Context: an optimization exercise on an open-source flow, tuned for small area. The choices shown serve that exercise and are no tape-out recipe. The RTL was checked by simulation tests, not by an equivalence proof against the original design. Not every run is shown, and edits may drop behaviour that the tests do not exercise.

## flow/config.mk

```make
export PLATFORM = sky130hd
export DESIGN_NAME = ballgame_core
export DESIGN_NICKNAME = ballgame_core
export VERILOG_FILES = /design/flow/design.v
export SDC_FILE = /design/flow/constraint.sdc
export NUM_CORES = 4
export LEC_CHECK = 0
export CAP_MARGIN = 20
export CORE_MARGIN = 2
export CORE_UTILIZATION = 40
export SLEW_MARGIN = 20
```

## flow/constraint.sdc

```tcl
create_clock -name core_clock -period 12.5 [get_ports {clk}]
set_input_delay 2.5000 -clock core_clock [delete_from_list [all_inputs] [get_ports {clk}]]
set_output_delay 2.5000 -clock core_clock [all_outputs]
set_load 0.01 [all_outputs]
```

## flow/design.v

```verilog
module vga_sig(clock, reset, hsyncb, vsyncb, enable, xaddr, yaddr);
   input        clock;
   input        reset;
   output       hsyncb;
   reg          hsyncb;
   output       vsyncb;
   reg          vsyncb;
   output       enable;
   reg          enable;
   output [9:0] xaddr;
   reg [9:0]    xaddr;
   output [9:0] yaddr;
   reg [9:0]    yaddr;
   reg [9:0]    hcnt;
   reg [9:0]    vcnt;
   parameter    h_pixels = 640;
   parameter    h_front = 16;
   parameter    h_back = 48;
   parameter    h_synctime = 96;
   parameter    h_period = h_synctime + h_pixels + h_front + h_back;
   parameter    v_lines = 480;
   parameter    v_front = 10;
   parameter    v_back = 33;
   parameter    v_synctime = 2;
   parameter    v_period = v_synctime + v_lines + v_front + v_back;
   always @(posedge clock)
   begin: a
      if (reset == 1'b1)
         hcnt <= 10'b0000000001;
      else 
      begin
         if (hcnt < h_period)
            hcnt <= hcnt + 1;
         else
            hcnt <= 10'b0000000001;
      end
   end
   always @(posedge clock)
   begin: b
      if (reset == 1'b1)
         vcnt <= 10'b0000000001;
      else 
      begin
         if (vcnt < v_period & hcnt == h_period)
            vcnt <= vcnt + 1;
         else if (vcnt == v_period & hcnt == h_period)
            vcnt <= 10'b0000000001;
      end
   end
   always @(posedge clock)
   begin: c
      if (reset == 1'b1)
         hsyncb <= 1'b1;
      else 
      begin
         if ((hcnt >= h_pixels + h_front) & (hcnt < h_pixels + h_synctime + h_front))
            hsyncb <= 1'b0;
         else
            hsyncb <= 1'b1;
      end
   end
   always @(posedge clock)
   begin: d
      if (reset == 1'b1)
         vsyncb <= 1'b1;
      else 
      begin
         if ((vcnt >= v_lines + v_front) & (vcnt < v_lines + v_synctime + v_front))
            vsyncb <= 1'b0;
         else
            vsyncb <= 1'b1;
      end
   end
   always @(posedge clock)
   begin: e
      begin
         if (hcnt >= h_pixels | vcnt >= v_lines)
            enable <= 1'b0;
         else
            enable <= 1'b1;
      end
   end
   always @(posedge clock)
   begin: f
      if (reset == 1'b1)
      begin
         xaddr <= 10'b0000000001;
         yaddr <= 10'b0000000001;
      end
      else 
      begin
         if (hcnt < h_pixels)
            xaddr <= hcnt;
         if (vcnt < v_lines)
            yaddr <= vcnt;
      end
   end
endmodule
module SEG7_LUT (
  input      [3:0] num_ten,
  output reg [6:0] led_ten_hex1,
  input      [3:0] num_one,
  output reg [6:0] led_one_hex0
);
always@(num_ten) 
begin
  case(num_ten)
    4'h0: led_ten_hex1 = 7'b1000000;
    4'h1: led_ten_hex1 = 7'b1111001;  
    4'h2: led_ten_hex1 = 7'b0100100;  
    4'h3: led_ten_hex1 = 7'b0110000;  
    4'h4: led_ten_hex1 = 7'b0011001; 
    4'h5: led_ten_hex1 = 7'b0010010; 
    4'h6: led_ten_hex1 = 7'b0000010;  
    4'h7: led_ten_hex1 = 7'b1111000; 
    4'h8: led_ten_hex1 = 7'b0000000;  
    4'h9: led_ten_hex1 = 7'b0010000;  
    4'ha: led_ten_hex1 = 7'b1111111;
    4'hb: led_ten_hex1 =  7'b1111111;  
    4'hc: led_ten_hex1 =  7'b1111111;  
    4'hd: led_ten_hex1 =  7'b1111111;  
    4'he: led_ten_hex1 =  7'b1111111;  
    4'hf: led_ten_hex1 =  7'b1111111;  
    default: led_ten_hex1 = 7'b1111111;  
  endcase                     
end 
always@(num_one) 
begin
  case(num_one)
    4'h0: led_one_hex0 = 7'b1000000;
    4'h1: led_one_hex0 = 7'b1111001;  
    4'h2: led_one_hex0 = 7'b0100100;  
    4'h3: led_one_hex0 = 7'b0110000;  
    4'h4: led_one_hex0 = 7'b0011001; 
    4'h5: led_one_hex0 = 7'b0010010; 
    4'h6: led_one_hex0 = 7'b0000010;  
    4'h7: led_one_hex0 = 7'b1111000; 
    4'h8: led_one_hex0 = 7'b0000000;  
    4'h9: led_one_hex0 = 7'b0010000;  
    4'ha: led_one_hex0 = 7'b1111111;
    4'hb: led_one_hex0 =  7'b1111111;  
    4'hc: led_one_hex0 =  7'b1111111;  
    4'hd: led_one_hex0 =  7'b1111111;  
    4'he: led_one_hex0 =  7'b1111111;  
    4'hf: led_one_hex0 =  7'b1111111;  
    default: led_one_hex0 = 7'b1111111;  
  endcase                     
end      
endmodule
module FSM(
	clk,
	rst,
	xaddr,
	yaddr,
	key_start,
	user1_left,
	user1_right,
	user2_left,
	user2_right,
	score_user1,
	score_user2,
	disp_sel,
	music_en,
	ball_xaddr,
	ball_yaddr,
	user1_xaddr,
	user1_yaddr,
	user2_xaddr,
	user2_yaddr,
	block1_xaddr,
	block1_yaddr,
	block2_xaddr,
	block2_yaddr,
	block3_xaddr,
	block3_yaddr
);
	input			clk;
	input			rst;
	input	[9:0] 	xaddr;
	input	[9:0] 	yaddr;
	input			key_start;
	input			user1_left;
	input			user1_right;
	input			user2_left;
	input			user2_right;
	output			disp_sel;
	output			music_en;
	output	[3:0] 	score_user1;
	output	[3:0] 	score_user2;	
	output	[9:0] 	ball_xaddr;
	output	[9:0] 	ball_yaddr;
	output	[9:0] 	user1_xaddr;
	output	[9:0] 	user1_yaddr;
	output	[9:0] 	user2_xaddr;
	output	[9:0] 	user2_yaddr;
	output	[9:0] 	block1_xaddr;
	output	[9:0] 	block1_yaddr;
	output	[9:0] 	block2_xaddr;
	output	[9:0] 	block2_yaddr;
	output	[9:0] 	block3_xaddr;
	output	[9:0] 	block3_yaddr;
	reg		[3:0] 	score_user1;
	reg		[3:0] 	score_user2;	
	reg		[9:0] 	ball_xaddr;
	reg		[9:0] 	ball_yaddr;
	reg		[9:0] 	user1_xaddr;
	reg		[9:0] 	user1_yaddr;
	reg		[9:0] 	user2_xaddr;
	reg		[9:0] 	user2_yaddr;
	reg		[9:0] 	block1_xaddr;
	reg		[9:0] 	block1_yaddr;
	reg		[9:0] 	block2_xaddr;
	reg		[9:0] 	block2_yaddr;
	reg		[9:0] 	block3_xaddr;
	reg		[9:0] 	block3_yaddr;
	parameter    	HIGH_block	= 60;
	parameter    	WIDTH_block = 120;
	parameter    	HIGH_user	= 20;
	parameter    	WIDTH_user	= 120;
	parameter    	STEP  		= 250000;
	reg		[39:0]	cnt_div;
	reg				clk_div;
	reg		[1:0]	ball_dir;
	reg				ball_move_en;
	reg				ball_reset;
	parameter    	IDLE 	= 3'b001;
	parameter    	RUN		= 3'b010;
	parameter    	OVER	= 3'b100;
	reg	[2:0]		state;
	always@(posedge clk)begin
		if(rst)begin
			cnt_div<=0;
			clk_div<=0;
		end
		else if(cnt_div<50000000)begin
			cnt_div<=cnt_div+STEP;
			clk_div<=0;
		end
		else begin
			cnt_div<=0;
			clk_div<=1;
		end
	end	
	reg	[39:0]		cnt_bolock_move;
	parameter   	BLOCK_STEP  	= 230000;
	reg		[1:0]	block_dir;	
	always@(posedge clk)begin
		if(rst)begin
			cnt_bolock_move<=0;
			block_dir<=0;
			block1_xaddr<=120;
			block1_yaddr<=120;
			block2_xaddr<=320;
			block2_yaddr<=120;
			block3_xaddr<=520;
			block3_yaddr<=120;
		end
		else if(cnt_bolock_move<50000000)begin
			cnt_bolock_move<=cnt_bolock_move+BLOCK_STEP;
		end
		else begin
			cnt_bolock_move<=0;
			case(block_dir)
			0:begin
				if(block1_xaddr<180)begin
					block1_xaddr<=block1_xaddr+1;
					block2_xaddr<=block2_xaddr+1;
					block3_xaddr<=block3_xaddr+1;
					block_dir<=0;
				end
				else begin
					block_dir<=1;
				end	
			end
			1:begin
				if(block1_yaddr>180)begin
					block1_yaddr<=block1_yaddr-1;
					block2_yaddr<=block2_yaddr-1;
					block3_yaddr<=block3_yaddr-1;
					block_dir<=1;
				end
				else begin
					block_dir<=2;
				end					
			end
			2:begin
				if(block1_xaddr>60)begin
					block1_xaddr<=block1_xaddr-1;
					block2_xaddr<=block2_xaddr-1;
					block3_xaddr<=block3_xaddr-1;
					block_dir<=2;
				end
				else begin
					block_dir<=3;
				end				
			end
			3:begin
				if(block1_yaddr<300)begin
					block1_yaddr<=block1_yaddr+1;
					block2_yaddr<=block2_yaddr+1;
					block3_yaddr<=block3_yaddr+1;
					block_dir<=3;
				end
				else begin
					block_dir<=0;
				end			
			end
			endcase								
		end
	end
	always@(posedge clk)begin
		if(rst)begin
			ball_xaddr<=320;
			ball_yaddr<=440;
		end
		else if(ball_reset==1)begin
			ball_xaddr<=320;
			ball_yaddr<=440;
		end
		else if(ball_move_en==1 && clk_div==1)begin
			case(ball_dir)
			0:begin
				ball_xaddr<=ball_xaddr+1;
				ball_yaddr<=ball_yaddr-1;
			end
			1:begin
				ball_xaddr<=ball_xaddr-1;
				ball_yaddr<=ball_yaddr-1;			
			end
			2:begin
				ball_xaddr<=ball_xaddr-1;
				ball_yaddr<=ball_yaddr+1;			
			end
			3:begin
				ball_xaddr<=ball_xaddr+1;
				ball_yaddr<=ball_yaddr+1;				
			end
			endcase								
		end
	end
	always@(posedge clk)begin
		if(rst)
			ball_dir<=0;
		else
		case(ball_dir)
			0:begin
				if(ball_yaddr>=block1_yaddr-HIGH_block/2 && ball_yaddr<=block1_yaddr+HIGH_block/2 && ball_xaddr==block1_xaddr-WIDTH_block/2)
					ball_dir<=1;
				else if(ball_yaddr>=block2_yaddr-HIGH_block/2 && ball_yaddr<=block2_yaddr+HIGH_block/2 && ball_xaddr==block2_xaddr-WIDTH_block/2)
					ball_dir<=1;
				else if(ball_yaddr>=block3_yaddr-HIGH_block/2 && ball_yaddr<=block3_yaddr+HIGH_block/2 && ball_xaddr==block3_xaddr-WIDTH_block/2)
					ball_dir<=1;										
				else if(ball_xaddr==620)
					ball_dir<=1;
				else if(ball_xaddr>=block1_xaddr-WIDTH_block/2 && ball_xaddr<=block1_xaddr+WIDTH_block/2 && ball_yaddr==block1_yaddr+HIGH_block/2)
					ball_dir<=3;
				else if(ball_xaddr>=block2_xaddr-WIDTH_block/2 && ball_xaddr<=block2_xaddr+WIDTH_block/2 && ball_yaddr==block2_yaddr+HIGH_block/2)
					ball_dir<=3;
				else if(ball_xaddr>=block3_xaddr-WIDTH_block/2 && ball_xaddr<=block3_xaddr+WIDTH_block/2 && ball_yaddr==block3_yaddr+HIGH_block/2)
					ball_dir<=3;
				else if(ball_xaddr>=user1_xaddr-WIDTH_user/2 && ball_xaddr<=user1_xaddr+WIDTH_user/2 && ball_yaddr==40)
					ball_dir<=3;															
				else if(ball_yaddr==20)
					ball_dir<=3;
				else
					ball_dir<=0;
			end
			1:begin
				if(ball_yaddr>=block1_yaddr-HIGH_block/2 && ball_yaddr<=block1_yaddr+HIGH_block/2 && ball_xaddr==block1_xaddr+WIDTH_block/2)
					ball_dir<=0;
				else if(ball_yaddr>=block2_yaddr-HIGH_block/2 && ball_yaddr<=block2_yaddr+HIGH_block/2 && ball_xaddr==block2_xaddr+WIDTH_block/2)
					ball_dir<=0;
				else if(ball_yaddr>=block3_yaddr-HIGH_block/2 && ball_yaddr<=block3_yaddr+HIGH_block/2 && ball_xaddr==block3_xaddr+WIDTH_block/2)
					ball_dir<=0;										
				else if(ball_xaddr==20)
					ball_dir<=0;
				else if(ball_xaddr>=block1_xaddr-WIDTH_block/2 && ball_xaddr<=block1_xaddr+WIDTH_block/2 && ball_yaddr==block1_yaddr+HIGH_block/2)
					ball_dir<=2;
				else if(ball_xaddr>=block2_xaddr-WIDTH_block/2 && ball_xaddr<=block2_xaddr+WIDTH_block/2 && ball_yaddr==block2_yaddr+HIGH_block/2)
					ball_dir<=2;
				else if(ball_xaddr>=block3_xaddr-WIDTH_block/2 && ball_xaddr<=block3_xaddr+WIDTH_block/2 && ball_yaddr==block3_yaddr+HIGH_block/2)
					ball_dir<=2;
				else if(ball_xaddr>=user1_xaddr-WIDTH_user/2 && ball_xaddr<=user1_xaddr+WIDTH_user/2 && ball_yaddr==40)
					ball_dir<=2;															
				else if(ball_yaddr==20)
					ball_dir<=2;
				else
					ball_dir<=1;		
			end
			2:begin
				if(ball_yaddr>=block1_yaddr-HIGH_block/2 && ball_yaddr<=block1_yaddr+HIGH_block/2 && ball_xaddr==block1_xaddr+WIDTH_block/2)
					ball_dir<=3;
				else if(ball_yaddr>=block2_yaddr-HIGH_block/2 && ball_yaddr<=block2_yaddr+HIGH_block/2 && ball_xaddr==block2_xaddr+WIDTH_block/2)
					ball_dir<=3;
				else if(ball_yaddr>=block3_yaddr-HIGH_block/2 && ball_yaddr<=block3_yaddr+HIGH_block/2 && ball_xaddr==block3_xaddr+WIDTH_block/2)
					ball_dir<=3;										
				else if(ball_xaddr==20)
					ball_dir<=3;
				else if(ball_xaddr>=block1_xaddr-WIDTH_block/2 && ball_xaddr<=block1_xaddr+WIDTH_block/2 && ball_yaddr==block1_yaddr-HIGH_block/2)
					ball_dir<=1;
				else if(ball_xaddr>=block2_xaddr-WIDTH_block/2 && ball_xaddr<=block2_xaddr+WIDTH_block/2 && ball_yaddr==block2_yaddr-HIGH_block/2)
					ball_dir<=1;
				else if(ball_xaddr>=block3_xaddr-WIDTH_block/2 && ball_xaddr<=block3_xaddr+WIDTH_block/2 && ball_yaddr==block3_yaddr-HIGH_block/2)
					ball_dir<=1;
				else if(ball_xaddr>=user2_xaddr-WIDTH_user/2 && ball_xaddr<=user2_xaddr+WIDTH_user/2 && ball_yaddr==440)
					ball_dir<=1;															
				else if(ball_yaddr==460)
					ball_dir<=1;
				else
					ball_dir<=2;		
			end
			3:begin
				if(ball_yaddr>=block1_yaddr-HIGH_block/2 && ball_yaddr<=block1_yaddr+HIGH_block/2 && ball_xaddr==block1_xaddr-WIDTH_block/2)
					ball_dir<=2;
				else if(ball_yaddr>=block2_yaddr-HIGH_block/2 && ball_yaddr<=block2_yaddr+HIGH_block/2 && ball_xaddr==block2_xaddr-WIDTH_block/2)
					ball_dir<=2;
				else if(ball_yaddr>=block3_yaddr-HIGH_block/2 && ball_yaddr<=block3_yaddr+HIGH_block/2 && ball_xaddr==block3_xaddr-WIDTH_block/2)
					ball_dir<=2;										
				else if(ball_xaddr==620)
					ball_dir<=2;
				else if(ball_xaddr>=block1_xaddr-WIDTH_block/2 && ball_xaddr<=block1_xaddr+WIDTH_block/2 && ball_yaddr==block1_yaddr-HIGH_block/2)
					ball_dir<=0;
				else if(ball_xaddr>=block2_xaddr-WIDTH_block/2 && ball_xaddr<=block2_xaddr+WIDTH_block/2 && ball_yaddr==block2_yaddr-HIGH_block/2)
					ball_dir<=0;
				else if(ball_xaddr>=block3_xaddr-WIDTH_block/2 && ball_xaddr<=block3_xaddr+WIDTH_block/2 && ball_yaddr==block3_yaddr-HIGH_block/2)
					ball_dir<=0;
				else if(ball_xaddr>=user2_xaddr-WIDTH_user/2 && ball_xaddr<=user2_xaddr+WIDTH_user/2 && ball_yaddr==440)
					ball_dir<=0;															
				else if(ball_yaddr==460)
					ball_dir<=0;
				else
					ball_dir<=3;			
			end
		endcase	
	end
	always@(posedge clk)begin
		if(rst)begin
			state		<=IDLE;
			ball_move_en<=1;
			ball_reset	<=0;
			score_user1	<=0;
			score_user2	<=0;
			user1_xaddr	<=320;
			user1_yaddr	<=20;
			user2_xaddr	<=320;
			user2_yaddr	<=460;
		end
		else
		case(state)
			IDLE : begin
				ball_move_en<=0;
				score_user1	<=0;
				score_user2 <=0;
				user1_xaddr <=320;
				user1_yaddr <=20;
				user2_xaddr <=320;
				user2_yaddr <=460;
				ball_reset	<=1;
				if(key_start==1)begin
					state<=RUN;
					ball_move_en<=1;
					ball_reset	<=0;
				end	
				else begin
					state<=IDLE;
				end
			end
			RUN  : begin
				ball_move_en<=1;
				if(ball_reset==0)begin
					if(user1_left==1)begin
						if(user1_xaddr>50)
							user1_xaddr<=user1_xaddr-10;
						else
							user1_xaddr<=50;
					end
					else if(user1_right==1)begin
						if(user1_xaddr<590)
							user1_xaddr<=user1_xaddr+10;
						else
							user1_xaddr<=590;
					end
					if(user2_left==1)begin
						if(user2_xaddr>50)
							user2_xaddr<=user2_xaddr-10;
						else
							user2_xaddr<=50;
					end
					else if(user2_right==1)begin
						if(user2_xaddr<590)
							user2_xaddr<=user2_xaddr+10;
						else
							user2_xaddr<=590;
					end
				end
				if(key_start==1)begin
					ball_reset	<=0;
				end
				if(ball_yaddr<=22)begin
					if(ball_reset==0)begin
						if(score_user1<4)begin
							score_user1<=score_user1+1;
							state<=RUN;
						end
						else begin
							score_user1<=score_user1+1;
							state<=OVER;
						end
					end
					ball_reset	<=1;
					user1_xaddr <=320;
					user1_yaddr <=20;
					user2_xaddr <=320;
					user2_yaddr <=460;					
				end
				else if(ball_yaddr>=458)begin
					if(ball_reset==0)begin
						if(score_user2<4)begin
							score_user2<=score_user2+1;
							state<=RUN;
						end
						else begin
							score_user2<=score_user2+1;
							state<=OVER;
						end
					end
					ball_reset	<=1;
					user1_xaddr <=320;
					user1_yaddr <=20;
					user2_xaddr <=320;
					user2_yaddr <=460;					
				end
				else begin
					state<=RUN;
				end
			end
			OVER : begin
				ball_move_en<=0;
				if(key_start==1)begin
					state<=IDLE;
				end	
				else begin
					state<=OVER;
				end				
			end
		endcase
	end
	assign disp_sel=(state==OVER)? 1'b1 :1'b0;
	assign music_en=(state==RUN)? 1'b1 :1'b0;
endmodule 						
module vga_disp(
	input clk,
	input disp_sel,
	input [9:0] xaddr,
	input [9:0] yaddr,
	input [9:0] ball_xaddr,
	input [9:0] ball_yaddr,
	input [9:0] user1_xaddr,
	input [9:0] user1_yaddr,
	input [9:0] user2_xaddr,
	input [9:0] user2_yaddr,
	input [9:0] block1_xaddr,
	input [9:0] block1_yaddr,
	input [9:0] block2_xaddr,
	input [9:0] block2_yaddr,
	input [9:0] block3_xaddr,
	input [9:0] block3_yaddr,
	output reg [2:0] rgb
);
	parameter    HIGH_block = 40;
	parameter    WIDTH_block = 100;
	parameter    HIGH_user = 20;
	parameter    WIDTH_user = 100;
	wire	[0:1151] game_over;
	assign game_over[0:71]		= 72'b000000000000000000000000000000000000000000000000000000000000000000000000;
	assign game_over[72:143]	= 72'b000000000000000000000000000000000000000000000000000000000000000000000000;
	assign game_over[144:215]	= 72'b001111000001000011000011111111100000000001111100110000111111111011111100;
	assign game_over[216:287]	= 72'b011001100011100011100111011001100000000011000110110000110110011001100110;
	assign game_over[288:359]	= 72'b110000100110110011111111011000100000000011000110110000110110001001100110;
	assign game_over[360:431]	= 72'b110000001100011011111111011010000000000011000110110000110110100001100110;
	assign game_over[432:503]	= 72'b110000001100011011011011011110000000000011000110110000110111100001111100;
	assign game_over[504:575]	= 72'b110111101111111011000011011010000000000011000110110000110110100001101100;
	assign game_over[576:647]	= 72'b110001101100011011000011011000000000000011000110110000110110000001100110;
	assign game_over[648:719]	= 72'b110001101100011011000011011000100000000011000110011001100110001001100110;
	assign game_over[720:791]	= 72'b011001101100011011000011011001100000000011000110001111000110011001100110;
	assign game_over[792:863]	= 72'b001110101100011011000011111111100000000001111100000110001111111011100110;
	assign game_over[864:935]	= 72'b000000000000000000000000000000000000000000000000000000000000000000000000;
	assign game_over[936:1007]	= 72'b000000000000000000000000000000000000000000000000000000000000000000000000;
	assign game_over[1008:1079]	= 72'b000000000000000000000000000000000000000000000000000000000000000000000000;
	assign game_over[1080:1151]	= 72'b000000000000000000000000000000000000000000000000000000000000000000000000;
always@(posedge clk)begin
	if(xaddr<640 && yaddr<480)begin
		if(disp_sel==0)begin
			if(xaddr>=5 && xaddr<10 && yaddr>=5 && yaddr<=475)
				rgb<=3'b111;
			else if(xaddr<=635 && xaddr>630 && yaddr>=5 && yaddr<=475)
				rgb<=3'b111;
			else if(xaddr>=5 && xaddr<=635 && yaddr>=5 && yaddr<10)
				rgb<=3'b111;
			else if(xaddr>=5 && xaddr<=635 && yaddr<=475 && yaddr>470)
				rgb<=3'b111;			
			else if(xaddr>=user1_xaddr-WIDTH_user/2 && xaddr<=user1_xaddr+WIDTH_user/2 && yaddr>=user1_yaddr-HIGH_user/2 && yaddr<=user1_yaddr+HIGH_user/2)
				rgb<=3'b111;
			else if(xaddr>=user2_xaddr-WIDTH_user/2 && xaddr<=user2_xaddr+WIDTH_user/2 && yaddr>=user2_yaddr-HIGH_user/2 && yaddr<=user2_yaddr+HIGH_user/2)
				rgb<=3'b111;
			else if(xaddr>=block1_xaddr-WIDTH_block/2 && xaddr<=block1_xaddr+WIDTH_block/2 && yaddr>=block1_yaddr-HIGH_block/2 && yaddr<=block1_yaddr+HIGH_block/2)
				rgb<=3'b100;
			else if(xaddr>=block2_xaddr-WIDTH_block/2 && xaddr<=block2_xaddr+WIDTH_block/2 && yaddr>=block2_yaddr-HIGH_block/2 && yaddr<=block2_yaddr+HIGH_block/2)
				rgb<=3'b100;
			else if(xaddr>=block3_xaddr-WIDTH_block/2 && xaddr<=block3_xaddr+WIDTH_block/2 && yaddr>=block3_yaddr-HIGH_block/2 && yaddr<=block3_yaddr+HIGH_block/2)
				rgb<=3'b100;
			else if((xaddr-ball_xaddr)*(xaddr-ball_xaddr)+(yaddr-ball_yaddr)*(yaddr-ball_yaddr)<100)
				rgb<=3'b010;
			else
				rgb<=3'b000;
		end
		else begin
			if((xaddr>=176 && xaddr<464) && (yaddr>=208 && yaddr<272))begin
				if((game_over[(yaddr[9:2]-52)*72+xaddr[9:2]-44]==1))
					rgb<=3'b111;
				else
					rgb<=3'b000;
			end
			else
				rgb<=3'b000;
		end
	end
end
endmodule 						
module ballgame_core(
	input			clk,			 
	input			rst,			 
	input			key_start,
	input			user1_left,
	input			user1_right,
	input			user2_left,
	input			user2_right,
	output			vga_hs,
	output			vga_vs,
	output	[2:0]	rgb,
	output	[6:0]	hex1,
	output	[6:0]	hex0,
	output			music_en
);
	wire	[9:0] 	hloc;
	wire	[9:0] 	vloc;
	wire			enable_start;
	wire			disp_sel;
	wire	[9:0] 	ball_xaddr;
	wire	[9:0] 	ball_yaddr;
	wire	[9:0] 	user1_xaddr;
	wire	[9:0] 	user1_yaddr;
	wire	[9:0] 	user2_xaddr;
	wire	[9:0] 	user2_yaddr;
	wire	[9:0] 	block1_xaddr;
	wire	[9:0] 	block1_yaddr;
	wire	[9:0] 	block2_xaddr;
	wire	[9:0] 	block2_yaddr;
	wire	[9:0] 	block3_xaddr;
	wire	[9:0] 	block3_yaddr;
	wire	[3:0] 	score_user1;
	wire	[3:0] 	score_user2;
vga_sig u0(
	.clock(clk),
	.reset(rst),
	.hsyncb(vga_hs),
	.vsyncb(vga_vs),
	.enable(enable_start),
	.xaddr(hloc),
	.yaddr(vloc));
SEG7_LUT u2(
	.num_ten(score_user1),
	.led_ten_hex1(hex1),
	.num_one(score_user2),
	.led_one_hex0(hex0));
FSM u3(
	.clk(clk),
	.rst(rst),
	.xaddr(hloc),
	.yaddr(vloc),
	.key_start(key_start),
	.user1_left(user1_left),
	.user1_right(user1_right),
	.user2_left(user2_left),
	.user2_right(user2_right),
	.disp_sel(disp_sel),
	.music_en(music_en),
	.score_user1(score_user1),
	.score_user2(score_user2),
	.ball_xaddr(ball_xaddr),
	.ball_yaddr(ball_yaddr),
	.user1_xaddr(user1_xaddr),
	.user1_yaddr(user1_yaddr),
	.user2_xaddr(user2_xaddr),
	.user2_yaddr(user2_yaddr),
	.block1_xaddr(block1_xaddr),
	.block1_yaddr(block1_yaddr),
	.block2_xaddr(block2_xaddr),
	.block2_yaddr(block2_yaddr),
	.block3_xaddr(block3_xaddr),
	.block3_yaddr(block3_yaddr)
);
vga_disp u4(
	.clk(clk),
	.xaddr(hloc),
	.yaddr(vloc),
	.disp_sel(disp_sel),
	.ball_xaddr(ball_xaddr),
	.ball_yaddr(ball_yaddr),
	.user1_xaddr(user1_xaddr),
	.user1_yaddr(user1_yaddr),
	.user2_xaddr(user2_xaddr),
	.user2_yaddr(user2_yaddr),
	.block1_xaddr(block1_xaddr),
	.block1_yaddr(block1_yaddr),
	.block2_xaddr(block2_xaddr),
	.block2_yaddr(block2_yaddr),
	.block3_xaddr(block3_xaddr),
	.block3_yaddr(block3_yaddr),
	.rgb(rgb));
endmodule
```

## flow/run.sh

```bash
#!/bin/bash
# synth_recipe.tcl (not shown) runs the flow's synth.tcl, then flattens the netlist and writes it again
# the make line also repeats each setting of config.mk as NAME=value (left out here)
make -C /OpenROAD-flow-scripts/flow DESIGN_CONFIG=/design/flow/config.mk WORK_HOME=/design/flow/orfs CLKGATE_MAP_FILE= SYNTH_SCRIPT=/design/flow/synth_recipe.tcl finish
```

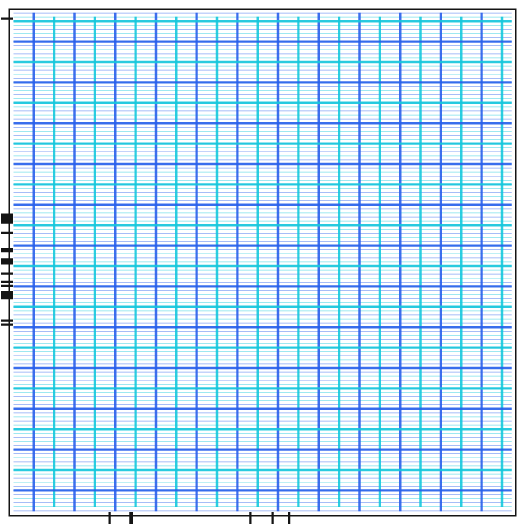
*Power grid, run 1*
Drawn at 1.5 px/um. Pins as bars on the die edge.
- VSS: blue
- VDD: cyan
- signal pins: 27
- met4 straps: 24

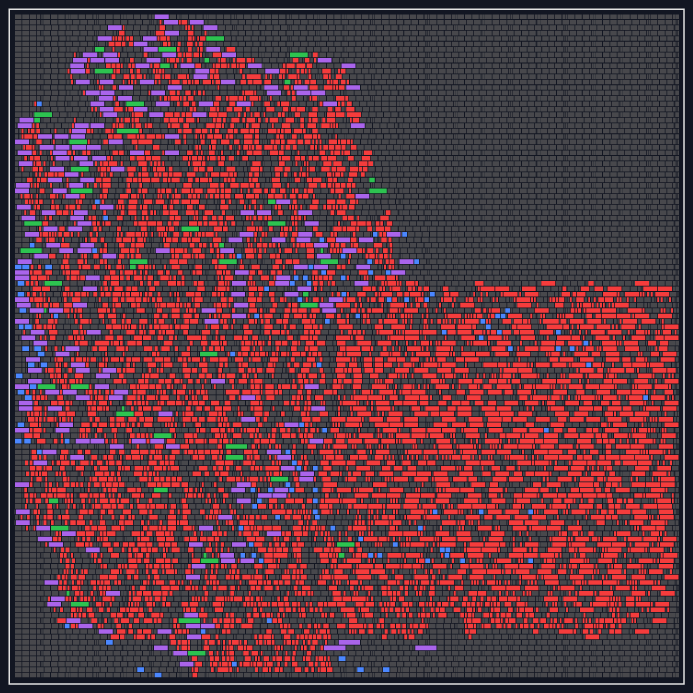
*Cells colored by class, run 1*
Drawn at 2 px/um. Fill, decap, tap and diode cells in gray.
- remaining buffers and delay cells: blue (cells 119; share of their area 2.1%)
- clock drivers and dummy loads: green (cells 52; share of their area 2.3%)
- remaining logic cells: red (cells 4,821; share of their area 85%)
- registers: purple (cells 247; share of their area 11%)
core box area: 110,000 um^2
Final Instance Area: 47,700 um^2
Util after Layout: 0.432

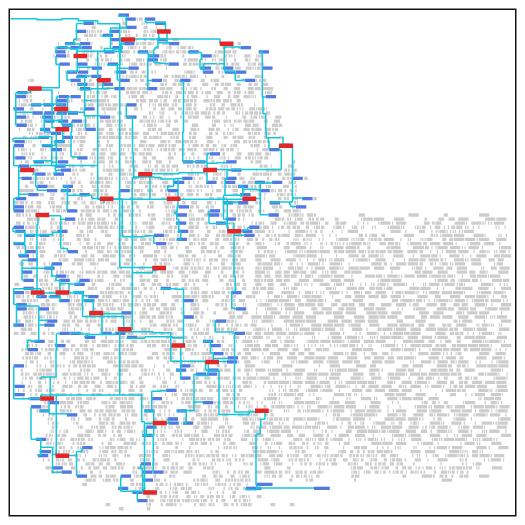
*Clock network drawn from the DEF, run 1*
Drawn at 1.5 px/um.
- flip-flops: blue (count 247)
- clock-net drivers: red (count 29)
- clock wires: cyan (length 4,480 um)
- routed clock nets: 30

==> summary.txt, run 1 <==
----------------------------------------------------
[Status]
  Run status ... timing/DRC/antenna clean

[Layout]
  Area added between synthesis and finish ... 7.71%
  Layout cells sized above 1 ... 0.0437
  Diodes inserted ... 0
  Fin cells ... 6,727

[Global route]
  Global-route met2 utilization ... 0.374
  Antenna violations before repair ... 1
  Overall overflow remaining after global route ... 0
  Met1 global-route usage ... 0.289
  Met3 demand-to-capacity share in global routing ... 0.0187
  Via count of the first global-routing pass ... 35,800

[Logic synthesis]
  Cell type with the highest aggregate area in the netlist ... sky130_fd_sc_hd__fa_1
  Syn Area/Cell ... 8.49 um^2
  Main synth FF type ... sky130_fd_sc_hd__dfxtp_1
  Netlist Area Pre-Place ... 44,200 um^2
  Post-synthesis share of cell area spent on and, or, nand and nor gates ... 0.142
  Fraction of post-synthesis cell area in the top cell type by area ... 0.233
  Number of flops mapped to enable cells by yosys ... 3
  Synth area leaders ... sky130_fd_sc_hd__fa_1, sky130_fd_sc_hd__ha_1, sky130_fd_sc_hd__dfxtp_1, sky130_fd_sc_hd__inv_1, sky130_fd_sc_hd__xnor2_1

[Route]
  DRC viols ... 0
  Met2 wire len ... 59.0 mm
  Number of design-rule violations left by the first detailed-router iteration ... 2,424
  Detailed-route via count ... 35,900
  Metal1 wirelength ... 54.6 mm
  Residual antenna-violating net count after detailed routing ... 0
  Top routing layer in use ... met4

[Worst setup path]
  Cell family with most CP delay ... adder cells
  Standard cell with the maximum stage delay on the critical path ... sky130_fd_sc_hd__fa_2
  Number of buffer and inverter stages on the critical path ... 9
  Largest driver fanout on the critical path ... 8
  Critical path class ... reg2reg
  Critical path required time ... 12.98 ns
  Worst setup SP type ... register

[CTS]
  Buffer cell driving the clock tree root ... sky130_fd_sc_hd__clkbuf_16
  Clock latency of the later-clocked register in the worst-skew pair ... 0.61 ns
  Total number of clock tree sinks ... 247
  Bufs on Longest Clock Path ... 3
  Clock slew seen by the registers of the worst setup and hold paths ... 0.07 ns

[STA]
  Hold WS ... 0.427 ns
  Total setup violations reported at the end of the flow ... 0
  Worst Setup Slack, final ... 0.589 ns
  Slew HR ... 0.310
  Number of pins with negative max-slew slack in the final report ... 0

[Floorplanning]
  Total I/O pin count ... 27
  DIE AREA ... 113,000 um^2
  Starting utilization of the core area ... 0.401

[Placed design]
  Worst slack after detailed placement ... 0.332 ns
  Placed instance area ... 46,500 um^2
  HPWL Detailed ... 99.2 mm

[Min path]
  Class of the tightest hold or removal check ... reg2reg

[Run]
  Max-cap violations ... 0

----------------------------------------------------
==> run 1: final cells by class <==
cell class | instances | area (um^2) | area share
multi-input cells | 3994 | 35700 | 0.749
clock buffers | 33 | 771 | 0.0162
well taps | 1488 | 1860 | 0.0391
flip-flops and latches | 247 | 4970 | 0.104
inverters | 827 | 3110 | 0.0653
clock inverters | 19 | 269 | 0.00564
repair buffers | 119 | 956 | 0.0201
==> run 1: layout by cell type (no fill, tap or decap), types with 30 or more instances in the layout <==
master                     synthesis  layout
sky130_fd_sc_hd__xnor2_1         265     264
sky130_fd_sc_hd__nand3_1          70      70
sky130_fd_sc_hd__o211ai_1         49      49
sky130_fd_sc_hd__nand2b_1         73      72
sky130_fd_sc_hd__ha_1            682     682
sky130_fd_sc_hd__nor2b_1          65      65
sky130_fd_sc_hd__a21o_1           64      64
sky130_fd_sc_hd__dfxtp_1         244     244
sky130_fd_sc_hd__o21a_1           59      59
sky130_fd_sc_hd__nor3_1           97      96
sky130_fd_sc_hd__inv_1           799     795
sky130_fd_sc_hd__fa_1            515     509
sky130_fd_sc_hd__nand2_1         326     325
sky130_fd_sc_hd__and2_1           30      30
sky130_fd_sc_hd__a31oi_1          42      42
sky130_fd_sc_hd__xor2_1          157     156
sky130_fd_sc_hd__o21ai_1          87      87
sky130_fd_sc_hd__nand4_1          73      73
sky130_fd_sc_hd__a21oi_1         302     300
sky130_fd_sc_hd__o21bai_1         42      42
sky130_fd_sc_hd__buf_4             0      94
sky130_fd_sc_hd__nor4_1           33      31
sky130_fd_sc_hd__nor2_1          423     421
sky130_fd_sc_hd__o21ai_0         127     127
sky130_fd_sc_hd__inv_2            27      30
==> run 1: worst paths after layout <==
| path | startpoint | to | slack (ns) | cells past startpoint |
|---|---|---|---|---|
| max | u3.ball_xaddr[0] | u4.rgb[1] | 0.59 | 39 |
| max reg2reg | u3.ball_xaddr[0] | u4.rgb[1] | 0.59 | 39 |
| min | u3.cnt_bolock_move[4] | u3.cnt_bolock_move[4] | 0.43 | 1 |
| min reg2reg | u3.cnt_bolock_move[4] | u3.cnt_bolock_move[4] | 0.43 | 1 |
==> run 1: timing repair <==
item,CTS,global route
gates resized for setup,0,23
hold buffers,0,0
setup endpoints to repair,0,1
setup buffers,0,7
### Clock routing, run 1

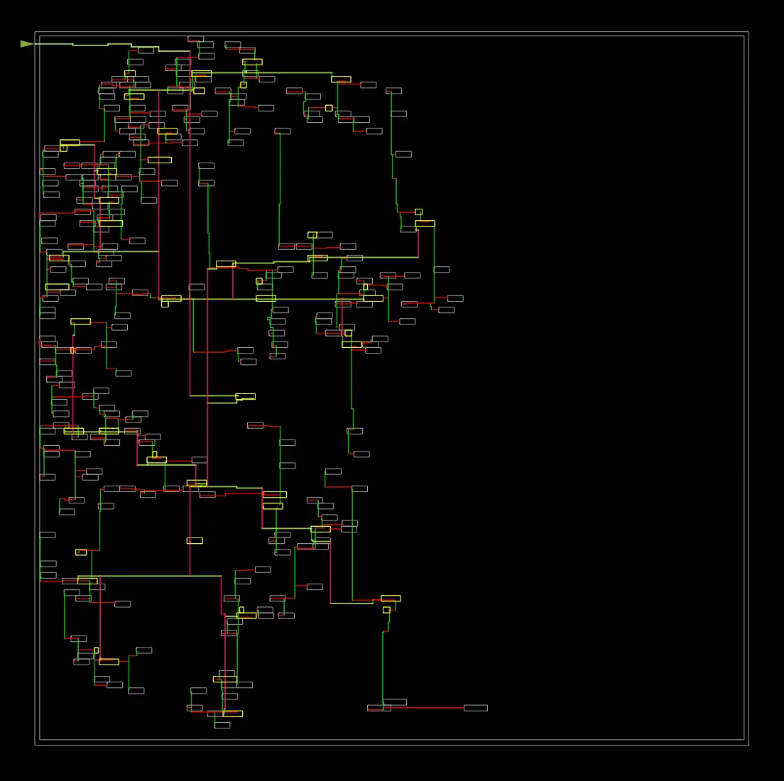

--- run 2 (changed files replaced; the others as in run 1) ---
==> flow/design.v <==
module vga_sig(clock, reset, hsyncb, vsyncb, xaddr, yaddr);
   input        clock;
   input        reset;
   output       hsyncb;
   output       vsyncb;
   output [9:0] xaddr;
   output [9:0] yaddr;
   reg [9:0]    h;
   reg [9:0]    v;
   wire hend = h[9] & h[8] & h[5];               
   wire vend = v[9] & v[3] & v[2] & v[0];        
   always @(posedge clock) begin
      if (reset) begin
         h <= 10'd0;
         v <= 10'd1;
      end else begin
         h <= hend ? 10'd1 : h + 10'd1;
         if (hend)
            v <= vend ? 10'd1 : v + 10'd1;
      end
   end
   assign hsyncb = ~((h >= 10'd656) & (h < 10'd752));
   assign vsyncb = ~((v == 10'd490) | (v == 10'd491));
   wire hsat = h[9] & (h[8] | h[7]);             
   wire vsat = v[9] | (v[8] & v[7] & v[6] & v[5]);  
   assign xaddr = hsat ? 10'd639 : h;
   assign yaddr = vsat ? 10'd479 : v;
endmodule
module SEG7_LUT (
  input      [2:0] num_ten,
  output reg [6:0] led_ten_hex1,
  input      [2:0] num_one,
  output reg [6:0] led_one_hex0
);
function [6:0] seg;
  input [2:0] n;
  case (n)
    3'd0: seg = 7'b1000000;
    3'd1: seg = 7'b1111001;
    3'd2: seg = 7'b0100100;
    3'd3: seg = 7'b0110000;
    3'd4: seg = 7'b0011001;
    3'd5: seg = 7'b0010010;
    3'd6: seg = 7'b0000010;
    default: seg = 7'b1111000;
  endcase
endfunction
always @(*) begin
  led_ten_hex1 = seg(num_ten);
  led_one_hex0 = seg(num_one);
end
endmodule
module FSM(
	input				clk,
	input				rst,
	input				key_start,
	input				user1_left,
	input				user1_right,
	input				user2_left,
	input				user2_right,
	output				disp_sel,
	output				music_en,
	output reg	[2:0]	score_user1,
	output reg	[2:0]	score_user2,
	output reg	[9:0]	ball_xaddr,
	output reg	[8:0]	ball_yaddr,
	output reg	[8:0]	user1_pos,
	output reg	[8:0]	user2_pos,
	output reg	[6:0]	block_x,
	output reg	[7:0]	block_y
);
	localparam [8:0] PAD_MID = 9'd135;	 
	function [7:0] lfsr;
		input [7:0] s;
		lfsr = {s[6:0], s[7] ^ s[5] ^ s[4] ^ s[3]};
	endfunction
	reg		[7:0]	ball_tmr;
	wire			clk_div = (ball_tmr == 8'd58);
	always @(posedge clk) begin
		if (rst)
			ball_tmr <= 8'd1;
		else if (clk_div)
			ball_tmr <= 8'd2;
		else
			ball_tmr <= lfsr(ball_tmr);
	end
	reg		[7:0]	blk_tmr;
	wire			blk_step = (blk_tmr == 8'd40);
	always @(posedge clk) begin
		if (rst | blk_step)
			blk_tmr <= 8'd1;
		else
			blk_tmr <= lfsr(blk_tmr);
	end
	reg		[1:0]	block_dir;
	always @(posedge clk) begin
		if (rst) begin
			block_dir <= 2'd0;
			block_x <= 7'd60;
			block_y <= 8'd0;
		end else if (blk_step) begin
			case (block_dir)
			2'd0: if (block_x < 7'd120) block_x <= block_x + 7'd1; else block_dir <= 2'd1;
			2'd1: if (block_y > 8'd60)  block_y <= block_y - 8'd1; else block_dir <= 2'd2;
			2'd2: if (block_x != 7'd0)  block_x <= block_x - 7'd1; else block_dir <= 2'd3;
			2'd3: if (block_y < 8'd180) block_y <= block_y + 8'd1; else block_dir <= 2'd0;
			endcase
		end
	end
	reg				run;
	reg				over;
	reg				ball_reset;
	assign music_en = run;
	assign disp_sel = over;
	reg				right;
	reg				up;
	always @(posedge clk) begin
		if (rst | ball_reset) begin
			ball_xaddr <= 10'd320;
			ball_yaddr <= 9'd440;
		end else if (clk_div) begin
			ball_xaddr <= right ? ball_xaddr + 10'd1 : ball_xaddr - 10'd1;
			ball_yaddr <= up ? ball_yaddr - 9'd1 : ball_yaddr + 9'd1;
		end
	end
	wire	[10:0]	rx = {1'b0, ball_xaddr} - {4'b0, block_x};
	wire	[9:0]	ry = {1'b0, ball_yaddr} - {2'b0, block_y};
	wire			rx_pos = ~rx[10];
	wire			yin = ~ry[9] & (ry >= 10'd90) & (ry <= 10'd150);
	wire			x_left  = rx == 11'd0   | rx == 11'd200 | rx == 11'd400;
	wire			x_right = rx == 11'd120 | rx == 11'd320 | rx == 11'd520;
	wire			xin = rx_pos & ((rx <= 11'd120) |
	                                (rx >= 11'd200 & rx <= 11'd320) |
	                                (rx >= 11'd400 & rx <= 11'd520));
	wire	[8:0]	pad = up ? user1_pos : user2_pos;
	wire	[10:0]	rp = {1'b0, ball_xaddr} + 11'd10 - {1'b0, pad, 1'b0};
	wire			pad_hit = (pad != 9'd0) & ~rp[10] & (rp <= 11'd120) &
	                          (ball_yaddr == (up ? 9'd40 : 9'd440));
	wire			hflip = (yin & (right ? x_left : x_right)) |
	                        (ball_xaddr == (right ? 10'd620 : 10'd20));
	wire			vflip = (xin & (ry == (up ? 10'd150 : 10'd90))) | pad_hit |
	                        (ball_yaddr == (up ? 9'd20 : 9'd460));
	always @(posedge clk) begin
		if (rst) begin
			right <= 1'b1;
			up <= 1'b1;
		end else if (hflip)
			right <= ~right;
		else if (vflip)
			up <= ~up;
	end
	wire			top_out = ball_yaddr <= 9'd22;
	wire			bot_out = ball_yaddr >= 9'd458;
	function [8:0] pad_move;
		input [8:0] p;
		input       l;
		input       r;
		begin
			if (l)
				pad_move = (p > 9'd5) ? p - 9'd5 : 9'd0;
			else if (r)
				pad_move = (p < 9'd265) ? p + 9'd5 : 9'd270;
			else
				pad_move = p;
		end
	endfunction
	always @(posedge clk) begin
		if (rst) begin
			run <= 1'b0;
			over <= 1'b0;
			ball_reset <= 1'b0;
			score_user1 <= 3'd0;
			score_user2 <= 3'd0;
			user1_pos <= PAD_MID;
			user2_pos <= PAD_MID;
		end else if (run) begin
			if (~ball_reset) begin
				user1_pos <= pad_move(user1_pos, user1_left, user1_right);
				user2_pos <= pad_move(user2_pos, user2_left, user2_right);
			end
			if (key_start)
				ball_reset <= 1'b0;
			if (top_out | bot_out) begin
				if (~ball_reset) begin
					if (top_out)
						score_user1 <= score_user1 + 3'd1;
					else
						score_user2 <= score_user2 + 3'd1;
					if ((top_out ? score_user1 : score_user2) == 3'd4) begin
						run <= 1'b0;
						over <= 1'b1;
					end
				end
				ball_reset <= 1'b1;
				user1_pos <= PAD_MID;
				user2_pos <= PAD_MID;
			end
		end else if (over) begin
			if (key_start)
				over <= 1'b0;
		end else begin
			score_user1 <= 3'd0;
			score_user2 <= 3'd0;
			user1_pos <= PAD_MID;
			user2_pos <= PAD_MID;
			ball_reset <= ~key_start;
			run <= key_start;
		end
	end
endmodule
module vga_disp(
	input clk,
	input disp_sel,
	input [9:0] xaddr,
	input [9:0] yaddr,
	input [9:0] ball_xaddr,
	input [8:0] ball_yaddr,
	input [8:0] user1_pos,
	input [8:0] user2_pos,
	input [6:0] block_x,
	input [7:0] block_y,
	output reg [2:0] rgb
);
function go_bit;
	input [10:0] a;
	case (a)
	11'd814: go_bit = 1'b1;
	11'd815: go_bit = 1'b1;
	11'd816: go_bit = 1'b1;
	11'd817: go_bit = 1'b1;
	11'd823: go_bit = 1'b1;
	11'd828: go_bit = 1'b1;
	11'd829: go_bit = 1'b1;
	11'd834: go_bit = 1'b1;
	11'd835: go_bit = 1'b1;
	11'd836: go_bit = 1'b1;
	11'd837: go_bit = 1'b1;
	11'd838: go_bit = 1'b1;
	11'd839: go_bit = 1'b1;
	11'd840: go_bit = 1'b1;
	11'd841: go_bit = 1'b1;
	11'd842: go_bit = 1'b1;
	11'd853: go_bit = 1'b1;
	11'd854: go_bit = 1'b1;
	11'd855: go_bit = 1'b1;
	11'd856: go_bit = 1'b1;
	11'd857: go_bit = 1'b1;
	11'd860: go_bit = 1'b1;
	11'd861: go_bit = 1'b1;
	11'd866: go_bit = 1'b1;
	11'd867: go_bit = 1'b1;
	11'd868: go_bit = 1'b1;
	11'd869: go_bit = 1'b1;
	11'd870: go_bit = 1'b1;
	11'd871: go_bit = 1'b1;
	11'd872: go_bit = 1'b1;
	11'd873: go_bit = 1'b1;
	11'd874: go_bit = 1'b1;
	11'd876: go_bit = 1'b1;
	11'd877: go_bit = 1'b1;
	11'd878: go_bit = 1'b1;
	11'd879: go_bit = 1'b1;
	11'd880: go_bit = 1'b1;
	11'd881: go_bit = 1'b1;
	11'd941: go_bit = 1'b1;
	11'd942: go_bit = 1'b1;
	11'd945: go_bit = 1'b1;
	11'd946: go_bit = 1'b1;
	11'd950: go_bit = 1'b1;
	11'd951: go_bit = 1'b1;
	11'd952: go_bit = 1'b1;
	11'd956: go_bit = 1'b1;
	11'd957: go_bit = 1'b1;
	11'd958: go_bit = 1'b1;
	11'd961: go_bit = 1'b1;
	11'd962: go_bit = 1'b1;
	11'd963: go_bit = 1'b1;
	11'd965: go_bit = 1'b1;
	11'd966: go_bit = 1'b1;
	11'd969: go_bit = 1'b1;
	11'd970: go_bit = 1'b1;
	11'd980: go_bit = 1'b1;
	11'd981: go_bit = 1'b1;
	11'd985: go_bit = 1'b1;
	11'd986: go_bit = 1'b1;
	11'd988: go_bit = 1'b1;
	11'd989: go_bit = 1'b1;
	11'd994: go_bit = 1'b1;
	11'd995: go_bit = 1'b1;
	11'd997: go_bit = 1'b1;
	11'd998: go_bit = 1'b1;
	11'd1001: go_bit = 1'b1;
	11'd1002: go_bit = 1'b1;
	11'd1005: go_bit = 1'b1;
	11'd1006: go_bit = 1'b1;
	11'd1009: go_bit = 1'b1;
	11'd1010: go_bit = 1'b1;
	11'd1068: go_bit = 1'b1;
	11'd1069: go_bit = 1'b1;
	11'd1074: go_bit = 1'b1;
	11'd1077: go_bit = 1'b1;
	11'd1078: go_bit = 1'b1;
	11'd1080: go_bit = 1'b1;
	11'd1081: go_bit = 1'b1;
	11'd1084: go_bit = 1'b1;
	11'd1085: go_bit = 1'b1;
	11'd1086: go_bit = 1'b1;
	11'd1087: go_bit = 1'b1;
	11'd1088: go_bit = 1'b1;
	11'd1089: go_bit = 1'b1;
	11'd1090: go_bit = 1'b1;
	11'd1091: go_bit = 1'b1;
	11'd1093: go_bit = 1'b1;
	11'd1094: go_bit = 1'b1;
	11'd1098: go_bit = 1'b1;
	11'd1108: go_bit = 1'b1;
	11'd1109: go_bit = 1'b1;
	11'd1113: go_bit = 1'b1;
	11'd1114: go_bit = 1'b1;
	11'd1116: go_bit = 1'b1;
	11'd1117: go_bit = 1'b1;
	11'd1122: go_bit = 1'b1;
	11'd1123: go_bit = 1'b1;
	11'd1125: go_bit = 1'b1;
	11'd1126: go_bit = 1'b1;
	11'd1130: go_bit = 1'b1;
	11'd1133: go_bit = 1'b1;
	11'd1134: go_bit = 1'b1;
	11'd1137: go_bit = 1'b1;
	11'd1138: go_bit = 1'b1;
	11'd1196: go_bit = 1'b1;
	11'd1197: go_bit = 1'b1;
	11'd1204: go_bit = 1'b1;
	11'd1205: go_bit = 1'b1;
	11'd1209: go_bit = 1'b1;
	11'd1210: go_bit = 1'b1;
	11'd1212: go_bit = 1'b1;
	11'd1213: go_bit = 1'b1;
	11'd1214: go_bit = 1'b1;
	11'd1215: go_bit = 1'b1;
	11'd1216: go_bit = 1'b1;
	11'd1217: go_bit = 1'b1;
	11'd1218: go_bit = 1'b1;
	11'd1219: go_bit = 1'b1;
	11'd1221: go_bit = 1'b1;
	11'd1222: go_bit = 1'b1;
	11'd1224: go_bit = 1'b1;
	11'd1236: go_bit = 1'b1;
	11'd1237: go_bit = 1'b1;
	11'd1241: go_bit = 1'b1;
	11'd1242: go_bit = 1'b1;
	11'd1244: go_bit = 1'b1;
	11'd1245: go_bit = 1'b1;
	11'd1250: go_bit = 1'b1;
	11'd1251: go_bit = 1'b1;
	11'd1253: go_bit = 1'b1;
	11'd1254: go_bit = 1'b1;
	11'd1256: go_bit = 1'b1;
	11'd1261: go_bit = 1'b1;
	11'd1262: go_bit = 1'b1;
	11'd1265: go_bit = 1'b1;
	11'd1266: go_bit = 1'b1;
	11'd1324: go_bit = 1'b1;
	11'd1325: go_bit = 1'b1;
	11'd1332: go_bit = 1'b1;
	11'd1333: go_bit = 1'b1;
	11'd1337: go_bit = 1'b1;
	11'd1338: go_bit = 1'b1;
	11'd1340: go_bit = 1'b1;
	11'd1341: go_bit = 1'b1;
	11'd1343: go_bit = 1'b1;
	11'd1344: go_bit = 1'b1;
	11'd1346: go_bit = 1'b1;
	11'd1347: go_bit = 1'b1;
	11'd1349: go_bit = 1'b1;
	11'd1350: go_bit = 1'b1;
	11'd1351: go_bit = 1'b1;
	11'd1352: go_bit = 1'b1;
	11'd1364: go_bit = 1'b1;
	11'd1365: go_bit = 1'b1;
	11'd1369: go_bit = 1'b1;
	11'd1370: go_bit = 1'b1;
	11'd1372: go_bit = 1'b1;
	11'd1373: go_bit = 1'b1;
	11'd1378: go_bit = 1'b1;
	11'd1379: go_bit = 1'b1;
	11'd1381: go_bit = 1'b1;
	11'd1382: go_bit = 1'b1;
	11'd1383: go_bit = 1'b1;
	11'd1384: go_bit = 1'b1;
	11'd1389: go_bit = 1'b1;
	11'd1390: go_bit = 1'b1;
	11'd1391: go_bit = 1'b1;
	11'd1392: go_bit = 1'b1;
	11'd1393: go_bit = 1'b1;
	11'd1452: go_bit = 1'b1;
	11'd1453: go_bit = 1'b1;
	11'd1455: go_bit = 1'b1;
	11'd1456: go_bit = 1'b1;
	11'd1457: go_bit = 1'b1;
	11'd1458: go_bit = 1'b1;
	11'd1460: go_bit = 1'b1;
	11'd1461: go_bit = 1'b1;
	11'd1462: go_bit = 1'b1;
	11'd1463: go_bit = 1'b1;
	11'd1464: go_bit = 1'b1;
	11'd1465: go_bit = 1'b1;
	11'd1466: go_bit = 1'b1;
	11'd1468: go_bit = 1'b1;
	11'd1469: go_bit = 1'b1;
	11'd1474: go_bit = 1'b1;
	11'd1475: go_bit = 1'b1;
	11'd1477: go_bit = 1'b1;
	11'd1478: go_bit = 1'b1;
	11'd1480: go_bit = 1'b1;
	11'd1492: go_bit = 1'b1;
	11'd1493: go_bit = 1'b1;
	11'd1497: go_bit = 1'b1;
	11'd1498: go_bit = 1'b1;
	11'd1500: go_bit = 1'b1;
	11'd1501: go_bit = 1'b1;
	11'd1506: go_bit = 1'b1;
	11'd1507: go_bit = 1'b1;
	11'd1509: go_bit = 1'b1;
	11'd1510: go_bit = 1'b1;
	11'd1512: go_bit = 1'b1;
	11'd1517: go_bit = 1'b1;
	11'd1518: go_bit = 1'b1;
	11'd1520: go_bit = 1'b1;
	11'd1521: go_bit = 1'b1;
	11'd1580: go_bit = 1'b1;
	11'd1581: go_bit = 1'b1;
	11'd1585: go_bit = 1'b1;
	11'd1586: go_bit = 1'b1;
	11'd1588: go_bit = 1'b1;
	11'd1589: go_bit = 1'b1;
	11'd1593: go_bit = 1'b1;
	11'd1594: go_bit = 1'b1;
	11'd1596: go_bit = 1'b1;
	11'd1597: go_bit = 1'b1;
	11'd1602: go_bit = 1'b1;
	11'd1603: go_bit = 1'b1;
	11'd1605: go_bit = 1'b1;
	11'd1606: go_bit = 1'b1;
	11'd1620: go_bit = 1'b1;
	11'd1621: go_bit = 1'b1;
	11'd1625: go_bit = 1'b1;
	11'd1626: go_bit = 1'b1;
	11'd1628: go_bit = 1'b1;
	11'd1629: go_bit = 1'b1;
	11'd1634: go_bit = 1'b1;
	11'd1635: go_bit = 1'b1;
	11'd1637: go_bit = 1'b1;
	11'd1638: go_bit = 1'b1;
	11'd1645: go_bit = 1'b1;
	11'd1646: go_bit = 1'b1;
	11'd1649: go_bit = 1'b1;
	11'd1650: go_bit = 1'b1;
	11'd1708: go_bit = 1'b1;
	11'd1709: go_bit = 1'b1;
	11'd1713: go_bit = 1'b1;
	11'd1714: go_bit = 1'b1;
	11'd1716: go_bit = 1'b1;
	11'd1717: go_bit = 1'b1;
	11'd1721: go_bit = 1'b1;
	11'd1722: go_bit = 1'b1;
	11'd1724: go_bit = 1'b1;
	11'd1725: go_bit = 1'b1;
	11'd1730: go_bit = 1'b1;
	11'd1731: go_bit = 1'b1;
	11'd1733: go_bit = 1'b1;
	11'd1734: go_bit = 1'b1;
	11'd1738: go_bit = 1'b1;
	11'd1748: go_bit = 1'b1;
	11'd1749: go_bit = 1'b1;
	11'd1753: go_bit = 1'b1;
	11'd1754: go_bit = 1'b1;
	11'd1757: go_bit = 1'b1;
	11'd1758: go_bit = 1'b1;
	11'd1761: go_bit = 1'b1;
	11'd1762: go_bit = 1'b1;
	11'd1765: go_bit = 1'b1;
	11'd1766: go_bit = 1'b1;
	11'd1770: go_bit = 1'b1;
	11'd1773: go_bit = 1'b1;
	11'd1774: go_bit = 1'b1;
	11'd1777: go_bit = 1'b1;
	11'd1778: go_bit = 1'b1;
	11'd1837: go_bit = 1'b1;
	11'd1838: go_bit = 1'b1;
	11'd1841: go_bit = 1'b1;
	11'd1842: go_bit = 1'b1;
	11'd1844: go_bit = 1'b1;
	11'd1845: go_bit = 1'b1;
	11'd1849: go_bit = 1'b1;
	11'd1850: go_bit = 1'b1;
	11'd1852: go_bit = 1'b1;
	11'd1853: go_bit = 1'b1;
	11'd1858: go_bit = 1'b1;
	11'd1859: go_bit = 1'b1;
	11'd1861: go_bit = 1'b1;
	11'd1862: go_bit = 1'b1;
	11'd1865: go_bit = 1'b1;
	11'd1866: go_bit = 1'b1;
	11'd1876: go_bit = 1'b1;
	11'd1877: go_bit = 1'b1;
	11'd1881: go_bit = 1'b1;
	11'd1882: go_bit = 1'b1;
	11'd1886: go_bit = 1'b1;
	11'd1887: go_bit = 1'b1;
	11'd1888: go_bit = 1'b1;
	11'd1889: go_bit = 1'b1;
	11'd1893: go_bit = 1'b1;
	11'd1894: go_bit = 1'b1;
	11'd1897: go_bit = 1'b1;
	11'd1898: go_bit = 1'b1;
	11'd1901: go_bit = 1'b1;
	11'd1902: go_bit = 1'b1;
	11'd1905: go_bit = 1'b1;
	11'd1906: go_bit = 1'b1;
	11'd1966: go_bit = 1'b1;
	11'd1967: go_bit = 1'b1;
	11'd1968: go_bit = 1'b1;
	11'd1970: go_bit = 1'b1;
	11'd1972: go_bit = 1'b1;
	11'd1973: go_bit = 1'b1;
	11'd1977: go_bit = 1'b1;
	11'd1978: go_bit = 1'b1;
	11'd1980: go_bit = 1'b1;
	11'd1981: go_bit = 1'b1;
	11'd1986: go_bit = 1'b1;
	11'd1987: go_bit = 1'b1;
	11'd1988: go_bit = 1'b1;
	11'd1989: go_bit = 1'b1;
	11'd1990: go_bit = 1'b1;
	11'd1991: go_bit = 1'b1;
	11'd1992: go_bit = 1'b1;
	11'd1993: go_bit = 1'b1;
	11'd1994: go_bit = 1'b1;
	11'd2005: go_bit = 1'b1;
	11'd2006: go_bit = 1'b1;
	11'd2007: go_bit = 1'b1;
	11'd2008: go_bit = 1'b1;
	11'd2009: go_bit = 1'b1;
	11'd2015: go_bit = 1'b1;
	11'd2016: go_bit = 1'b1;
	11'd2020: go_bit = 1'b1;
	11'd2021: go_bit = 1'b1;
	11'd2022: go_bit = 1'b1;
	11'd2023: go_bit = 1'b1;
	11'd2024: go_bit = 1'b1;
	11'd2025: go_bit = 1'b1;
	11'd2026: go_bit = 1'b1;
	11'd2028: go_bit = 1'b1;
	11'd2029: go_bit = 1'b1;
	11'd2030: go_bit = 1'b1;
	11'd2033: go_bit = 1'b1;
	11'd2034: go_bit = 1'b1;
	default: go_bit = 1'b0;
	endcase
endfunction
function ball_bit;
	input [9:0] a;
	case (a)
	10'd764: ball_bit = 1'b1;
	10'd765: ball_bit = 1'b1;
	10'd766: ball_bit = 1'b1;
	10'd767: ball_bit = 1'b1;
	10'd736: ball_bit = 1'b1;
	10'd737: ball_bit = 1'b1;
	10'd738: ball_bit = 1'b1;
	10'd739: ball_bit = 1'b1;
	10'd740: ball_bit = 1'b1;
	10'd795: ball_bit = 1'b1;
	10'd796: ball_bit = 1'b1;
	10'd797: ball_bit = 1'b1;
	10'd798: ball_bit = 1'b1;
	10'd799: ball_bit = 1'b1;
	10'd768: ball_bit = 1'b1;
	10'd769: ball_bit = 1'b1;
	10'd770: ball_bit = 1'b1;
	10'd771: ball_bit = 1'b1;
	10'd772: ball_bit = 1'b1;
	10'd773: ball_bit = 1'b1;
	10'd825: ball_bit = 1'b1;
	10'd826: ball_bit = 1'b1;
	10'd827: ball_bit = 1'b1;
	10'd828: ball_bit = 1'b1;
	10'd829: ball_bit = 1'b1;
	10'd830: ball_bit = 1'b1;
	10'd831: ball_bit = 1'b1;
	10'd800: ball_bit = 1'b1;
	10'd801: ball_bit = 1'b1;
	10'd802: ball_bit = 1'b1;
	10'd803: ball_bit = 1'b1;
	10'd804: ball_bit = 1'b1;
	10'd805: ball_bit = 1'b1;
	10'd806: ball_bit = 1'b1;
	10'd807: ball_bit = 1'b1;
	10'd857: ball_bit = 1'b1;
	10'd858: ball_bit = 1'b1;
	10'd859: ball_bit = 1'b1;
	10'd860: ball_bit = 1'b1;
	10'd861: ball_bit = 1'b1;
	10'd862: ball_bit = 1'b1;
	10'd863: ball_bit = 1'b1;
	10'd832: ball_bit = 1'b1;
	10'd833: ball_bit = 1'b1;
	10'd834: ball_bit = 1'b1;
	10'd835: ball_bit = 1'b1;
	10'd836: ball_bit = 1'b1;
	10'd837: ball_bit = 1'b1;
	10'd838: ball_bit = 1'b1;
	10'd839: ball_bit = 1'b1;
	10'd888: ball_bit = 1'b1;
	10'd889: ball_bit = 1'b1;
	10'd890: ball_bit = 1'b1;
	10'd891: ball_bit = 1'b1;
	10'd892: ball_bit = 1'b1;
	10'd893: ball_bit = 1'b1;
	10'd894: ball_bit = 1'b1;
	10'd895: ball_bit = 1'b1;
	10'd864: ball_bit = 1'b1;
	10'd865: ball_bit = 1'b1;
	10'd866: ball_bit = 1'b1;
	10'd867: ball_bit = 1'b1;
	10'd868: ball_bit = 1'b1;
	10'd869: ball_bit = 1'b1;
	10'd870: ball_bit = 1'b1;
	10'd871: ball_bit = 1'b1;
	10'd872: ball_bit = 1'b1;
	10'd919: ball_bit = 1'b1;
	10'd920: ball_bit = 1'b1;
	10'd921: ball_bit = 1'b1;
	10'd922: ball_bit = 1'b1;
	10'd923: ball_bit = 1'b1;
	10'd924: ball_bit = 1'b1;
	10'd925: ball_bit = 1'b1;
	10'd926: ball_bit = 1'b1;
	10'd927: ball_bit = 1'b1;
	10'd896: ball_bit = 1'b1;
	10'd897: ball_bit = 1'b1;
	10'd898: ball_bit = 1'b1;
	10'd899: ball_bit = 1'b1;
	10'd900: ball_bit = 1'b1;
	10'd901: ball_bit = 1'b1;
	10'd902: ball_bit = 1'b1;
	10'd903: ball_bit = 1'b1;
	10'd904: ball_bit = 1'b1;
	10'd905: ball_bit = 1'b1;
	10'd951: ball_bit = 1'b1;
	10'd952: ball_bit = 1'b1;
	10'd953: ball_bit = 1'b1;
	10'd954: ball_bit = 1'b1;
	10'd955: ball_bit = 1'b1;
	10'd956: ball_bit = 1'b1;
	10'd957: ball_bit = 1'b1;
	10'd958: ball_bit = 1'b1;
	10'd959: ball_bit = 1'b1;
	10'd928: ball_bit = 1'b1;
	10'd929: ball_bit = 1'b1;
	10'd930: ball_bit = 1'b1;
	10'd931: ball_bit = 1'b1;
	10'd932: ball_bit = 1'b1;
	10'd933: ball_bit = 1'b1;
	10'd934: ball_bit = 1'b1;
	10'd935: ball_bit = 1'b1;
	10'd936: ball_bit = 1'b1;
	10'd937: ball_bit = 1'b1;
	10'd983: ball_bit = 1'b1;
	10'd984: ball_bit = 1'b1;
	10'd985: ball_bit = 1'b1;
	10'd986: ball_bit = 1'b1;
	10'd987: ball_bit = 1'b1;
	10'd988: ball_bit = 1'b1;
	10'd989: ball_bit = 1'b1;
	10'd990: ball_bit = 1'b1;
	10'd991: ball_bit = 1'b1;
	10'd960: ball_bit = 1'b1;
	10'd961: ball_bit = 1'b1;
	10'd962: ball_bit = 1'b1;
	10'd963: ball_bit = 1'b1;
	10'd964: ball_bit = 1'b1;
	10'd965: ball_bit = 1'b1;
	10'd966: ball_bit = 1'b1;
	10'd967: ball_bit = 1'b1;
	10'd968: ball_bit = 1'b1;
	10'd969: ball_bit = 1'b1;
	10'd1015: ball_bit = 1'b1;
	10'd1016: ball_bit = 1'b1;
	10'd1017: ball_bit = 1'b1;
	10'd1018: ball_bit = 1'b1;
	10'd1019: ball_bit = 1'b1;
	10'd1020: ball_bit = 1'b1;
	10'd1021: ball_bit = 1'b1;
	10'd1022: ball_bit = 1'b1;
	10'd1023: ball_bit = 1'b1;
	10'd992: ball_bit = 1'b1;
	10'd993: ball_bit = 1'b1;
	10'd994: ball_bit = 1'b1;
	10'd995: ball_bit = 1'b1;
	10'd996: ball_bit = 1'b1;
	10'd997: ball_bit = 1'b1;
	10'd998: ball_bit = 1'b1;
	10'd999: ball_bit = 1'b1;
	10'd1000: ball_bit = 1'b1;
	10'd1001: ball_bit = 1'b1;
	10'd23: ball_bit = 1'b1;
	10'd24: ball_bit = 1'b1;
	10'd25: ball_bit = 1'b1;
	10'd26: ball_bit = 1'b1;
	10'd27: ball_bit = 1'b1;
	10'd28: ball_bit = 1'b1;
	10'd29: ball_bit = 1'b1;
	10'd30: ball_bit = 1'b1;
	10'd31: ball_bit = 1'b1;
	10'd0: ball_bit = 1'b1;
	10'd1: ball_bit = 1'b1;
	10'd2: ball_bit = 1'b1;
	10'd3: ball_bit = 1'b1;
	10'd4: ball_bit = 1'b1;
	10'd5: ball_bit = 1'b1;
	10'd6: ball_bit = 1'b1;
	10'd7: ball_bit = 1'b1;
	10'd8: ball_bit = 1'b1;
	10'd9: ball_bit = 1'b1;
	10'd55: ball_bit = 1'b1;
	10'd56: ball_bit = 1'b1;
	10'd57: ball_bit = 1'b1;
	10'd58: ball_bit = 1'b1;
	10'd59: ball_bit = 1'b1;
	10'd60: ball_bit = 1'b1;
	10'd61: ball_bit = 1'b1;
	10'd62: ball_bit = 1'b1;
	10'd63: ball_bit = 1'b1;
	10'd32: ball_bit = 1'b1;
	10'd33: ball_bit = 1'b1;
	10'd34: ball_bit = 1'b1;
	10'd35: ball_bit = 1'b1;
	10'd36: ball_bit = 1'b1;
	10'd37: ball_bit = 1'b1;
	10'd38: ball_bit = 1'b1;
	10'd39: ball_bit = 1'b1;
	10'd40: ball_bit = 1'b1;
	10'd41: ball_bit = 1'b1;
	10'd87: ball_bit = 1'b1;
	10'd88: ball_bit = 1'b1;
	10'd89: ball_bit = 1'b1;
	10'd90: ball_bit = 1'b1;
	10'd91: ball_bit = 1'b1;
	10'd92: ball_bit = 1'b1;
	10'd93: ball_bit = 1'b1;
	10'd94: ball_bit = 1'b1;
	10'd95: ball_bit = 1'b1;
	10'd64: ball_bit = 1'b1;
	10'd65: ball_bit = 1'b1;
	10'd66: ball_bit = 1'b1;
	10'd67: ball_bit = 1'b1;
	10'd68: ball_bit = 1'b1;
	10'd69: ball_bit = 1'b1;
	10'd70: ball_bit = 1'b1;
	10'd71: ball_bit = 1'b1;
	10'd72: ball_bit = 1'b1;
	10'd73: ball_bit = 1'b1;
	10'd119: ball_bit = 1'b1;
	10'd120: ball_bit = 1'b1;
	10'd121: ball_bit = 1'b1;
	10'd122: ball_bit = 1'b1;
	10'd123: ball_bit = 1'b1;
	10'd124: ball_bit = 1'b1;
	10'd125: ball_bit = 1'b1;
	10'd126: ball_bit = 1'b1;
	10'd127: ball_bit = 1'b1;
	10'd96: ball_bit = 1'b1;
	10'd97: ball_bit = 1'b1;
	10'd98: ball_bit = 1'b1;
	10'd99: ball_bit = 1'b1;
	10'd100: ball_bit = 1'b1;
	10'd101: ball_bit = 1'b1;
	10'd102: ball_bit = 1'b1;
	10'd103: ball_bit = 1'b1;
	10'd104: ball_bit = 1'b1;
	10'd105: ball_bit = 1'b1;
	10'd151: ball_bit = 1'b1;
	10'd152: ball_bit = 1'b1;
	10'd153: ball_bit = 1'b1;
	10'd154: ball_bit = 1'b1;
	10'd155: ball_bit = 1'b1;
	10'd156: ball_bit = 1'b1;
	10'd157: ball_bit = 1'b1;
	10'd158: ball_bit = 1'b1;
	10'd159: ball_bit = 1'b1;
	10'd128: ball_bit = 1'b1;
	10'd129: ball_bit = 1'b1;
	10'd130: ball_bit = 1'b1;
	10'd131: ball_bit = 1'b1;
	10'd132: ball_bit = 1'b1;
	10'd133: ball_bit = 1'b1;
	10'd134: ball_bit = 1'b1;
	10'd135: ball_bit = 1'b1;
	10'd136: ball_bit = 1'b1;
	10'd137: ball_bit = 1'b1;
	10'd184: ball_bit = 1'b1;
	10'd185: ball_bit = 1'b1;
	10'd186: ball_bit = 1'b1;
	10'd187: ball_bit = 1'b1;
	10'd188: ball_bit = 1'b1;
	10'd189: ball_bit = 1'b1;
	10'd190: ball_bit = 1'b1;
	10'd191: ball_bit = 1'b1;
	10'd160: ball_bit = 1'b1;
	10'd161: ball_bit = 1'b1;
	10'd162: ball_bit = 1'b1;
	10'd163: ball_bit = 1'b1;
	10'd164: ball_bit = 1'b1;
	10'd165: ball_bit = 1'b1;
	10'd166: ball_bit = 1'b1;
	10'd167: ball_bit = 1'b1;
	10'd168: ball_bit = 1'b1;
	10'd217: ball_bit = 1'b1;
	10'd218: ball_bit = 1'b1;
	10'd219: ball_bit = 1'b1;
	10'd220: ball_bit = 1'b1;
	10'd221: ball_bit = 1'b1;
	10'd222: ball_bit = 1'b1;
	10'd223: ball_bit = 1'b1;
	10'd192: ball_bit = 1'b1;
	10'd193: ball_bit = 1'b1;
	10'd194: ball_bit = 1'b1;
	10'd195: ball_bit = 1'b1;
	10'd196: ball_bit = 1'b1;
	10'd197: ball_bit = 1'b1;
	10'd198: ball_bit = 1'b1;
	10'd199: ball_bit = 1'b1;
	10'd249: ball_bit = 1'b1;
	10'd250: ball_bit = 1'b1;
	10'd251: ball_bit = 1'b1;
	10'd252: ball_bit = 1'b1;
	10'd253: ball_bit = 1'b1;
	10'd254: ball_bit = 1'b1;
	10'd255: ball_bit = 1'b1;
	10'd224: ball_bit = 1'b1;
	10'd225: ball_bit = 1'b1;
	10'd226: ball_bit = 1'b1;
	10'd227: ball_bit = 1'b1;
	10'd228: ball_bit = 1'b1;
	10'd229: ball_bit = 1'b1;
	10'd230: ball_bit = 1'b1;
	10'd231: ball_bit = 1'b1;
	10'd283: ball_bit = 1'b1;
	10'd284: ball_bit = 1'b1;
	10'd285: ball_bit = 1'b1;
	10'd286: ball_bit = 1'b1;
	10'd287: ball_bit = 1'b1;
	10'd256: ball_bit = 1'b1;
	10'd257: ball_bit = 1'b1;
	10'd258: ball_bit = 1'b1;
	10'd259: ball_bit = 1'b1;
	10'd260: ball_bit = 1'b1;
	10'd261: ball_bit = 1'b1;
	10'd316: ball_bit = 1'b1;
	10'd317: ball_bit = 1'b1;
	10'd318: ball_bit = 1'b1;
	10'd319: ball_bit = 1'b1;
	10'd288: ball_bit = 1'b1;
	10'd289: ball_bit = 1'b1;
	10'd290: ball_bit = 1'b1;
	10'd291: ball_bit = 1'b1;
	10'd292: ball_bit = 1'b1;
	default: ball_bit = 1'b0;
	endcase
endfunction
	wire border = (xaddr >= 10'd5 && xaddr <= 10'd635 && yaddr >= 10'd5 && yaddr <= 10'd475) &&
	              (xaddr < 10'd10 || xaddr > 10'd630 || yaddr < 10'd10 || yaddr > 10'd470);
	wire [8:0]  pad = yaddr[8] ? user2_pos : user1_pos;
	wire [10:0] dp = {1'b0, xaddr} - {1'b0, pad, 1'b0};
	wire pad_row = (yaddr >= 10'd10 && yaddr <= 10'd30) || (yaddr >= 10'd450 && yaddr <= 10'd470);
	wire paddle = pad_row && ~dp[10] && dp <= 11'd100;
	wire [10:0] bx = {1'b0, xaddr} - {4'b0, block_x};
	wire [10:0] by = {1'b0, yaddr} - {3'b0, block_y};
	wire block = ~bx[10] && ~by[10] && by >= 11'd100 && by <= 11'd140 &&
	             ((bx >= 11'd10 && bx <= 11'd110) || (bx >= 11'd210 && bx <= 11'd310) ||
	              (bx >= 11'd410 && bx <= 11'd510));
	wire [10:0] dx = {1'b0, xaddr} - {1'b0, ball_xaddr};
	wire [10:0] dy = {1'b0, yaddr} - {2'b0, ball_yaddr};
	wire dx_near = (dx[10:4] == 7'h00) || (dx[10:4] == 7'h7f);
	wire dy_near = (dy[10:4] == 7'h00) || (dy[10:4] == 7'h7f);
	wire ball = dx_near && dy_near && ball_bit({dy[4:0], dx[4:0]});
	wire go = xaddr >= 10'd176 && xaddr < 10'd464 && yaddr >= 10'd208 && yaddr < 10'd272 &&
	          go_bit({yaddr[5:2], xaddr[8:2]});
	wire white = border || paddle;
	always @(posedge clk) begin
		if (disp_sel)
			rgb <= {3{go}};
		else
			rgb <= {white || block, white || (~block && ball), white};
	end
endmodule
module ballgame_core(
	input			clk,			 
	input			rst,			 
	input			key_start,
	input			user1_left,
	input			user1_right,
	input			user2_left,
	input			user2_right,
	output			vga_hs,
	output			vga_vs,
	output	[2:0]	rgb,
	output	[6:0]	hex1,
	output	[6:0]	hex0,
	output			music_en
);
	wire	[9:0] 	hloc;
	wire	[9:0] 	vloc;
	wire			disp_sel;
	wire	[9:0] 	ball_xaddr;
	wire	[8:0] 	ball_yaddr;
	wire	[8:0] 	user1_pos;
	wire	[8:0] 	user2_pos;
	wire	[6:0] 	block_x;
	wire	[7:0] 	block_y;
	wire	[2:0] 	score_user1;
	wire	[2:0] 	score_user2;
vga_sig u0(
	.clock(clk),
	.reset(rst),
	.hsyncb(vga_hs),
	.vsyncb(vga_vs),
	.xaddr(hloc),
	.yaddr(vloc));
SEG7_LUT u2(
	.num_ten(score_user1),
	.led_ten_hex1(hex1),
	.num_one(score_user2),
	.led_one_hex0(hex0));
FSM u3(
	.clk(clk),
	.rst(rst),
	.key_start(key_start),
	.user1_left(user1_left),
	.user1_right(user1_right),
	.user2_left(user2_left),
	.user2_right(user2_right),
	.disp_sel(disp_sel),
	.music_en(music_en),
	.score_user1(score_user1),
	.score_user2(score_user2),
	.ball_xaddr(ball_xaddr),
	.ball_yaddr(ball_yaddr),
	.user1_pos(user1_pos),
	.user2_pos(user2_pos),
	.block_x(block_x),
	.block_y(block_y)
);
vga_disp u4(
	.clk(clk),
	.xaddr(hloc),
	.yaddr(vloc),
	.disp_sel(disp_sel),
	.ball_xaddr(ball_xaddr),
	.ball_yaddr(ball_yaddr),
	.user1_pos(user1_pos),
	.user2_pos(user2_pos),
	.block_x(block_x),
	.block_y(block_y),
	.rgb(rgb));
endmodule
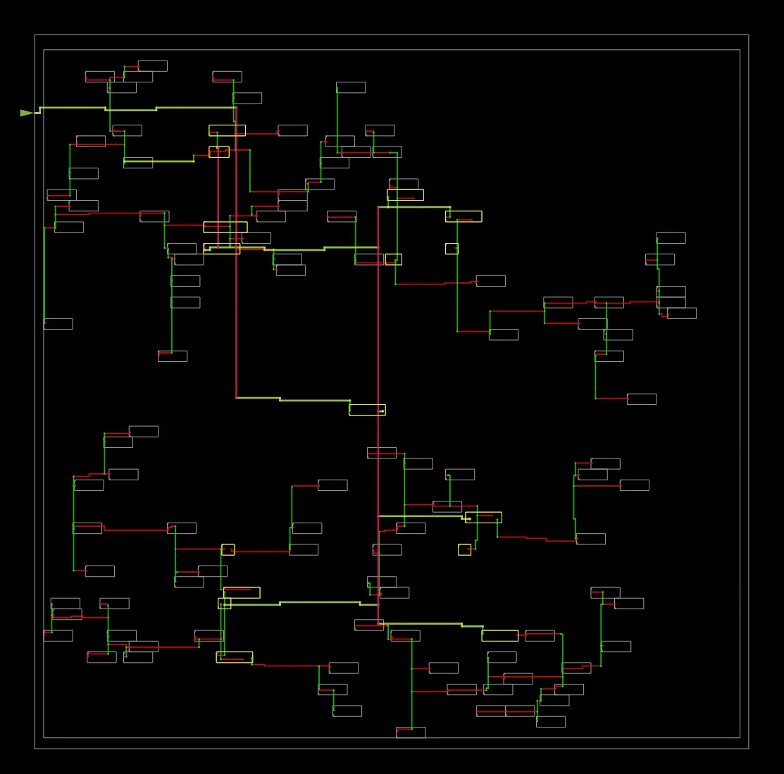
*Clock routing, run 2*
clock latency of the later-clocked register in the worst-skew pair: 0.37 ns
total number of clock tree sinks: 104
clock buf count: 10
TritonCTS buffer count: 9

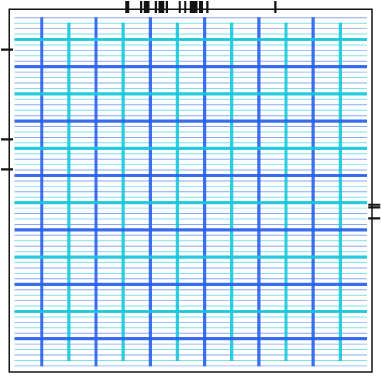
*Power grid, run 2*
Drawn at 2 px/um. Pins as bars on the die edge.
core box area: 30,700 um^2
Die H: 181 um

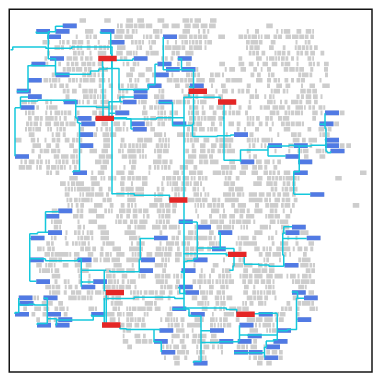
*Clock network drawn from the DEF, run 2*
Drawn at 2 px/um.
- clock wires: cyan (length 1,800 um)
- flip-flops: blue (count 104)
- clock-net drivers: red (count 9)
- routed clock nets: 10
- flops lie: all over the die
largest clock skew in the final design: 0.00905 ns

==> run 2 against run 1 <==
Register-to-register slack improved by 7.4 ns. Worst hold slack better by 0.033 ns. Synthesized area fell by 72%. Clock skew decreased by 0.0050 ns. First-iteration DRC count shrank 55%. Die area shrank 71%. Via count fell by 65%. Non-clock buffer count down 83. Critical path type is now reg2out. Synthesized cell count is 67% lower. Worst setup slack better by 6.9 ns. Routed wire length down 70%. Still clean.
==> summary.txt, run 2 <==
----------------------------------------------------
[Worst setup path]
  Number of buffer and inverter stages on the critical path ... 2 (-7)
  Critical path required time ... 10.00 ns (-2.98 ns)
  Critical path class ... reg2out
  Cell family with most CP delay ... buffers and inverters
  Largest driver fanout on the critical path ... 6 (-2)
  Largest stage delay on the critical path ... 0.56 ns

[CTS]
  Buffer cell driving the clock tree root ... sky130_fd_sc_hd__clkbuf_16
  Buffer count from post-CTS setup fixing ... 0 (unchanged)
  Number of buffers inserted for hold repair after clock tree synthesis ... 0 (unchanged)
  Bufs on Longest Clock Path ... 2 (-1)
  CTS resizes ... 0 (unchanged)
  Clock slew seen by the registers of the worst setup and hold paths ... 0.07 ns (about the same)

[Floorplanning]
  Total I/O pin count ... 27 (unchanged)
  Starting utilization of the core area ... 0.407 (+0.00561)
  DIE AREA ... 32,600 um^2 (-71%)

[Global route]
  Via count of the first global-routing pass ... 11,500 (-68%)
  Overall overflow remaining after global route ... 0 (unchanged)
  Antenna violations before repair ... 0 (-1)

[Route]
  DRC viols ... 0 (unchanged)
  Residual antenna-violating net count after detailed routing ... 0 (unchanged)

[STA]
  Slew HR ... 0.299 (-0.0114)
  Worst Setup Slack, final ... 7.54 ns (+6.95 ns)
  Number of pins with negative max-slew slack in the final report ... 0 (unchanged)
  Hold WS ... 0.459 ns (+0.0328 ns)

[Placed design]
  Worst slack after detailed placement ... 7.88 ns (+7.55 ns)
  HPWL Detailed ... 27.6 mm (-72%)

[Layout]
  Seq. cell area ... 2080 um^2 (-58%)
  Area used by multi-input combinational logic ... 9660 um^2 (-73%)
  Commonest cells after routing, fill and taps aside ... sky130_fd_sc_hd__nor2_1, sky130_fd_sc_hd__a21oi_1, sky130_fd_sc_hd__ha_1
  Diodes inserted ... 0 (unchanged)
  Layout cells sized above 1 ... 0.0386 (-0.00509)
  Area added between synthesis and finish ... 6.15%

[Logic synthesis]
  Syn Area/Cell ... 7.26 um^2 (-14%)
  Main synth FF type ... sky130_fd_sc_hd__dfxtp_1
  Cell type with the highest aggregate area in the netlist ... sky130_fd_sc_hd__dfxtp_1
  Number of flops mapped to enable cells by yosys ... 0 (-3)
  Synth area leaders ... sky130_fd_sc_hd__dfxtp_1, sky130_fd_sc_hd__ha_1, sky130_fd_sc_hd__nor2_1, sky130_fd_sc_hd__a21oi_1, sky130_fd_sc_hd__o21ai_0
  Fraction of post-synthesis cell area in the top cell type by area ... 0.167 (-0.0663)

[Min path]
  Class of the tightest hold or removal check ... reg2reg

[Run]
  Max-cap violations ... 0 (unchanged)

[Status]
  Run status ... timing/DRC/antenna clean

----------------------------------------------------
-- run 2: cell count changes in the layout (fill, tap and decap cells not counted), sizes merged, moves of 113 or more --
| cell | before | now |
|---|---|---|
| o21ai | 215 | 102 |
| dfxtp | 244 | 104 |
| nand2 | 326 | 109 |
| xor2 | 158 | 38 |
| inv | 831 | 98 |
| fa | 515 | 12 |
| nor2 | 424 | 209 |
| xnor2 | 266 | 49 |
| a21oi | 303 | 136 |
| ha | 682 | 125 |
-- run 2: routing by layer --
layer  global-route usage  share of wire  vias up
met3               0.0293          0.053       64
met2                0.350           0.45      414
met1                0.307           0.48     5833
met5                    0              0        -
met4               0.0677          0.022        0
li1                     -              -     6201
-- run 2: per-stage QoR --
step	util	cells
after floorplan	-	1719
after global placement	0.422	2063
after detailed placement	0.422	2063
after CTS	0.432	2079
after global routing	0.432	2079
final	0.432	2079
-- run 2: area by class of cell --
class                      count  share of cell area
multi-input combinational   1429               0.729
timing repair buffer          36              0.0249
clock buffer                  10              0.0180
inverter                      98              0.0278
tap                          396              0.0374
clock inverter                 6             0.00576
sequential                   104               0.157
-- run 2: worst paths after layout --
path	from	end	slack, ns	cells after the start
max	u3.score_user2[0]	hex0[4]	7.54	7
min	u3.ball_tmr[0]	u3.ball_tmr[1]	0.46	2
max reg2reg	u0.h[8]	u4.rgb[1]	7.95	12
min reg2reg	u3.ball_tmr[0]	u3.ball_tmr[1]	0.46	2
-- run 2: cell families after synthesis --
logic type                 after synthesis  synth area share
xor gates and xnor gates                87            0.0616
AOI/OAI and AO/OA                      492             0.262
DFF                                    104             0.167
and+or+nand+nor                        680             0.279
adders and majority gates              137             0.145
buffers and inverters                  186            0.0598
muxes                                   33            0.0270
### Signal wires by layer, run 2

Drawn at 2 px/um. Two of the layers only.
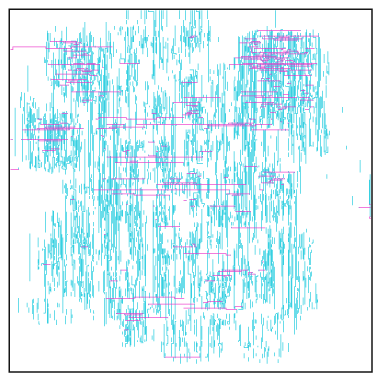

==> inputs of run 3 (changes only) <==
==> flow/flow/run.sh (new file) <==
#!/bin/bash
# Own layout flow: the standard synthesis, then its combinational logic
# re-mapped for area by ABC (every register kept: same instance, name and
# cell type), then the standard layout from that netlist.
# Each tool writes its full output to a log file in the work folder.
set -euo pipefail
W=$(pwd)
RES=$W/orfs/results/$FLOW_PLATFORM/ballgame_core/base
LIB=$FLOW_HOME/platforms/$FLOW_PLATFORM/lib/sky130_fd_sc_hd__tt_025C_1v80.lib
YOSYS=${YOSYS_EXE:-$FLOW_HOME/../tools/install/yosys/bin/yosys}
[ -x "$YOSYS" ] || YOSYS=yosys

# 1. standard synthesis (synth_recipe.tcl, unchanged)
bash standard.sh synth > "$W/log_1_standard_synth.txt" 2>&1
cp "$RES/1_2_yosys.v" "$W/std.v"

# 2. area re-mapping of the combinational logic
sed -e "s#@LIB@#$LIB#g" -e "s#@TOP@#$FLOW_TOP#g" -e "s#@ABCSCRIPT@#$W/flow/abc_area.script#g" \
    "$W/flow/remap.ys.in" > "$W/remap.ys"
"$YOSYS" -l "$W/log_2_remap.txt" -q "$W/remap.ys" > /dev/null 2>&1
cp "$W/remapped.v" "$RES/1_2_yosys.v"

# 3. standard layout from the re-mapped netlist (make redoes 1_synth.odb on)
bash standard.sh > "$W/log_3_standard_layout.txt" 2>&1
test -s "$W/out/final.def"
==> flow/flow/abc_area.script (new file) <==
strash
&get -n
&deepsyn -T 60
&put
dch -f
amap
topo
==> flow/flow/remap.ys.in (new file) <==
# Re-map the combinational logic of the standard synthesis for area.
# The registers (every sequential cell) are kept as they are: same instances,
# names and cell types. Inputs: std.v (standard synthesis), LIB.
read_liberty -ignore_miss_func @LIB@
read_verilog std.v
hierarchy -top @TOP@
blackbox sky130_fd_sc_hd__df* sky130_fd_sc_hd__dl* sky130_fd_sc_hd__sdf* sky130_fd_sc_hd__sedf* sky130_fd_sc_hd__edf* sky130_fd_sc_hd__sdl* sky130_fd_sc_hd__lpflow_inputisolatch_1
flatten
hierarchy -top @TOP@
opt_clean -purge
tee -o stat_before.txt stat -liberty @LIB@
abc -script @ABCSCRIPT@ -liberty @LIB@ -dont_use sky130_fd_sc_hd__lpflow_bleeder_1 -dont_use sky130_fd_sc_hd__lpflow_clkbufkapwr_1 -dont_use sky130_fd_sc_hd__lpflow_clkbufkapwr_16 -dont_use sky130_fd_sc_hd__lpflow_clkbufkapwr_2 -dont_use sky130_fd_sc_hd__lpflow_clkbufkapwr_4 -dont_use sky130_fd_sc_hd__lpflow_clkbufkapwr_8 -dont_use sky130_fd_sc_hd__lpflow_clkinvkapwr_1 -dont_use sky130_fd_sc_hd__lpflow_clkinvkapwr_16 -dont_use sky130_fd_sc_hd__lpflow_clkinvkapwr_2 -dont_use sky130_fd_sc_hd__lpflow_clkinvkapwr_4 -dont_use sky130_fd_sc_hd__lpflow_clkinvkapwr_8 -dont_use sky130_fd_sc_hd__lpflow_decapkapwr_12 -dont_use sky130_fd_sc_hd__lpflow_decapkapwr_3 -dont_use sky130_fd_sc_hd__lpflow_decapkapwr_4 -dont_use sky130_fd_sc_hd__lpflow_decapkapwr_6 -dont_use sky130_fd_sc_hd__lpflow_decapkapwr_8 -dont_use sky130_fd_sc_hd__lpflow_inputiso0n_1 -dont_use sky130_fd_sc_hd__lpflow_inputiso0p_1 -dont_use sky130_fd_sc_hd__lpflow_inputiso1n_1 -dont_use sky130_fd_sc_hd__lpflow_inputiso1p_1 -dont_use sky130_fd_sc_hd__lpflow_inputisolatch_1 -dont_use sky130_fd_sc_hd__lpflow_isobufsrc_1 -dont_use sky130_fd_sc_hd__lpflow_isobufsrc_16 -dont_use sky130_fd_sc_hd__lpflow_isobufsrc_2 -dont_use sky130_fd_sc_hd__lpflow_isobufsrc_4 -dont_use sky130_fd_sc_hd__lpflow_isobufsrc_8 -dont_use sky130_fd_sc_hd__lpflow_isobufsrckapwr_16 -dont_use sky130_fd_sc_hd__lpflow_lsbuf_lh_hl_isowell_tap_1 -dont_use sky130_fd_sc_hd__lpflow_lsbuf_lh_hl_isowell_tap_2 -dont_use sky130_fd_sc_hd__lpflow_lsbuf_lh_hl_isowell_tap_4 -dont_use sky130_fd_sc_hd__lpflow_lsbuf_lh_isowell_4 -dont_use sky130_fd_sc_hd__lpflow_lsbuf_lh_isowell_tap_1 -dont_use sky130_fd_sc_hd__lpflow_lsbuf_lh_isowell_tap_2 -dont_use sky130_fd_sc_hd__lpflow_lsbuf_lh_isowell_tap_4 -dont_use sky130_fd_sc_hd__probe_p_8 -dont_use sky130_fd_sc_hd__probec_p_8 
opt_clean -purge
read_liberty -lib -overwrite -ignore_miss_func @LIB@
setundef -zero
hilomap -singleton -hicell sky130_fd_sc_hd__conb_1 HI -locell sky130_fd_sc_hd__conb_1 LO
insbuf -buf sky130_fd_sc_hd__buf_4 A X
splitnets
opt_clean -purge
tee -o stat_after.txt stat -liberty @LIB@
check -assert
write_verilog -noattr -nohex -nodec remapped.v
==> flow/standard.sh (new file) <==
#!/bin/bash
# synth_recipe.tcl (not shown) runs the flow's synth.tcl, then flattens the netlist and writes it again
# the make line also repeats each setting of config.mk as NAME=value (left out here)
make -C /OpenROAD-flow-scripts/flow DESIGN_CONFIG=/design/flow/config.mk WORK_HOME=/design/flow/orfs CLKGATE_MAP_FILE= SYNTH_SCRIPT=/design/flow/synth_recipe.tcl "${@:-finish}"
removed: flow/run.sh
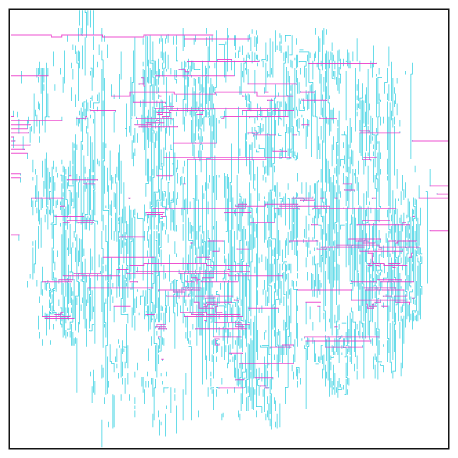
*Signal wires by layer, run 3*
Drawn at 3 px/um. Two of the layers only.
- M3: magenta (wire length 1,750 um)
- M2: cyan (wire length 12,100 um)

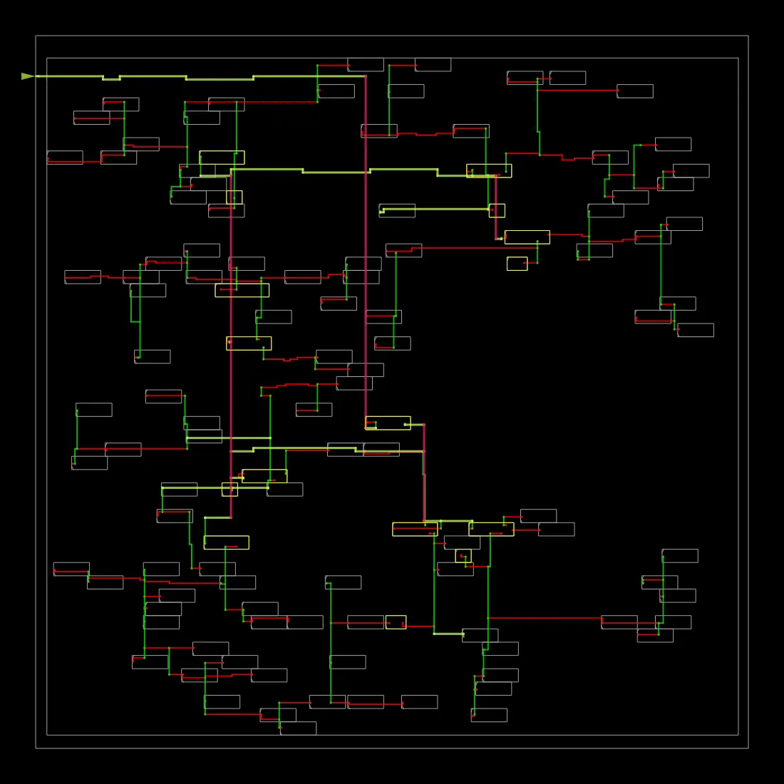
*Clock routing, run 3*
number of sequential cells: 104

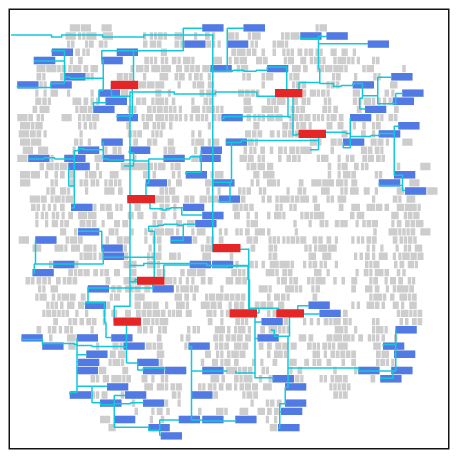
*Clock network drawn from the DEF, run 3*
Drawn at 3 px/um.
- clock wires: cyan (length 1,660 um)
- flip-flops: blue (count 104)
- clock-net drivers: red (count 9)
- routed clock nets: 10
- flops lie: all over the die

==> run 3 against run 2 <==
Via count fell by 24%. Synthesized area decreased by 35%. Still clean on timing, DRC and antenna. Clock skew increased by 0.0034 ns. Routed wire length fell by 25%. Sequential cell count stayed put. Worst hold slack got worse by 0.041 ns. Synthesized cell count down 25%. Final cell count is 23% lower. Worst setup slack worse by 0.15 ns. Fmax shrank 2.9%. Largest cell class unchanged.
==> summary.txt, run 3 <==
----------------------------------------------------
[CTS]
  Bufs on Longest Clock Path ... 2 (unchanged)
  CTS resizes ... 0 (unchanged)
  Clock slew seen by the registers of the worst setup and hold paths ... 0.08 ns (about the same)
  Buffer count from post-CTS setup fixing ... 0 (unchanged)
  Total number of clock tree sinks ... 104 (unchanged)
  TritonCTS buffer count ... 9 (unchanged)
  Number of buffers inserted for hold repair after clock tree synthesis ... 0 (unchanged)
  Clock latency of the later-clocked register in the worst-skew pair ... 0.37 ns (about the same)
  Buffer cell driving the clock tree root ... sky130_fd_sc_hd__clkbuf_16

[Floorplanning]
  Core box area ... 19,700 um^2 (-36%)
  DIE AREA ... 21,300 um^2 (-35%)
  Die H ... 146 um (-19%)
  Total I/O pin count ... 27 (unchanged)

[Worst setup path]
  Worst reg2reg startpoint ... u3.ball_xaddr[5]
  R2r setup slk ... 7.75 ns (-0.20 ns)
  Critical path class ... in2reg
  Register-to-Register Path Depth ... 20 (+8)
  Largest driver fanout on the critical path ... 34 (+28)

[STA]
  Sum Neg Setup Slack ... 0 ns
  Number of pins with negative max-slew slack in the final report ... 0 (unchanged)
  Worst Setup Slack, final ... 7.39 ns (-0.147 ns)
  Largest clock skew in the final design ... 0.0125 ns (+0.00344 ns)
  Slew HR ... 0.431 (+0.132)
  Total setup violations reported at the end of the flow ... 0
  Count of endpoints failing hold in the final timing report ... 0

[Min path]
  Cell count of the worst hold path ... 2 (unchanged)
  Class of the tightest hold or removal check ... reg2reg
  WHS Endpoint ... u3.blk_tmr[1]
  Beginning of the worst hold path ... u3.blk_tmr[0]

[Layout]
  Area added between synthesis and finish ... 11.7%
  Layout cells sized above 1 ... 0.0165 (-0.0222)
  Commonest cells after routing, fill and taps aside ... sky130_fd_sc_hd__nor2_1, sky130_fd_sc_hd__clkinv_1, sky130_fd_sc_hd__o21ai_0
  Util after Layout ... 0.459 (+0.0266)
  Diodes inserted ... 0 (unchanged)

[Status]
  Run status ... timing/DRC/antenna clean

[Placed design]
  HPWL Detailed ... 20.9 mm (-24%)
  Worst slack after detailed placement ... 7.02 ns (-0.854 ns)

[Logic synthesis]
  Syn Area/Cell ... 6.26 um^2 (-14%)

[Route]
  Residual antenna-violating net count after detailed routing ... 0 (unchanged)
  DRC viols ... 0 (unchanged)

[Global route]
  Via count of the first global-routing pass ... 8,629 (-25%)
  Overall overflow remaining after global route ... 0 (unchanged)

[Run]
  Max-cap violations ... 0 (unchanged)

----------------------------------------------------
## run 3: layout make-up
type / count / area, um^2 / area share
multi-input cells: 1013 / 5350 / 0.593
flip-flops and latches: 104 / 2080 / 0.231
inverters: 172 / 646 / 0.0716
well taps: 265 / 332 / 0.0368
repair buffers: 31 / 298 / 0.0330
clock buffers: 9 / 225 / 0.0250
clock inverters: 7 / 87.6 / 0.00972
## run 3: through the flow
step | area, um^2 | hold slack (ns) | cells
CTS | 9010 | 0.422 | 1601
finish | 9010 | 0.418 | 1601
detailed placement | 8700 | 0.410 | 1585
global placement | 8700 | 0.409 | 1585
global route | 9010 | 0.446 | 1601
floorplan | 8070 | 0.397 | 1289
## run 3: how the worst max path moves through the flow
stage	startpoint	slack, ns	cells after the start	to
2_1_floorplan	user2_left	8.49	9	u3.user2_pos[8]
3_3_place_gp	rst	7.10	12	u3.user2_pos[8]
3_5_place_dp	rst	7.02	12	u3.user2_pos[8]
4_1_cts	rst	7.40	12	u3.user2_pos[8]
5_1_grt	rst	7.20	12	u3.user2_pos[8]
6_report	rst	7.39	12	u3.user2_pos[8]
## run 3: critical path, delay by kind of cell
| kind | cells | cell delay [ns] |
|---|---|---|
| buffers and inverters | 5 | 1.52 |
| AOI/OAI and AO/OA | 5 | 1.10 |
| and+or+nand+nor | 2 | 0.20 |
## run 3: layer usage
| metal | part of all wire | track usage | vias to the layer above | wire length [um] |
|---|---|---|---|---|
| met5 | 0 | 0 | - | 0 |
| met4 | 0.033 | 0.101 | 0 | 907 |
| met3 | 0.064 | 0.0272 | 59 | 1750 |
| met2 | 0.44 | 0.412 | 377 | 12100 |
| met1 | 0.46 | 0.349 | 4315 | 12600 |
| li1 | - | - | 4814 | - |
### Power grid, run 3

Drawn at 3 px/um. Pins as bars on the die edge.
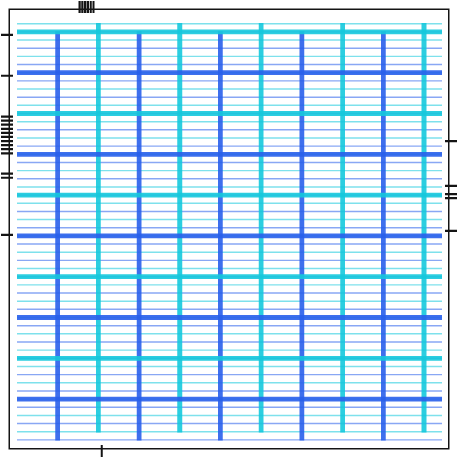

==> inputs of run 4 (changes only) <==
--- a/flow/design.v
+++ b/flow/design.v
@@ -66,4 +66,4 @@
 	output reg	[8:0]	ball_yaddr,
-	output reg	[8:0]	user1_pos,
-	output reg	[8:0]	user2_pos,
+	output reg	[5:0]	user1_pos,
+	output reg	[5:0]	user2_pos,
 	output reg	[6:0]	block_x,
@@ -71,3 +71,3 @@
 );
-	localparam [8:0] PAD_MID = 9'd135;	 
+	localparam [5:0] PAD_MID = 6'd27;	 
 	function [7:0] lfsr;
@@ -134,5 +134,6 @@
 	                                (rx >= 11'd400 & rx <= 11'd520));
-	wire	[8:0]	pad = up ? user1_pos : user2_pos;
-	wire	[10:0]	rp = {1'b0, ball_xaddr} + 11'd10 - {1'b0, pad, 1'b0};
-	wire			pad_hit = (pad != 9'd0) & ~rp[10] & (rp <= 11'd120) &
+	wire	[5:0]	pad = up ? user1_pos : user2_pos;
+	wire	[9:0]	pad10 = {1'b0, pad, 3'b0} + {3'b0, pad, 1'b0};
+	wire	[10:0]	rp = {1'b0, ball_xaddr} + 11'd10 - {1'b0, pad10};
+	wire			pad_hit = (pad != 6'd0) & ~rp[10] & (rp <= 11'd120) &
 	                          (ball_yaddr == (up ? 9'd40 : 9'd440));
@@ -153,4 +154,4 @@
 	wire			bot_out = ball_yaddr >= 9'd458;
-	function [8:0] pad_move;
-		input [8:0] p;
+	function [5:0] pad_move;
+		input [5:0] p;
 		input       l;
@@ -159,5 +160,5 @@
 			if (l)
-				pad_move = (p > 9'd5) ? p - 9'd5 : 9'd0;
+				pad_move = (p != 6'd0) ? p - 6'd1 : 6'd0;
 			else if (r)
-				pad_move = (p < 9'd265) ? p + 9'd5 : 9'd270;
+				pad_move = (p != 6'd54) ? p + 6'd1 : 6'd54;
 			else
@@ -217,4 +218,4 @@
 	input [8:0] ball_yaddr,
-	input [8:0] user1_pos,
-	input [8:0] user2_pos,
+	input [5:0] user1_pos,
+	input [5:0] user2_pos,
 	input [6:0] block_x,
@@ -874,4 +875,5 @@
 	              (xaddr < 10'd10 || xaddr > 10'd630 || yaddr < 10'd10 || yaddr > 10'd470);
-	wire [8:0]  pad = yaddr[8] ? user2_pos : user1_pos;
-	wire [10:0] dp = {1'b0, xaddr} - {1'b0, pad, 1'b0};
+	wire [5:0]  pad = yaddr[8] ? user2_pos : user1_pos;
+	wire [9:0]  pad10 = {1'b0, pad, 3'b0} + {3'b0, pad, 1'b0};
+	wire [10:0] dp = {1'b0, xaddr} - {1'b0, pad10};
 	wire pad_row = (yaddr >= 10'd10 && yaddr <= 10'd30) || (yaddr >= 10'd450 && yaddr <= 10'd470);
@@ -918,4 +920,4 @@
 	wire	[8:0] 	ball_yaddr;
-	wire	[8:0] 	user1_pos;
-	wire	[8:0] 	user2_pos;
+	wire	[5:0] 	user1_pos;
+	wire	[5:0] 	user2_pos;
 	wire	[6:0] 	block_x;
--- a/flow/flow/run.sh
+++ b/flow/flow/run.sh
@@ -22,4 +22,9 @@
 
-# 3. standard layout from the re-mapped netlist (make redoes 1_synth.odb on)
-bash standard.sh > "$W/log_3_standard_layout.txt" 2>&1
+# 3. standard layout from the re-mapped netlist (make redoes 1_synth.odb on),
+#    with a clock tree of smaller buffers and no dummy clock loads, and
+#    single-drive port buffers
+bash standard.sh finish \
+  "CTS_ARGS=-sink_clustering_enable -repair_clock_nets -dont_use_dummy_load -buf_list sky130_fd_sc_hd__clkbuf_8 -root_buf sky130_fd_sc_hd__clkbuf_8" \
+  "BUFFER_PORTS_ARGS=-buffer_cell sky130_fd_sc_hd__buf_1" \
+  > "$W/log_3_standard_layout.txt" 2>&1
 test -s "$W/out/final.def"
==> flow/flow/abc_area.script (replaced) <==
strash
&get -n
&deepsyn -T 120
&put
dch -f
amap
topo
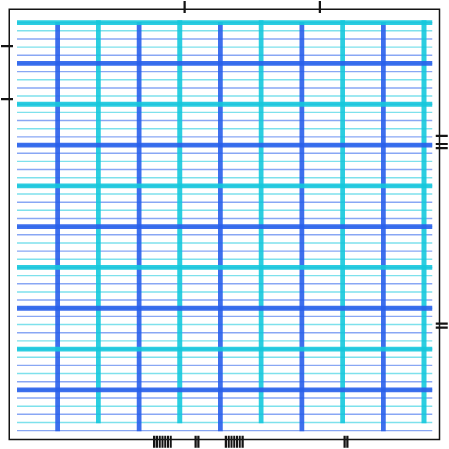
*Power grid, run 4*
Drawn at 3 px/um. Pins as bars on the die edge.
- VDD: cyan
- VSS: blue
- met5 straps: 10
- met4 straps: 10
die outline width: 143 um
Die H: 143 um

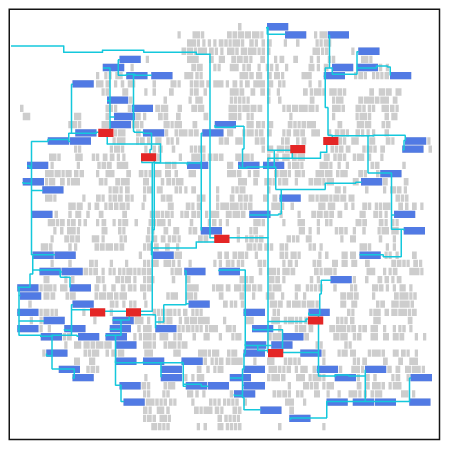
*Clock network drawn from the DEF, run 4*
Drawn at 3 px/um.
- flip-flops: blue (count 98)
- clock-net drivers: red (count 9)
- clock wires: cyan (length 1,500 um)
- routed clock nets: 10
- flops lie: all over the die

==> run 4 against run 3 <==
Non-clock buffer count unchanged. Worst setup slack better by 0.12 ns. Critical path depth down 7. Synthesized cell count down 3.2%. Global-route usage up 0.25 points. Still clean on timing, DRC and antenna. Critical endpoint is now vga_hs. Sequential share of layout area up 0.52 points. Highest routed layer unchanged. Critical path type is now reg2out. Register-to-register slack about the same. Utilization down 1.7 points.
==> summary.txt, run 4 <==
----------------------------------------------------
[Layout]
  Area added between synthesis and finish ... 7.60%
  Commonest cells after routing, fill and taps aside ... sky130_fd_sc_hd__nor2_1, sky130_fd_sc_hd__clkinv_1, sky130_fd_sc_hd__o21ai_0

[CTS]
  Bufs on Longest Clock Path ... 2 (unchanged)
  Clock latency of the later-clocked register in the worst-skew pair ... 0.40 ns (+0.03 ns)
  Number of buffers inserted for hold repair after clock tree synthesis ... 0 (unchanged)
  Total number of clock tree sinks ... 98 (-5.8%)
  TritonCTS buffer count ... 9 (unchanged)
  Clock slew seen by the registers of the worst setup and hold paths ... 0.09 ns (about the same)
  CTS resizes ... 0 (unchanged)

[Floorplanning]
  DIE AREA ... 20,400 um^2 (-4.2%)
  Core box area ... 18,800 um^2 (-4.2%)

[Route]
  Residual antenna-violating net count after detailed routing ... 0 (unchanged)
  DRC viols ... 0 (unchanged)

[Worst setup path]
  Worst reg2reg startpoint ... u3.up
  Launching instance or port of the critical path ... u0.h[5]
  Largest driver fanout on the critical path ... 18 (-47%)

[STA]
  Largest clock skew in the final design ... 0.0246 ns (+0.0121 ns)
  Slew HR ... 0.266 (-0.165)
  Number of pins with negative max-slew slack in the final report ... 0 (unchanged)

[Min path]
  Class of the tightest hold or removal check ... reg2reg

[Global route]
  Overall overflow remaining after global route ... 0 (unchanged)

[Placed design]
  HPWL Detailed ... 20.0 mm (-4.0%)

[Status]
  Run status ... timing/DRC/antenna clean

----------------------------------------------------
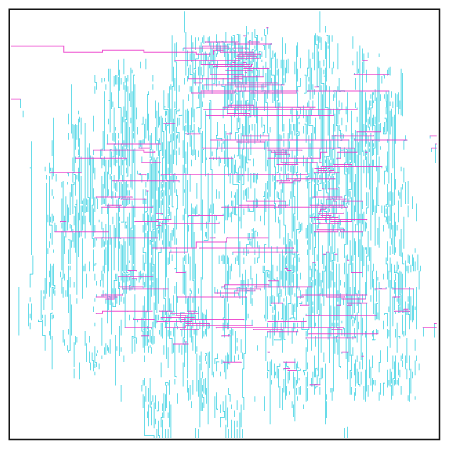
*Signal wires by layer, run 4*
Drawn at 3 px/um. Two of the layers only.
- M2: cyan (wire length 11,500 um)
- M3: magenta (wire length 2,000 um)

[run 4: cell type report]
class	instances	area [um^2]
multi-input cells	971	5090
flip-flops and latches	98	1960
clock buffers	9	124
diodes	1	2.50
fillers	2007	10500
repair buffers	31	135
inverters	179	672
well taps	260	325
[run 4: layer usage]
layer | share of wire | vias up | GRT usage
met3 | 0.077 | 51 | 0.0429
met5 | 0 | - | 0
li1 | - | 4620 | -
met1 | 0.46 | 4234 | 0.357
met4 | 0.024 | 0 | 0.0938
met2 | 0.44 | 372 | 0.401
[run 4: per-stage QoR]
step	instance area, um^2	hold WS, ns	std cells	setup WS (ns)
after floorplan	7720	0.397	1248	8.62
after global placement	8180	0.405	1539	7.93
after detailed placement	8180	0.407	1539	7.90
after CTS	8310	0.421	1548	7.53
after global routing	8310	0.447	1548	7.28
final	8310	0.422	1549	7.50
[run 4: path summary, 6_finish.rpt]
kind | endpoint | slack [ns] | cells past startpoint
max | vga_hs | 7.50 | 5
min | u3.ball_tmr[2] | 0.42 | 2
max reg2reg | u3.up | 7.75 | 20
min reg2reg | u3.ball_tmr[2] | 0.42 | 2
[run 4: critical path, delay by kind of cell, from the launching register on]
family | cells | cell delay, ns
simple gates | 3 | 0.73
buf+inv | 2 | 0.75
flops | 1 | 0.62
### Clock routing, run 4

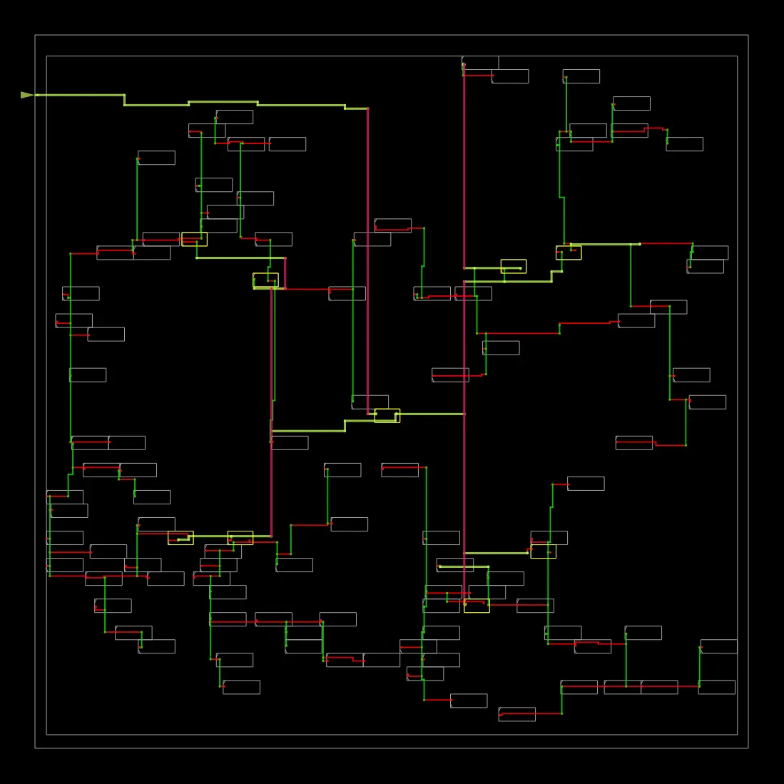

==> inputs of run 5 (changes only) <==
--- a/flow/design.v
+++ b/flow/design.v
@@ -1,2 +1,2 @@
-module vga_sig(clock, reset, hsyncb, vsyncb, xaddr, yaddr);
+module vga_sig(clock, reset, hsyncb, vsyncb, xaddr, xraw, yaddr);
    input        clock;
@@ -6,2 +6,3 @@
    output [9:0] xaddr;
+   output [9:0] xraw;
    output [9:0] yaddr;
@@ -24,5 +25,5 @@
    wire hsat = h[9] & (h[8] | h[7]);             
-   wire vsat = v[9] | (v[8] & v[7] & v[6] & v[5]);  
    assign xaddr = hsat ? 10'd639 : h;
-   assign yaddr = vsat ? 10'd479 : v;
+   assign xraw = h;
+   assign yaddr = v;
 endmodule
@@ -215,2 +216,3 @@
 	input [9:0] xaddr,
+	input [9:0] xraw,
 	input [9:0] yaddr,
@@ -873,4 +875,4 @@
 endfunction
-	wire border = (xaddr >= 10'd5 && xaddr <= 10'd635 && yaddr >= 10'd5 && yaddr <= 10'd475) &&
-	              (xaddr < 10'd10 || xaddr > 10'd630 || yaddr < 10'd10 || yaddr > 10'd470);
+	wire border = (xraw >= 10'd5 && xraw <= 10'd635 && yaddr >= 10'd5 && yaddr <= 10'd475) &&
+	              (xraw < 10'd10 || xraw > 10'd630 || yaddr < 10'd10 || yaddr > 10'd470);
 	wire [5:0]  pad = yaddr[8] ? user2_pos : user1_pos;
@@ -880,3 +882,3 @@
 	wire paddle = pad_row && ~dp[10] && dp <= 11'd100;
-	wire [10:0] bx = {1'b0, xaddr} - {4'b0, block_x};
+	wire [10:0] bx = {1'b0, xraw} - {4'b0, block_x};
 	wire [10:0] by = {1'b0, yaddr} - {3'b0, block_y};
@@ -890,4 +892,4 @@
 	wire ball = dx_near && dy_near && ball_bit({dy[4:0], dx[4:0]});
-	wire go = xaddr >= 10'd176 && xaddr < 10'd464 && yaddr >= 10'd208 && yaddr < 10'd272 &&
-	          go_bit({yaddr[5:2], xaddr[8:2]});
+	wire go = xraw >= 10'd176 && xraw < 10'd464 && yaddr >= 10'd208 && yaddr < 10'd272 &&
+	          go_bit({yaddr[5:2], xraw[8:2]});
 	wire white = border || paddle;
@@ -916,2 +918,3 @@
 	wire	[9:0] 	hloc;
+	wire	[9:0] 	hraw;
 	wire	[9:0] 	vloc;
@@ -932,2 +935,3 @@
 	.xaddr(hloc),
+	.xraw(hraw),
 	.yaddr(vloc));
@@ -960,2 +964,3 @@
 	.xaddr(hloc),
+	.xraw(hraw),
 	.yaddr(vloc),
--- a/flow/flow/run.sh
+++ b/flow/flow/run.sh
@@ -11,2 +11,3 @@
 [ -x "$YOSYS" ] || YOSYS=yosys
+ABC_TIME=${ABC_TIME:-240}
 
@@ -16,6 +17,24 @@
 
-# 2. area re-mapping of the combinational logic
-sed -e "s#@LIB@#$LIB#g" -e "s#@TOP@#$FLOW_TOP#g" -e "s#@ABCSCRIPT@#$W/flow/abc_area.script#g" \
-    "$W/flow/remap.ys.in" > "$W/remap.ys"
-"$YOSYS" -l "$W/log_2_remap.txt" -q "$W/remap.ys" > /dev/null 2>&1
+# 2. area re-mapping of the combinational logic: one ABC run per CPU, each
+#    with its own random seed; the smallest netlist is kept
+NRUN=${NUM_CORES:-4}
+for s in $(seq 1 "$NRUN"); do
+  D="$W/remap_$s"; mkdir -p "$D"; cp "$W/std.v" "$D/std.v"
+  sed -e "s/@SEED@/$s/" -e "s/@TIME@/$ABC_TIME/" "$W/flow/abc_area.script" > "$D/abc.script"
+  sed -e "s#@LIB@#$LIB#g" -e "s#@TOP@#$FLOW_TOP#g" -e "s#@ABCSCRIPT@#$D/abc.script#g" \
+      "$W/flow/remap.ys.in" > "$D/remap.ys"
+  (cd "$D" && "$YOSYS" -l "$D/log_2_remap.txt" -q remap.ys > /dev/null 2>&1 || true) &
+done
+wait
+BEST=""; BESTA=""
+for s in $(seq 1 "$NRUN"); do
+  D="$W/remap_$s"
+  [ -s "$D/remapped.v" ] || continue
+  A=$(grep -o "Chip area for module .*: [0-9.]*" "$D/stat_after.txt" | grep -o "[0-9.]*$")
+  echo "seed $s area $A" >> "$W/log_2_remap_pick.txt"
+  if [ -z "$BEST" ] || awk -v a="$A" -v b="$BESTA" 'BEGIN{exit !(a < b)}'; then BEST=$D; BESTA=$A; fi
+done
+echo "kept $BEST ($BESTA)" >> "$W/log_2_remap_pick.txt"
+test -n "$BEST"
+cp "$BEST/remapped.v" "$W/remapped.v"
 cp "$W/remapped.v" "$RES/1_2_yosys.v"
==> flow/flow/abc_area.script (replaced) <==
strash
&get -n
&deepsyn -T @TIME@ -S @SEED@
&put
dch -f
amap
topo
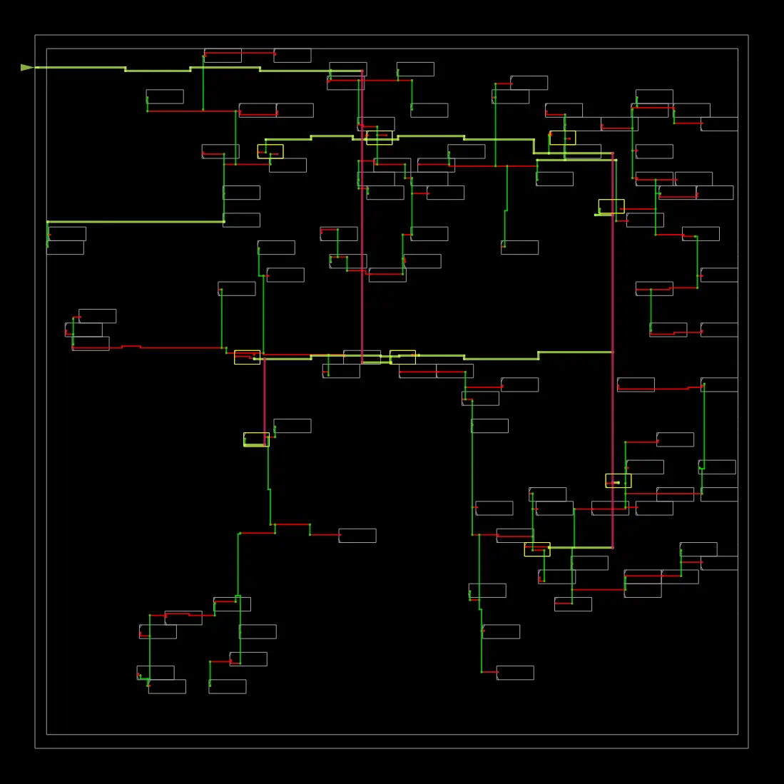
*Clock routing, run 5*
number of sequential cells: 98
total number of clock tree sinks: 98
clock latency of the later-clocked register in the worst-skew pair: 0.40 ns
clock buf count: 9
largest clock skew in the final design: 0.0232 ns

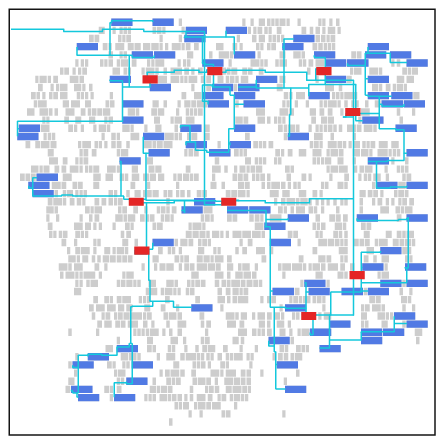
*Clock network drawn from the DEF, run 5*
Drawn at 3 px/um.

==> run 5 against run 4 <==
Still clean on timing, DRC and antenna. Clock skew is 0.0015 ns lower. Synthesized cell count shrank 4.2%. Critical path depth did not move. Global-route usage down 0.62 points. Routed wire length decreased by 4.0%. Synthesized area decreased by 2.2%. First-iteration DRC count increased by 0.13%. Die area decreased by 2.1%. Critical path type unchanged.
==> summary.txt, run 5 <==
----------------------------------------------------
[Layout]
  Commonest cells after routing, fill and taps aside ... sky130_fd_sc_hd__nor2_1, sky130_fd_sc_hd__clkinv_1, sky130_fd_sc_hd__o21ai_0
  Area added between synthesis and finish ... 7.20%
  Fillcell total ... 2,014 (+0.35%)
  Area used by multi-input combinational logic ... 4980 um^2 (-2.1%)
  Layout cells sized above 1 ... 0.0105
  Diodes inserted ... 0 (-1)
  Seq. cell area ... 1960 um^2 (unchanged)

[Worst setup path]
  Endpoint arrival time on the critical path ... 2.45 ns
  Number of buffer and inverter stages on the critical path ... 2 (unchanged)
  Worst setup path endpoint ... vga_hs
  Largest driver fanout on the critical path ... 14 (-4)
  Worst reg2reg startpoint ... u0.h[2]
  Largest stage delay on the critical path ... 0.63 ns
  Critical R2R Capture ... u4.rgb[1]
  Standard cell with the maximum stage delay on the critical path ... sky130_fd_sc_hd__dfxtp_1
  Cell family with most CP delay ... simple AND/OR/NAND/NOR gates
  Launching instance or port of the critical path ... u0.h[4]
  Register-to-Register Path Depth ... 22 (+10%)
  R2r setup slk ... 7.58 ns (-0.17 ns)
  Worst path depth ... 5 (unchanged)
  Critical path required time ... 10.00 ns
  Critical path class ... reg2out

[Floorplanning]
  DIE AREA ... 20,000 um^2 (-2.1%)
  Die H ... 141 um (-1.1%)
  Number of standard-cell rows in the floorplan ... 50
  Starting utilization of the core area ... 0.405
  Die outline width ... 141 um (-1.1%)
  Core box area ... 18,600 um^2 (-1.0%)

[Min path]
  Class of the tightest hold or removal check ... reg2reg

[CTS]
  Clock slew seen by the registers of the worst setup and hold paths ... 0.10 ns (about the same)
  Bufs on Longest Clock Path ... 2 (unchanged)
  Number of buffers inserted for hold repair after clock tree synthesis ... 0 (unchanged)
  CTS resizes ... 0 (unchanged)
  TritonCTS buffer count ... 9 (unchanged)
  Clock H-tree levels ... 3

[Logic synthesis]
  Warning count from the yosys run ... 4

[STA]
  Worst Setup Slack, final ... 7.55 ns (+0.0434 ns)
  Sum Neg Setup Slack ... 0 ns
  Highest clock rate ... 202 MHz
  Slew HR ... 0.413 (+0.147)
  Number of pins with negative max-slew slack in the final report ... 0 (unchanged)
  Hold WS ... 0.424 ns (+0.00159 ns)

[Run]
  Max-cap violations ... 0

[Placed design]
  Worst slack after detailed placement ... 7.27 ns (-0.634 ns)
  HPWL Detailed ... 19.5 mm (-2.8%)

[Route]
  Detailed-route wire length per cell ... 17.1 um
  Residual antenna-violating net count after detailed routing ... 0 (unchanged)
  DRC viols ... 0 (unchanged)

[Status]
  Run status ... timing/DRC/antenna clean

[Global route]
  Overall overflow remaining after global route ... 0 (unchanged)

----------------------------------------------------
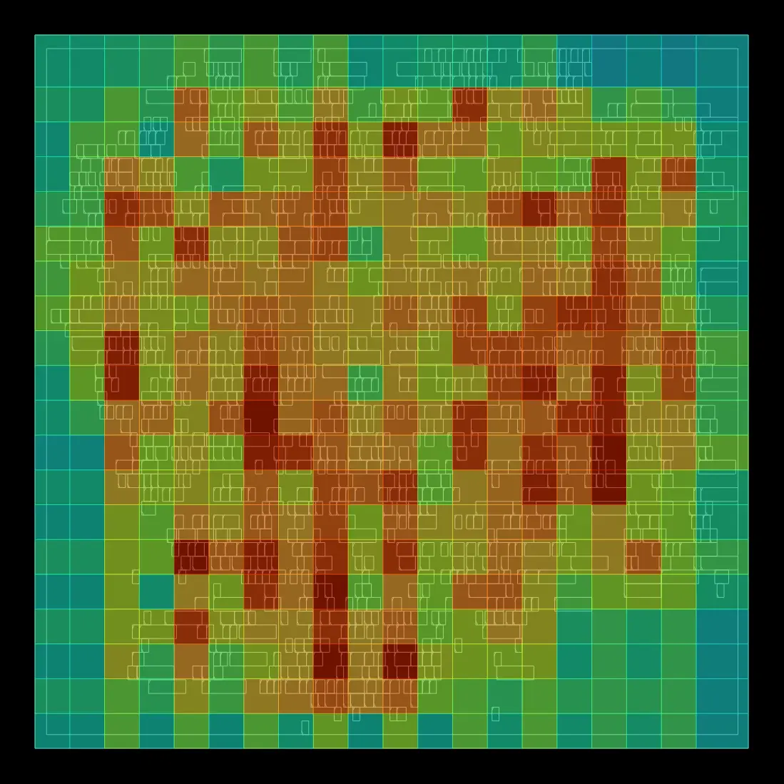
*Congestion heat map, run 5*
Util after Layout: 0.434
most used routing layer in global routing: met2

run 5: cell count changes in the layout (fill, tap and decap cells not counted), sizes merged, moves of 11 or more:
cell	previous run	this run
nor2	285	265
nor3	71	52
nand2	114	96
a21oi	65	81
clkinv	179	163
a211oi	42	27
a31oi	23	12
run 5: final cells by class:
cell class | count | share of cell area
Multi-Input combinational cell | 934 | 0.615
Sequential cell | 98 | 0.242
Inverter | 163 | 0.0755
Tap cell | 234 | 0.0362
Timing Repair Buffer | 30 | 0.0158
Clock buffer | 9 | 0.0153
run 5: metrics by stage:
step	area, um^2	cells
6_report	8100	1468
3_5_place_dp	7980	1459
5_1_grt	8100	1468
2_1_floorplan	7550	1195
3_3_place_gp	7980	1459
4_1_cts	8100	1468
run 5: how the worst min path moves through the flow:
stage	cells after the start	slack, ns	endpoint
final	2	0.42	u3.blk_tmr[7]
after global routing	2	0.45	u3.blk_tmr[1]
after CTS	2	0.43	u3.blk_tmr[7]
after detailed placement	2	0.41	u3.blk_tmr[7]
after global placement	2	0.41	u3.blk_tmr[7]
after floorplan	2	0.40	u3.ball_tmr[2]
run 5: routing by layer:
metal  GRT usage  routed length, um
met5           0                  0
met4      0.0768                635
met1       0.344              11400
met2       0.398              11200
met3      0.0510               1880
run 5: worst min-delay path, delay by kind of cell, from the launching register on:
kind	cells	cell delay, ns
flip-flops	1	0.31
buffers and inverters	1	0.05
AND/OR/NAND/NOR	1	0.03
### Cells colored by class, run 5

Drawn at 4 px/um. Fill, decap, tap and diode cells in gray.
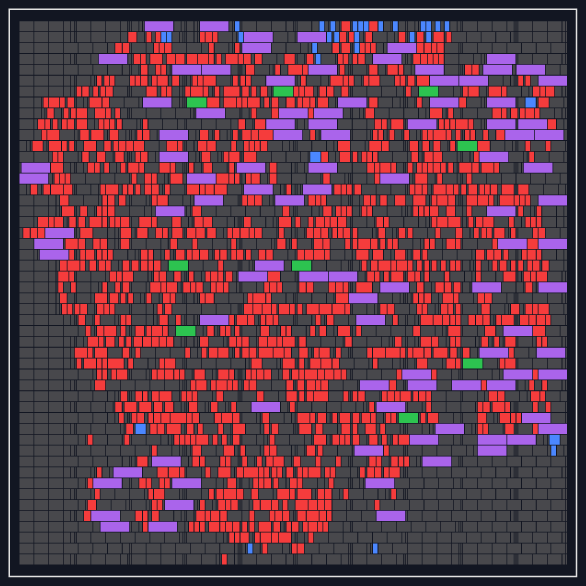

## Run 6: large edit since run 5, in outline
flow/design.v: 975 -> 951 lines; modules unchanged: 4
  vga_disp: edited, 690 -> 666 lines
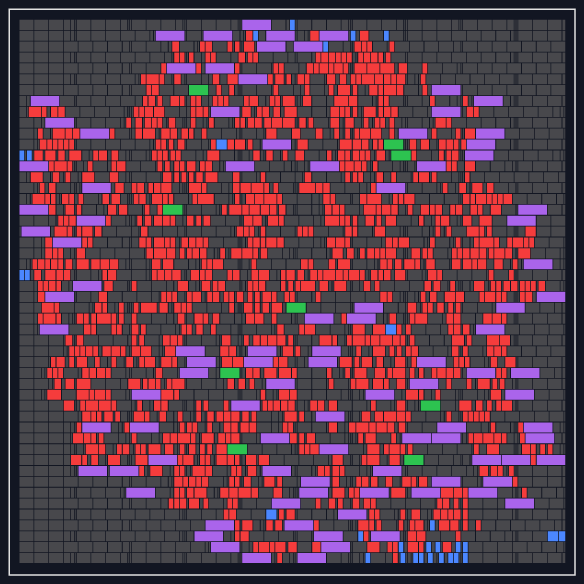
*Cells colored by class, run 6*
Drawn at 4 px/um. Fill, decap, tap and diode cells in gray.
core box area: 18,600 um^2
number of standard-cell rows in the floorplan: 50

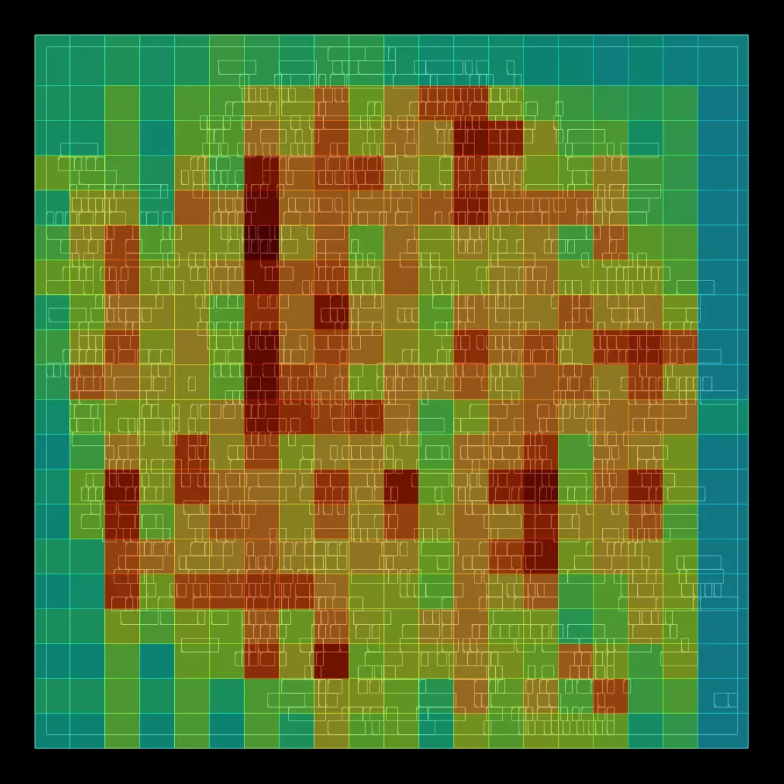
*Congestion heat map, run 6*
met3 demand-to-capacity share in global routing: 0.0476
aggregate global-route resource usage: 0.245
detailed-route wire length per cell: 16.9 um

==> run 6 against run 5 <==
Global-route usage down 0.56 points. Sequential cell count unchanged. Final cell count down 0.48%. Worst setup slack got worse by 0.49 ns. Utilization down 0.056 points. Non-clock buffer count is the same. Synthesized area is 0.51% lower. Synthesized cell count down 0.59%.
==> summary.txt, run 6 <==
----------------------------------------------------
[Placed design]
  Worst slack after detailed placement ... 6.70 ns (-0.568 ns)
  HPWL Detailed ... 18.8 mm (-3.8%)
  Placed cell count ... 1,452 (-0.48%)

[Layout]
  Layout cells sized above 1 ... 0.0114 (+0.000875)
  Fillcell total ... 1,948 (-3.3%)
  Commonest cells after routing, fill and taps aside ... sky130_fd_sc_hd__nor2_1, sky130_fd_sc_hd__clkinv_1, sky130_fd_sc_hd__o21ai_0
  Diodes inserted ... 0 (unchanged)
  Util after Layout ... 0.434 (-0.000558)
  Net count, final ... 1,236
  Fin cells ... 1,461 (-0.48%)
  Area added between synthesis and finish ... 7.26% (about the same)

[Floorplanning]
  Starting utilization of the core area ... 0.405 (-0.000723)
  Die H ... 141 um (-0.25%)
  DIE AREA ... 19,900 um^2 (-0.50%)
  Die outline width ... 141 um (-0.25%)

[CTS]
  Bufs on Longest Clock Path ... 2 (unchanged)
  Clock H-tree levels ... 3 (unchanged)
  CTS resizes ... 0 (unchanged)
  Total number of clock tree sinks ... 98 (unchanged)
  CTS tree ... built
  Number of buffers inserted for hold repair after clock tree synthesis ... 0 (unchanged)
  TritonCTS buffer count ... 9 (unchanged)
  Clock slew seen by the registers of the worst setup and hold paths ... 0.11 ns (about the same)

[Route]
  Via-to-Cell Ratio ... 6.07
  Residual antenna-violating net count after detailed routing ... 0 (unchanged)
  DRC viols ... 0 (unchanged)

[Worst setup path]
  Standard cell with the maximum stage delay on the critical path ... sky130_fd_sc_hd__clkinv_1
  Critical path class ... in2reg
  Largest stage delay on the critical path ... 0.62 ns (about the same)
  Critical path required time ... 12.83 ns (+2.83 ns)
  Kind of capture point of the worst setup path ... register
  Number of buffer and inverter stages on the critical path ... 4 (+2)
  Largest driver fanout on the critical path ... 37 (+23)
  Endpoint arrival time on the critical path ... 5.77 ns (+3.32 ns)
  Cell family with most CP delay ... simple AND/OR/NAND/NOR gates

[Logic synthesis]
  Synthesized netlist cell count ... 1,188
  Warning count from the yosys run ... 4 (unchanged)

[Run]
  Max-cap violations ... 0 (unchanged)

[STA]
  Slew HR ... 0.479 (+0.0665)
  Worst Setup Slack, final ... 7.06 ns (-0.490 ns)
  Highest clock rate ... 184 MHz (-9.0%)
  Number of pins with negative max-slew slack in the final report ... 0 (unchanged)
  Pin slew with the least headroom to its limit ... 0.773 ns
  Sum Neg Setup Slack ... 0 ns (unchanged)

[Global route]
  Overall overflow remaining after global route ... 0 (unchanged)
  Wire length of the first global-routing pass ... 39.5 mm

[Min path]
  Class of the tightest hold or removal check ... reg2reg

[Status]
  Run status ... timing/DRC/antenna clean

----------------------------------------------------
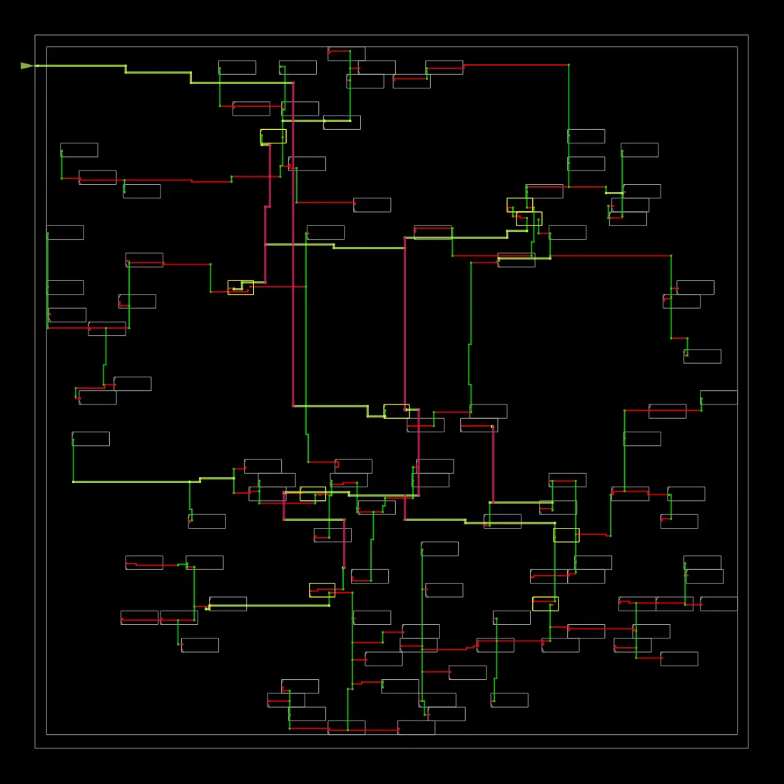
*Clock routing, run 6*
largest clock skew in the final design: 0.0333 ns
clock latency of the later-clocked register in the worst-skew pair: 0.41 ns

run 6: path summary, 6_finish.rpt:
check / startpoint / end / slack [ns] / cells after the start
setup / recovery: rst / u3.user2_pos[5] / 7.06 / 13
hold / removal: u3.blk_tmr[0] / u3.blk_tmr[1] / 0.42 / 2
setup reg to reg: u0.h[2] / u4.rgb[1] / 7.88 / 20
hold reg to reg: u3.blk_tmr[0] / u3.blk_tmr[1] / 0.42 / 2
run 6: layout make-up:
| class | count | area, um^2 | share of cell area |
|---|---|---|---|
| Clock buffer | 9 | 124 | 0.0154 |
| Inverter | 178 | 668 | 0.0829 |
| Multi-Input combinational cell | 912 | 4890 | 0.606 |
| Sequential cell | 98 | 1960 | 0.243 |
| Tap cell | 234 | 293 | 0.0363 |
| Timing Repair Buffer | 30 | 129 | 0.0160 |
run 6: routing by layer:
layer,global-route usage,up-vias,wire (um)
li1,-,4475,-
met1,0.328,3974,11200
met2,0.394,344,11000
met3,0.0476,68,1790
met4,0.0889,2,657
met5,0,-,13
run 6: metrics by stage:
step                hold WS, ns  area, um^2
floorplan                 0.397        7520
global placement          0.402        7940
detailed placement        0.405        7940
CTS                       0.415        8060
global route              0.439        8060
finish                    0.420        8060

separate check: timing with driven ports:
The flow's constraints put no driver on any port. The routed layouts listed below were extracted and timed again, unchanged, in two steps. Step 1 assumes that a clkbuf_16 drives the clock port and a buf_2 every other input. Step 2 times the ports against the registers' clock, not the clock port: input delays grow and output delays shrink by t, the midpoint of the rising clock arrivals with the driver on. Slacks: ideal / step 1 / step 2; pairs: ideal / step 1.
| run | t, ns | setup WS [ns] | cell pins on the clock port's net |
|---|---|---|---|
| run 1 | 0.670 | 0.589 / 0.589 / 0.589 | 1 |
| run 2 | 0.419 | 7.536 / 7.486 / 7.826 | 1 |
| run 3 | 0.410 | 7.389 / 7.377 / 7.003 | 1 |
| run 4 | 0.423 | 7.504 / 7.465 / 7.748 | 1 |
| run 5 | 0.427 | 7.548 / 7.508 / 7.290 | 1 |
| run 6 | 0.432 | 7.057 / 7.079 / 6.647 | 1 |
After both steps every run listed still meets setup and hold. For run 6, which loses most, drivers alone change the setup slack by +0.022 ns; drivers and shift together by -0.410 ns.
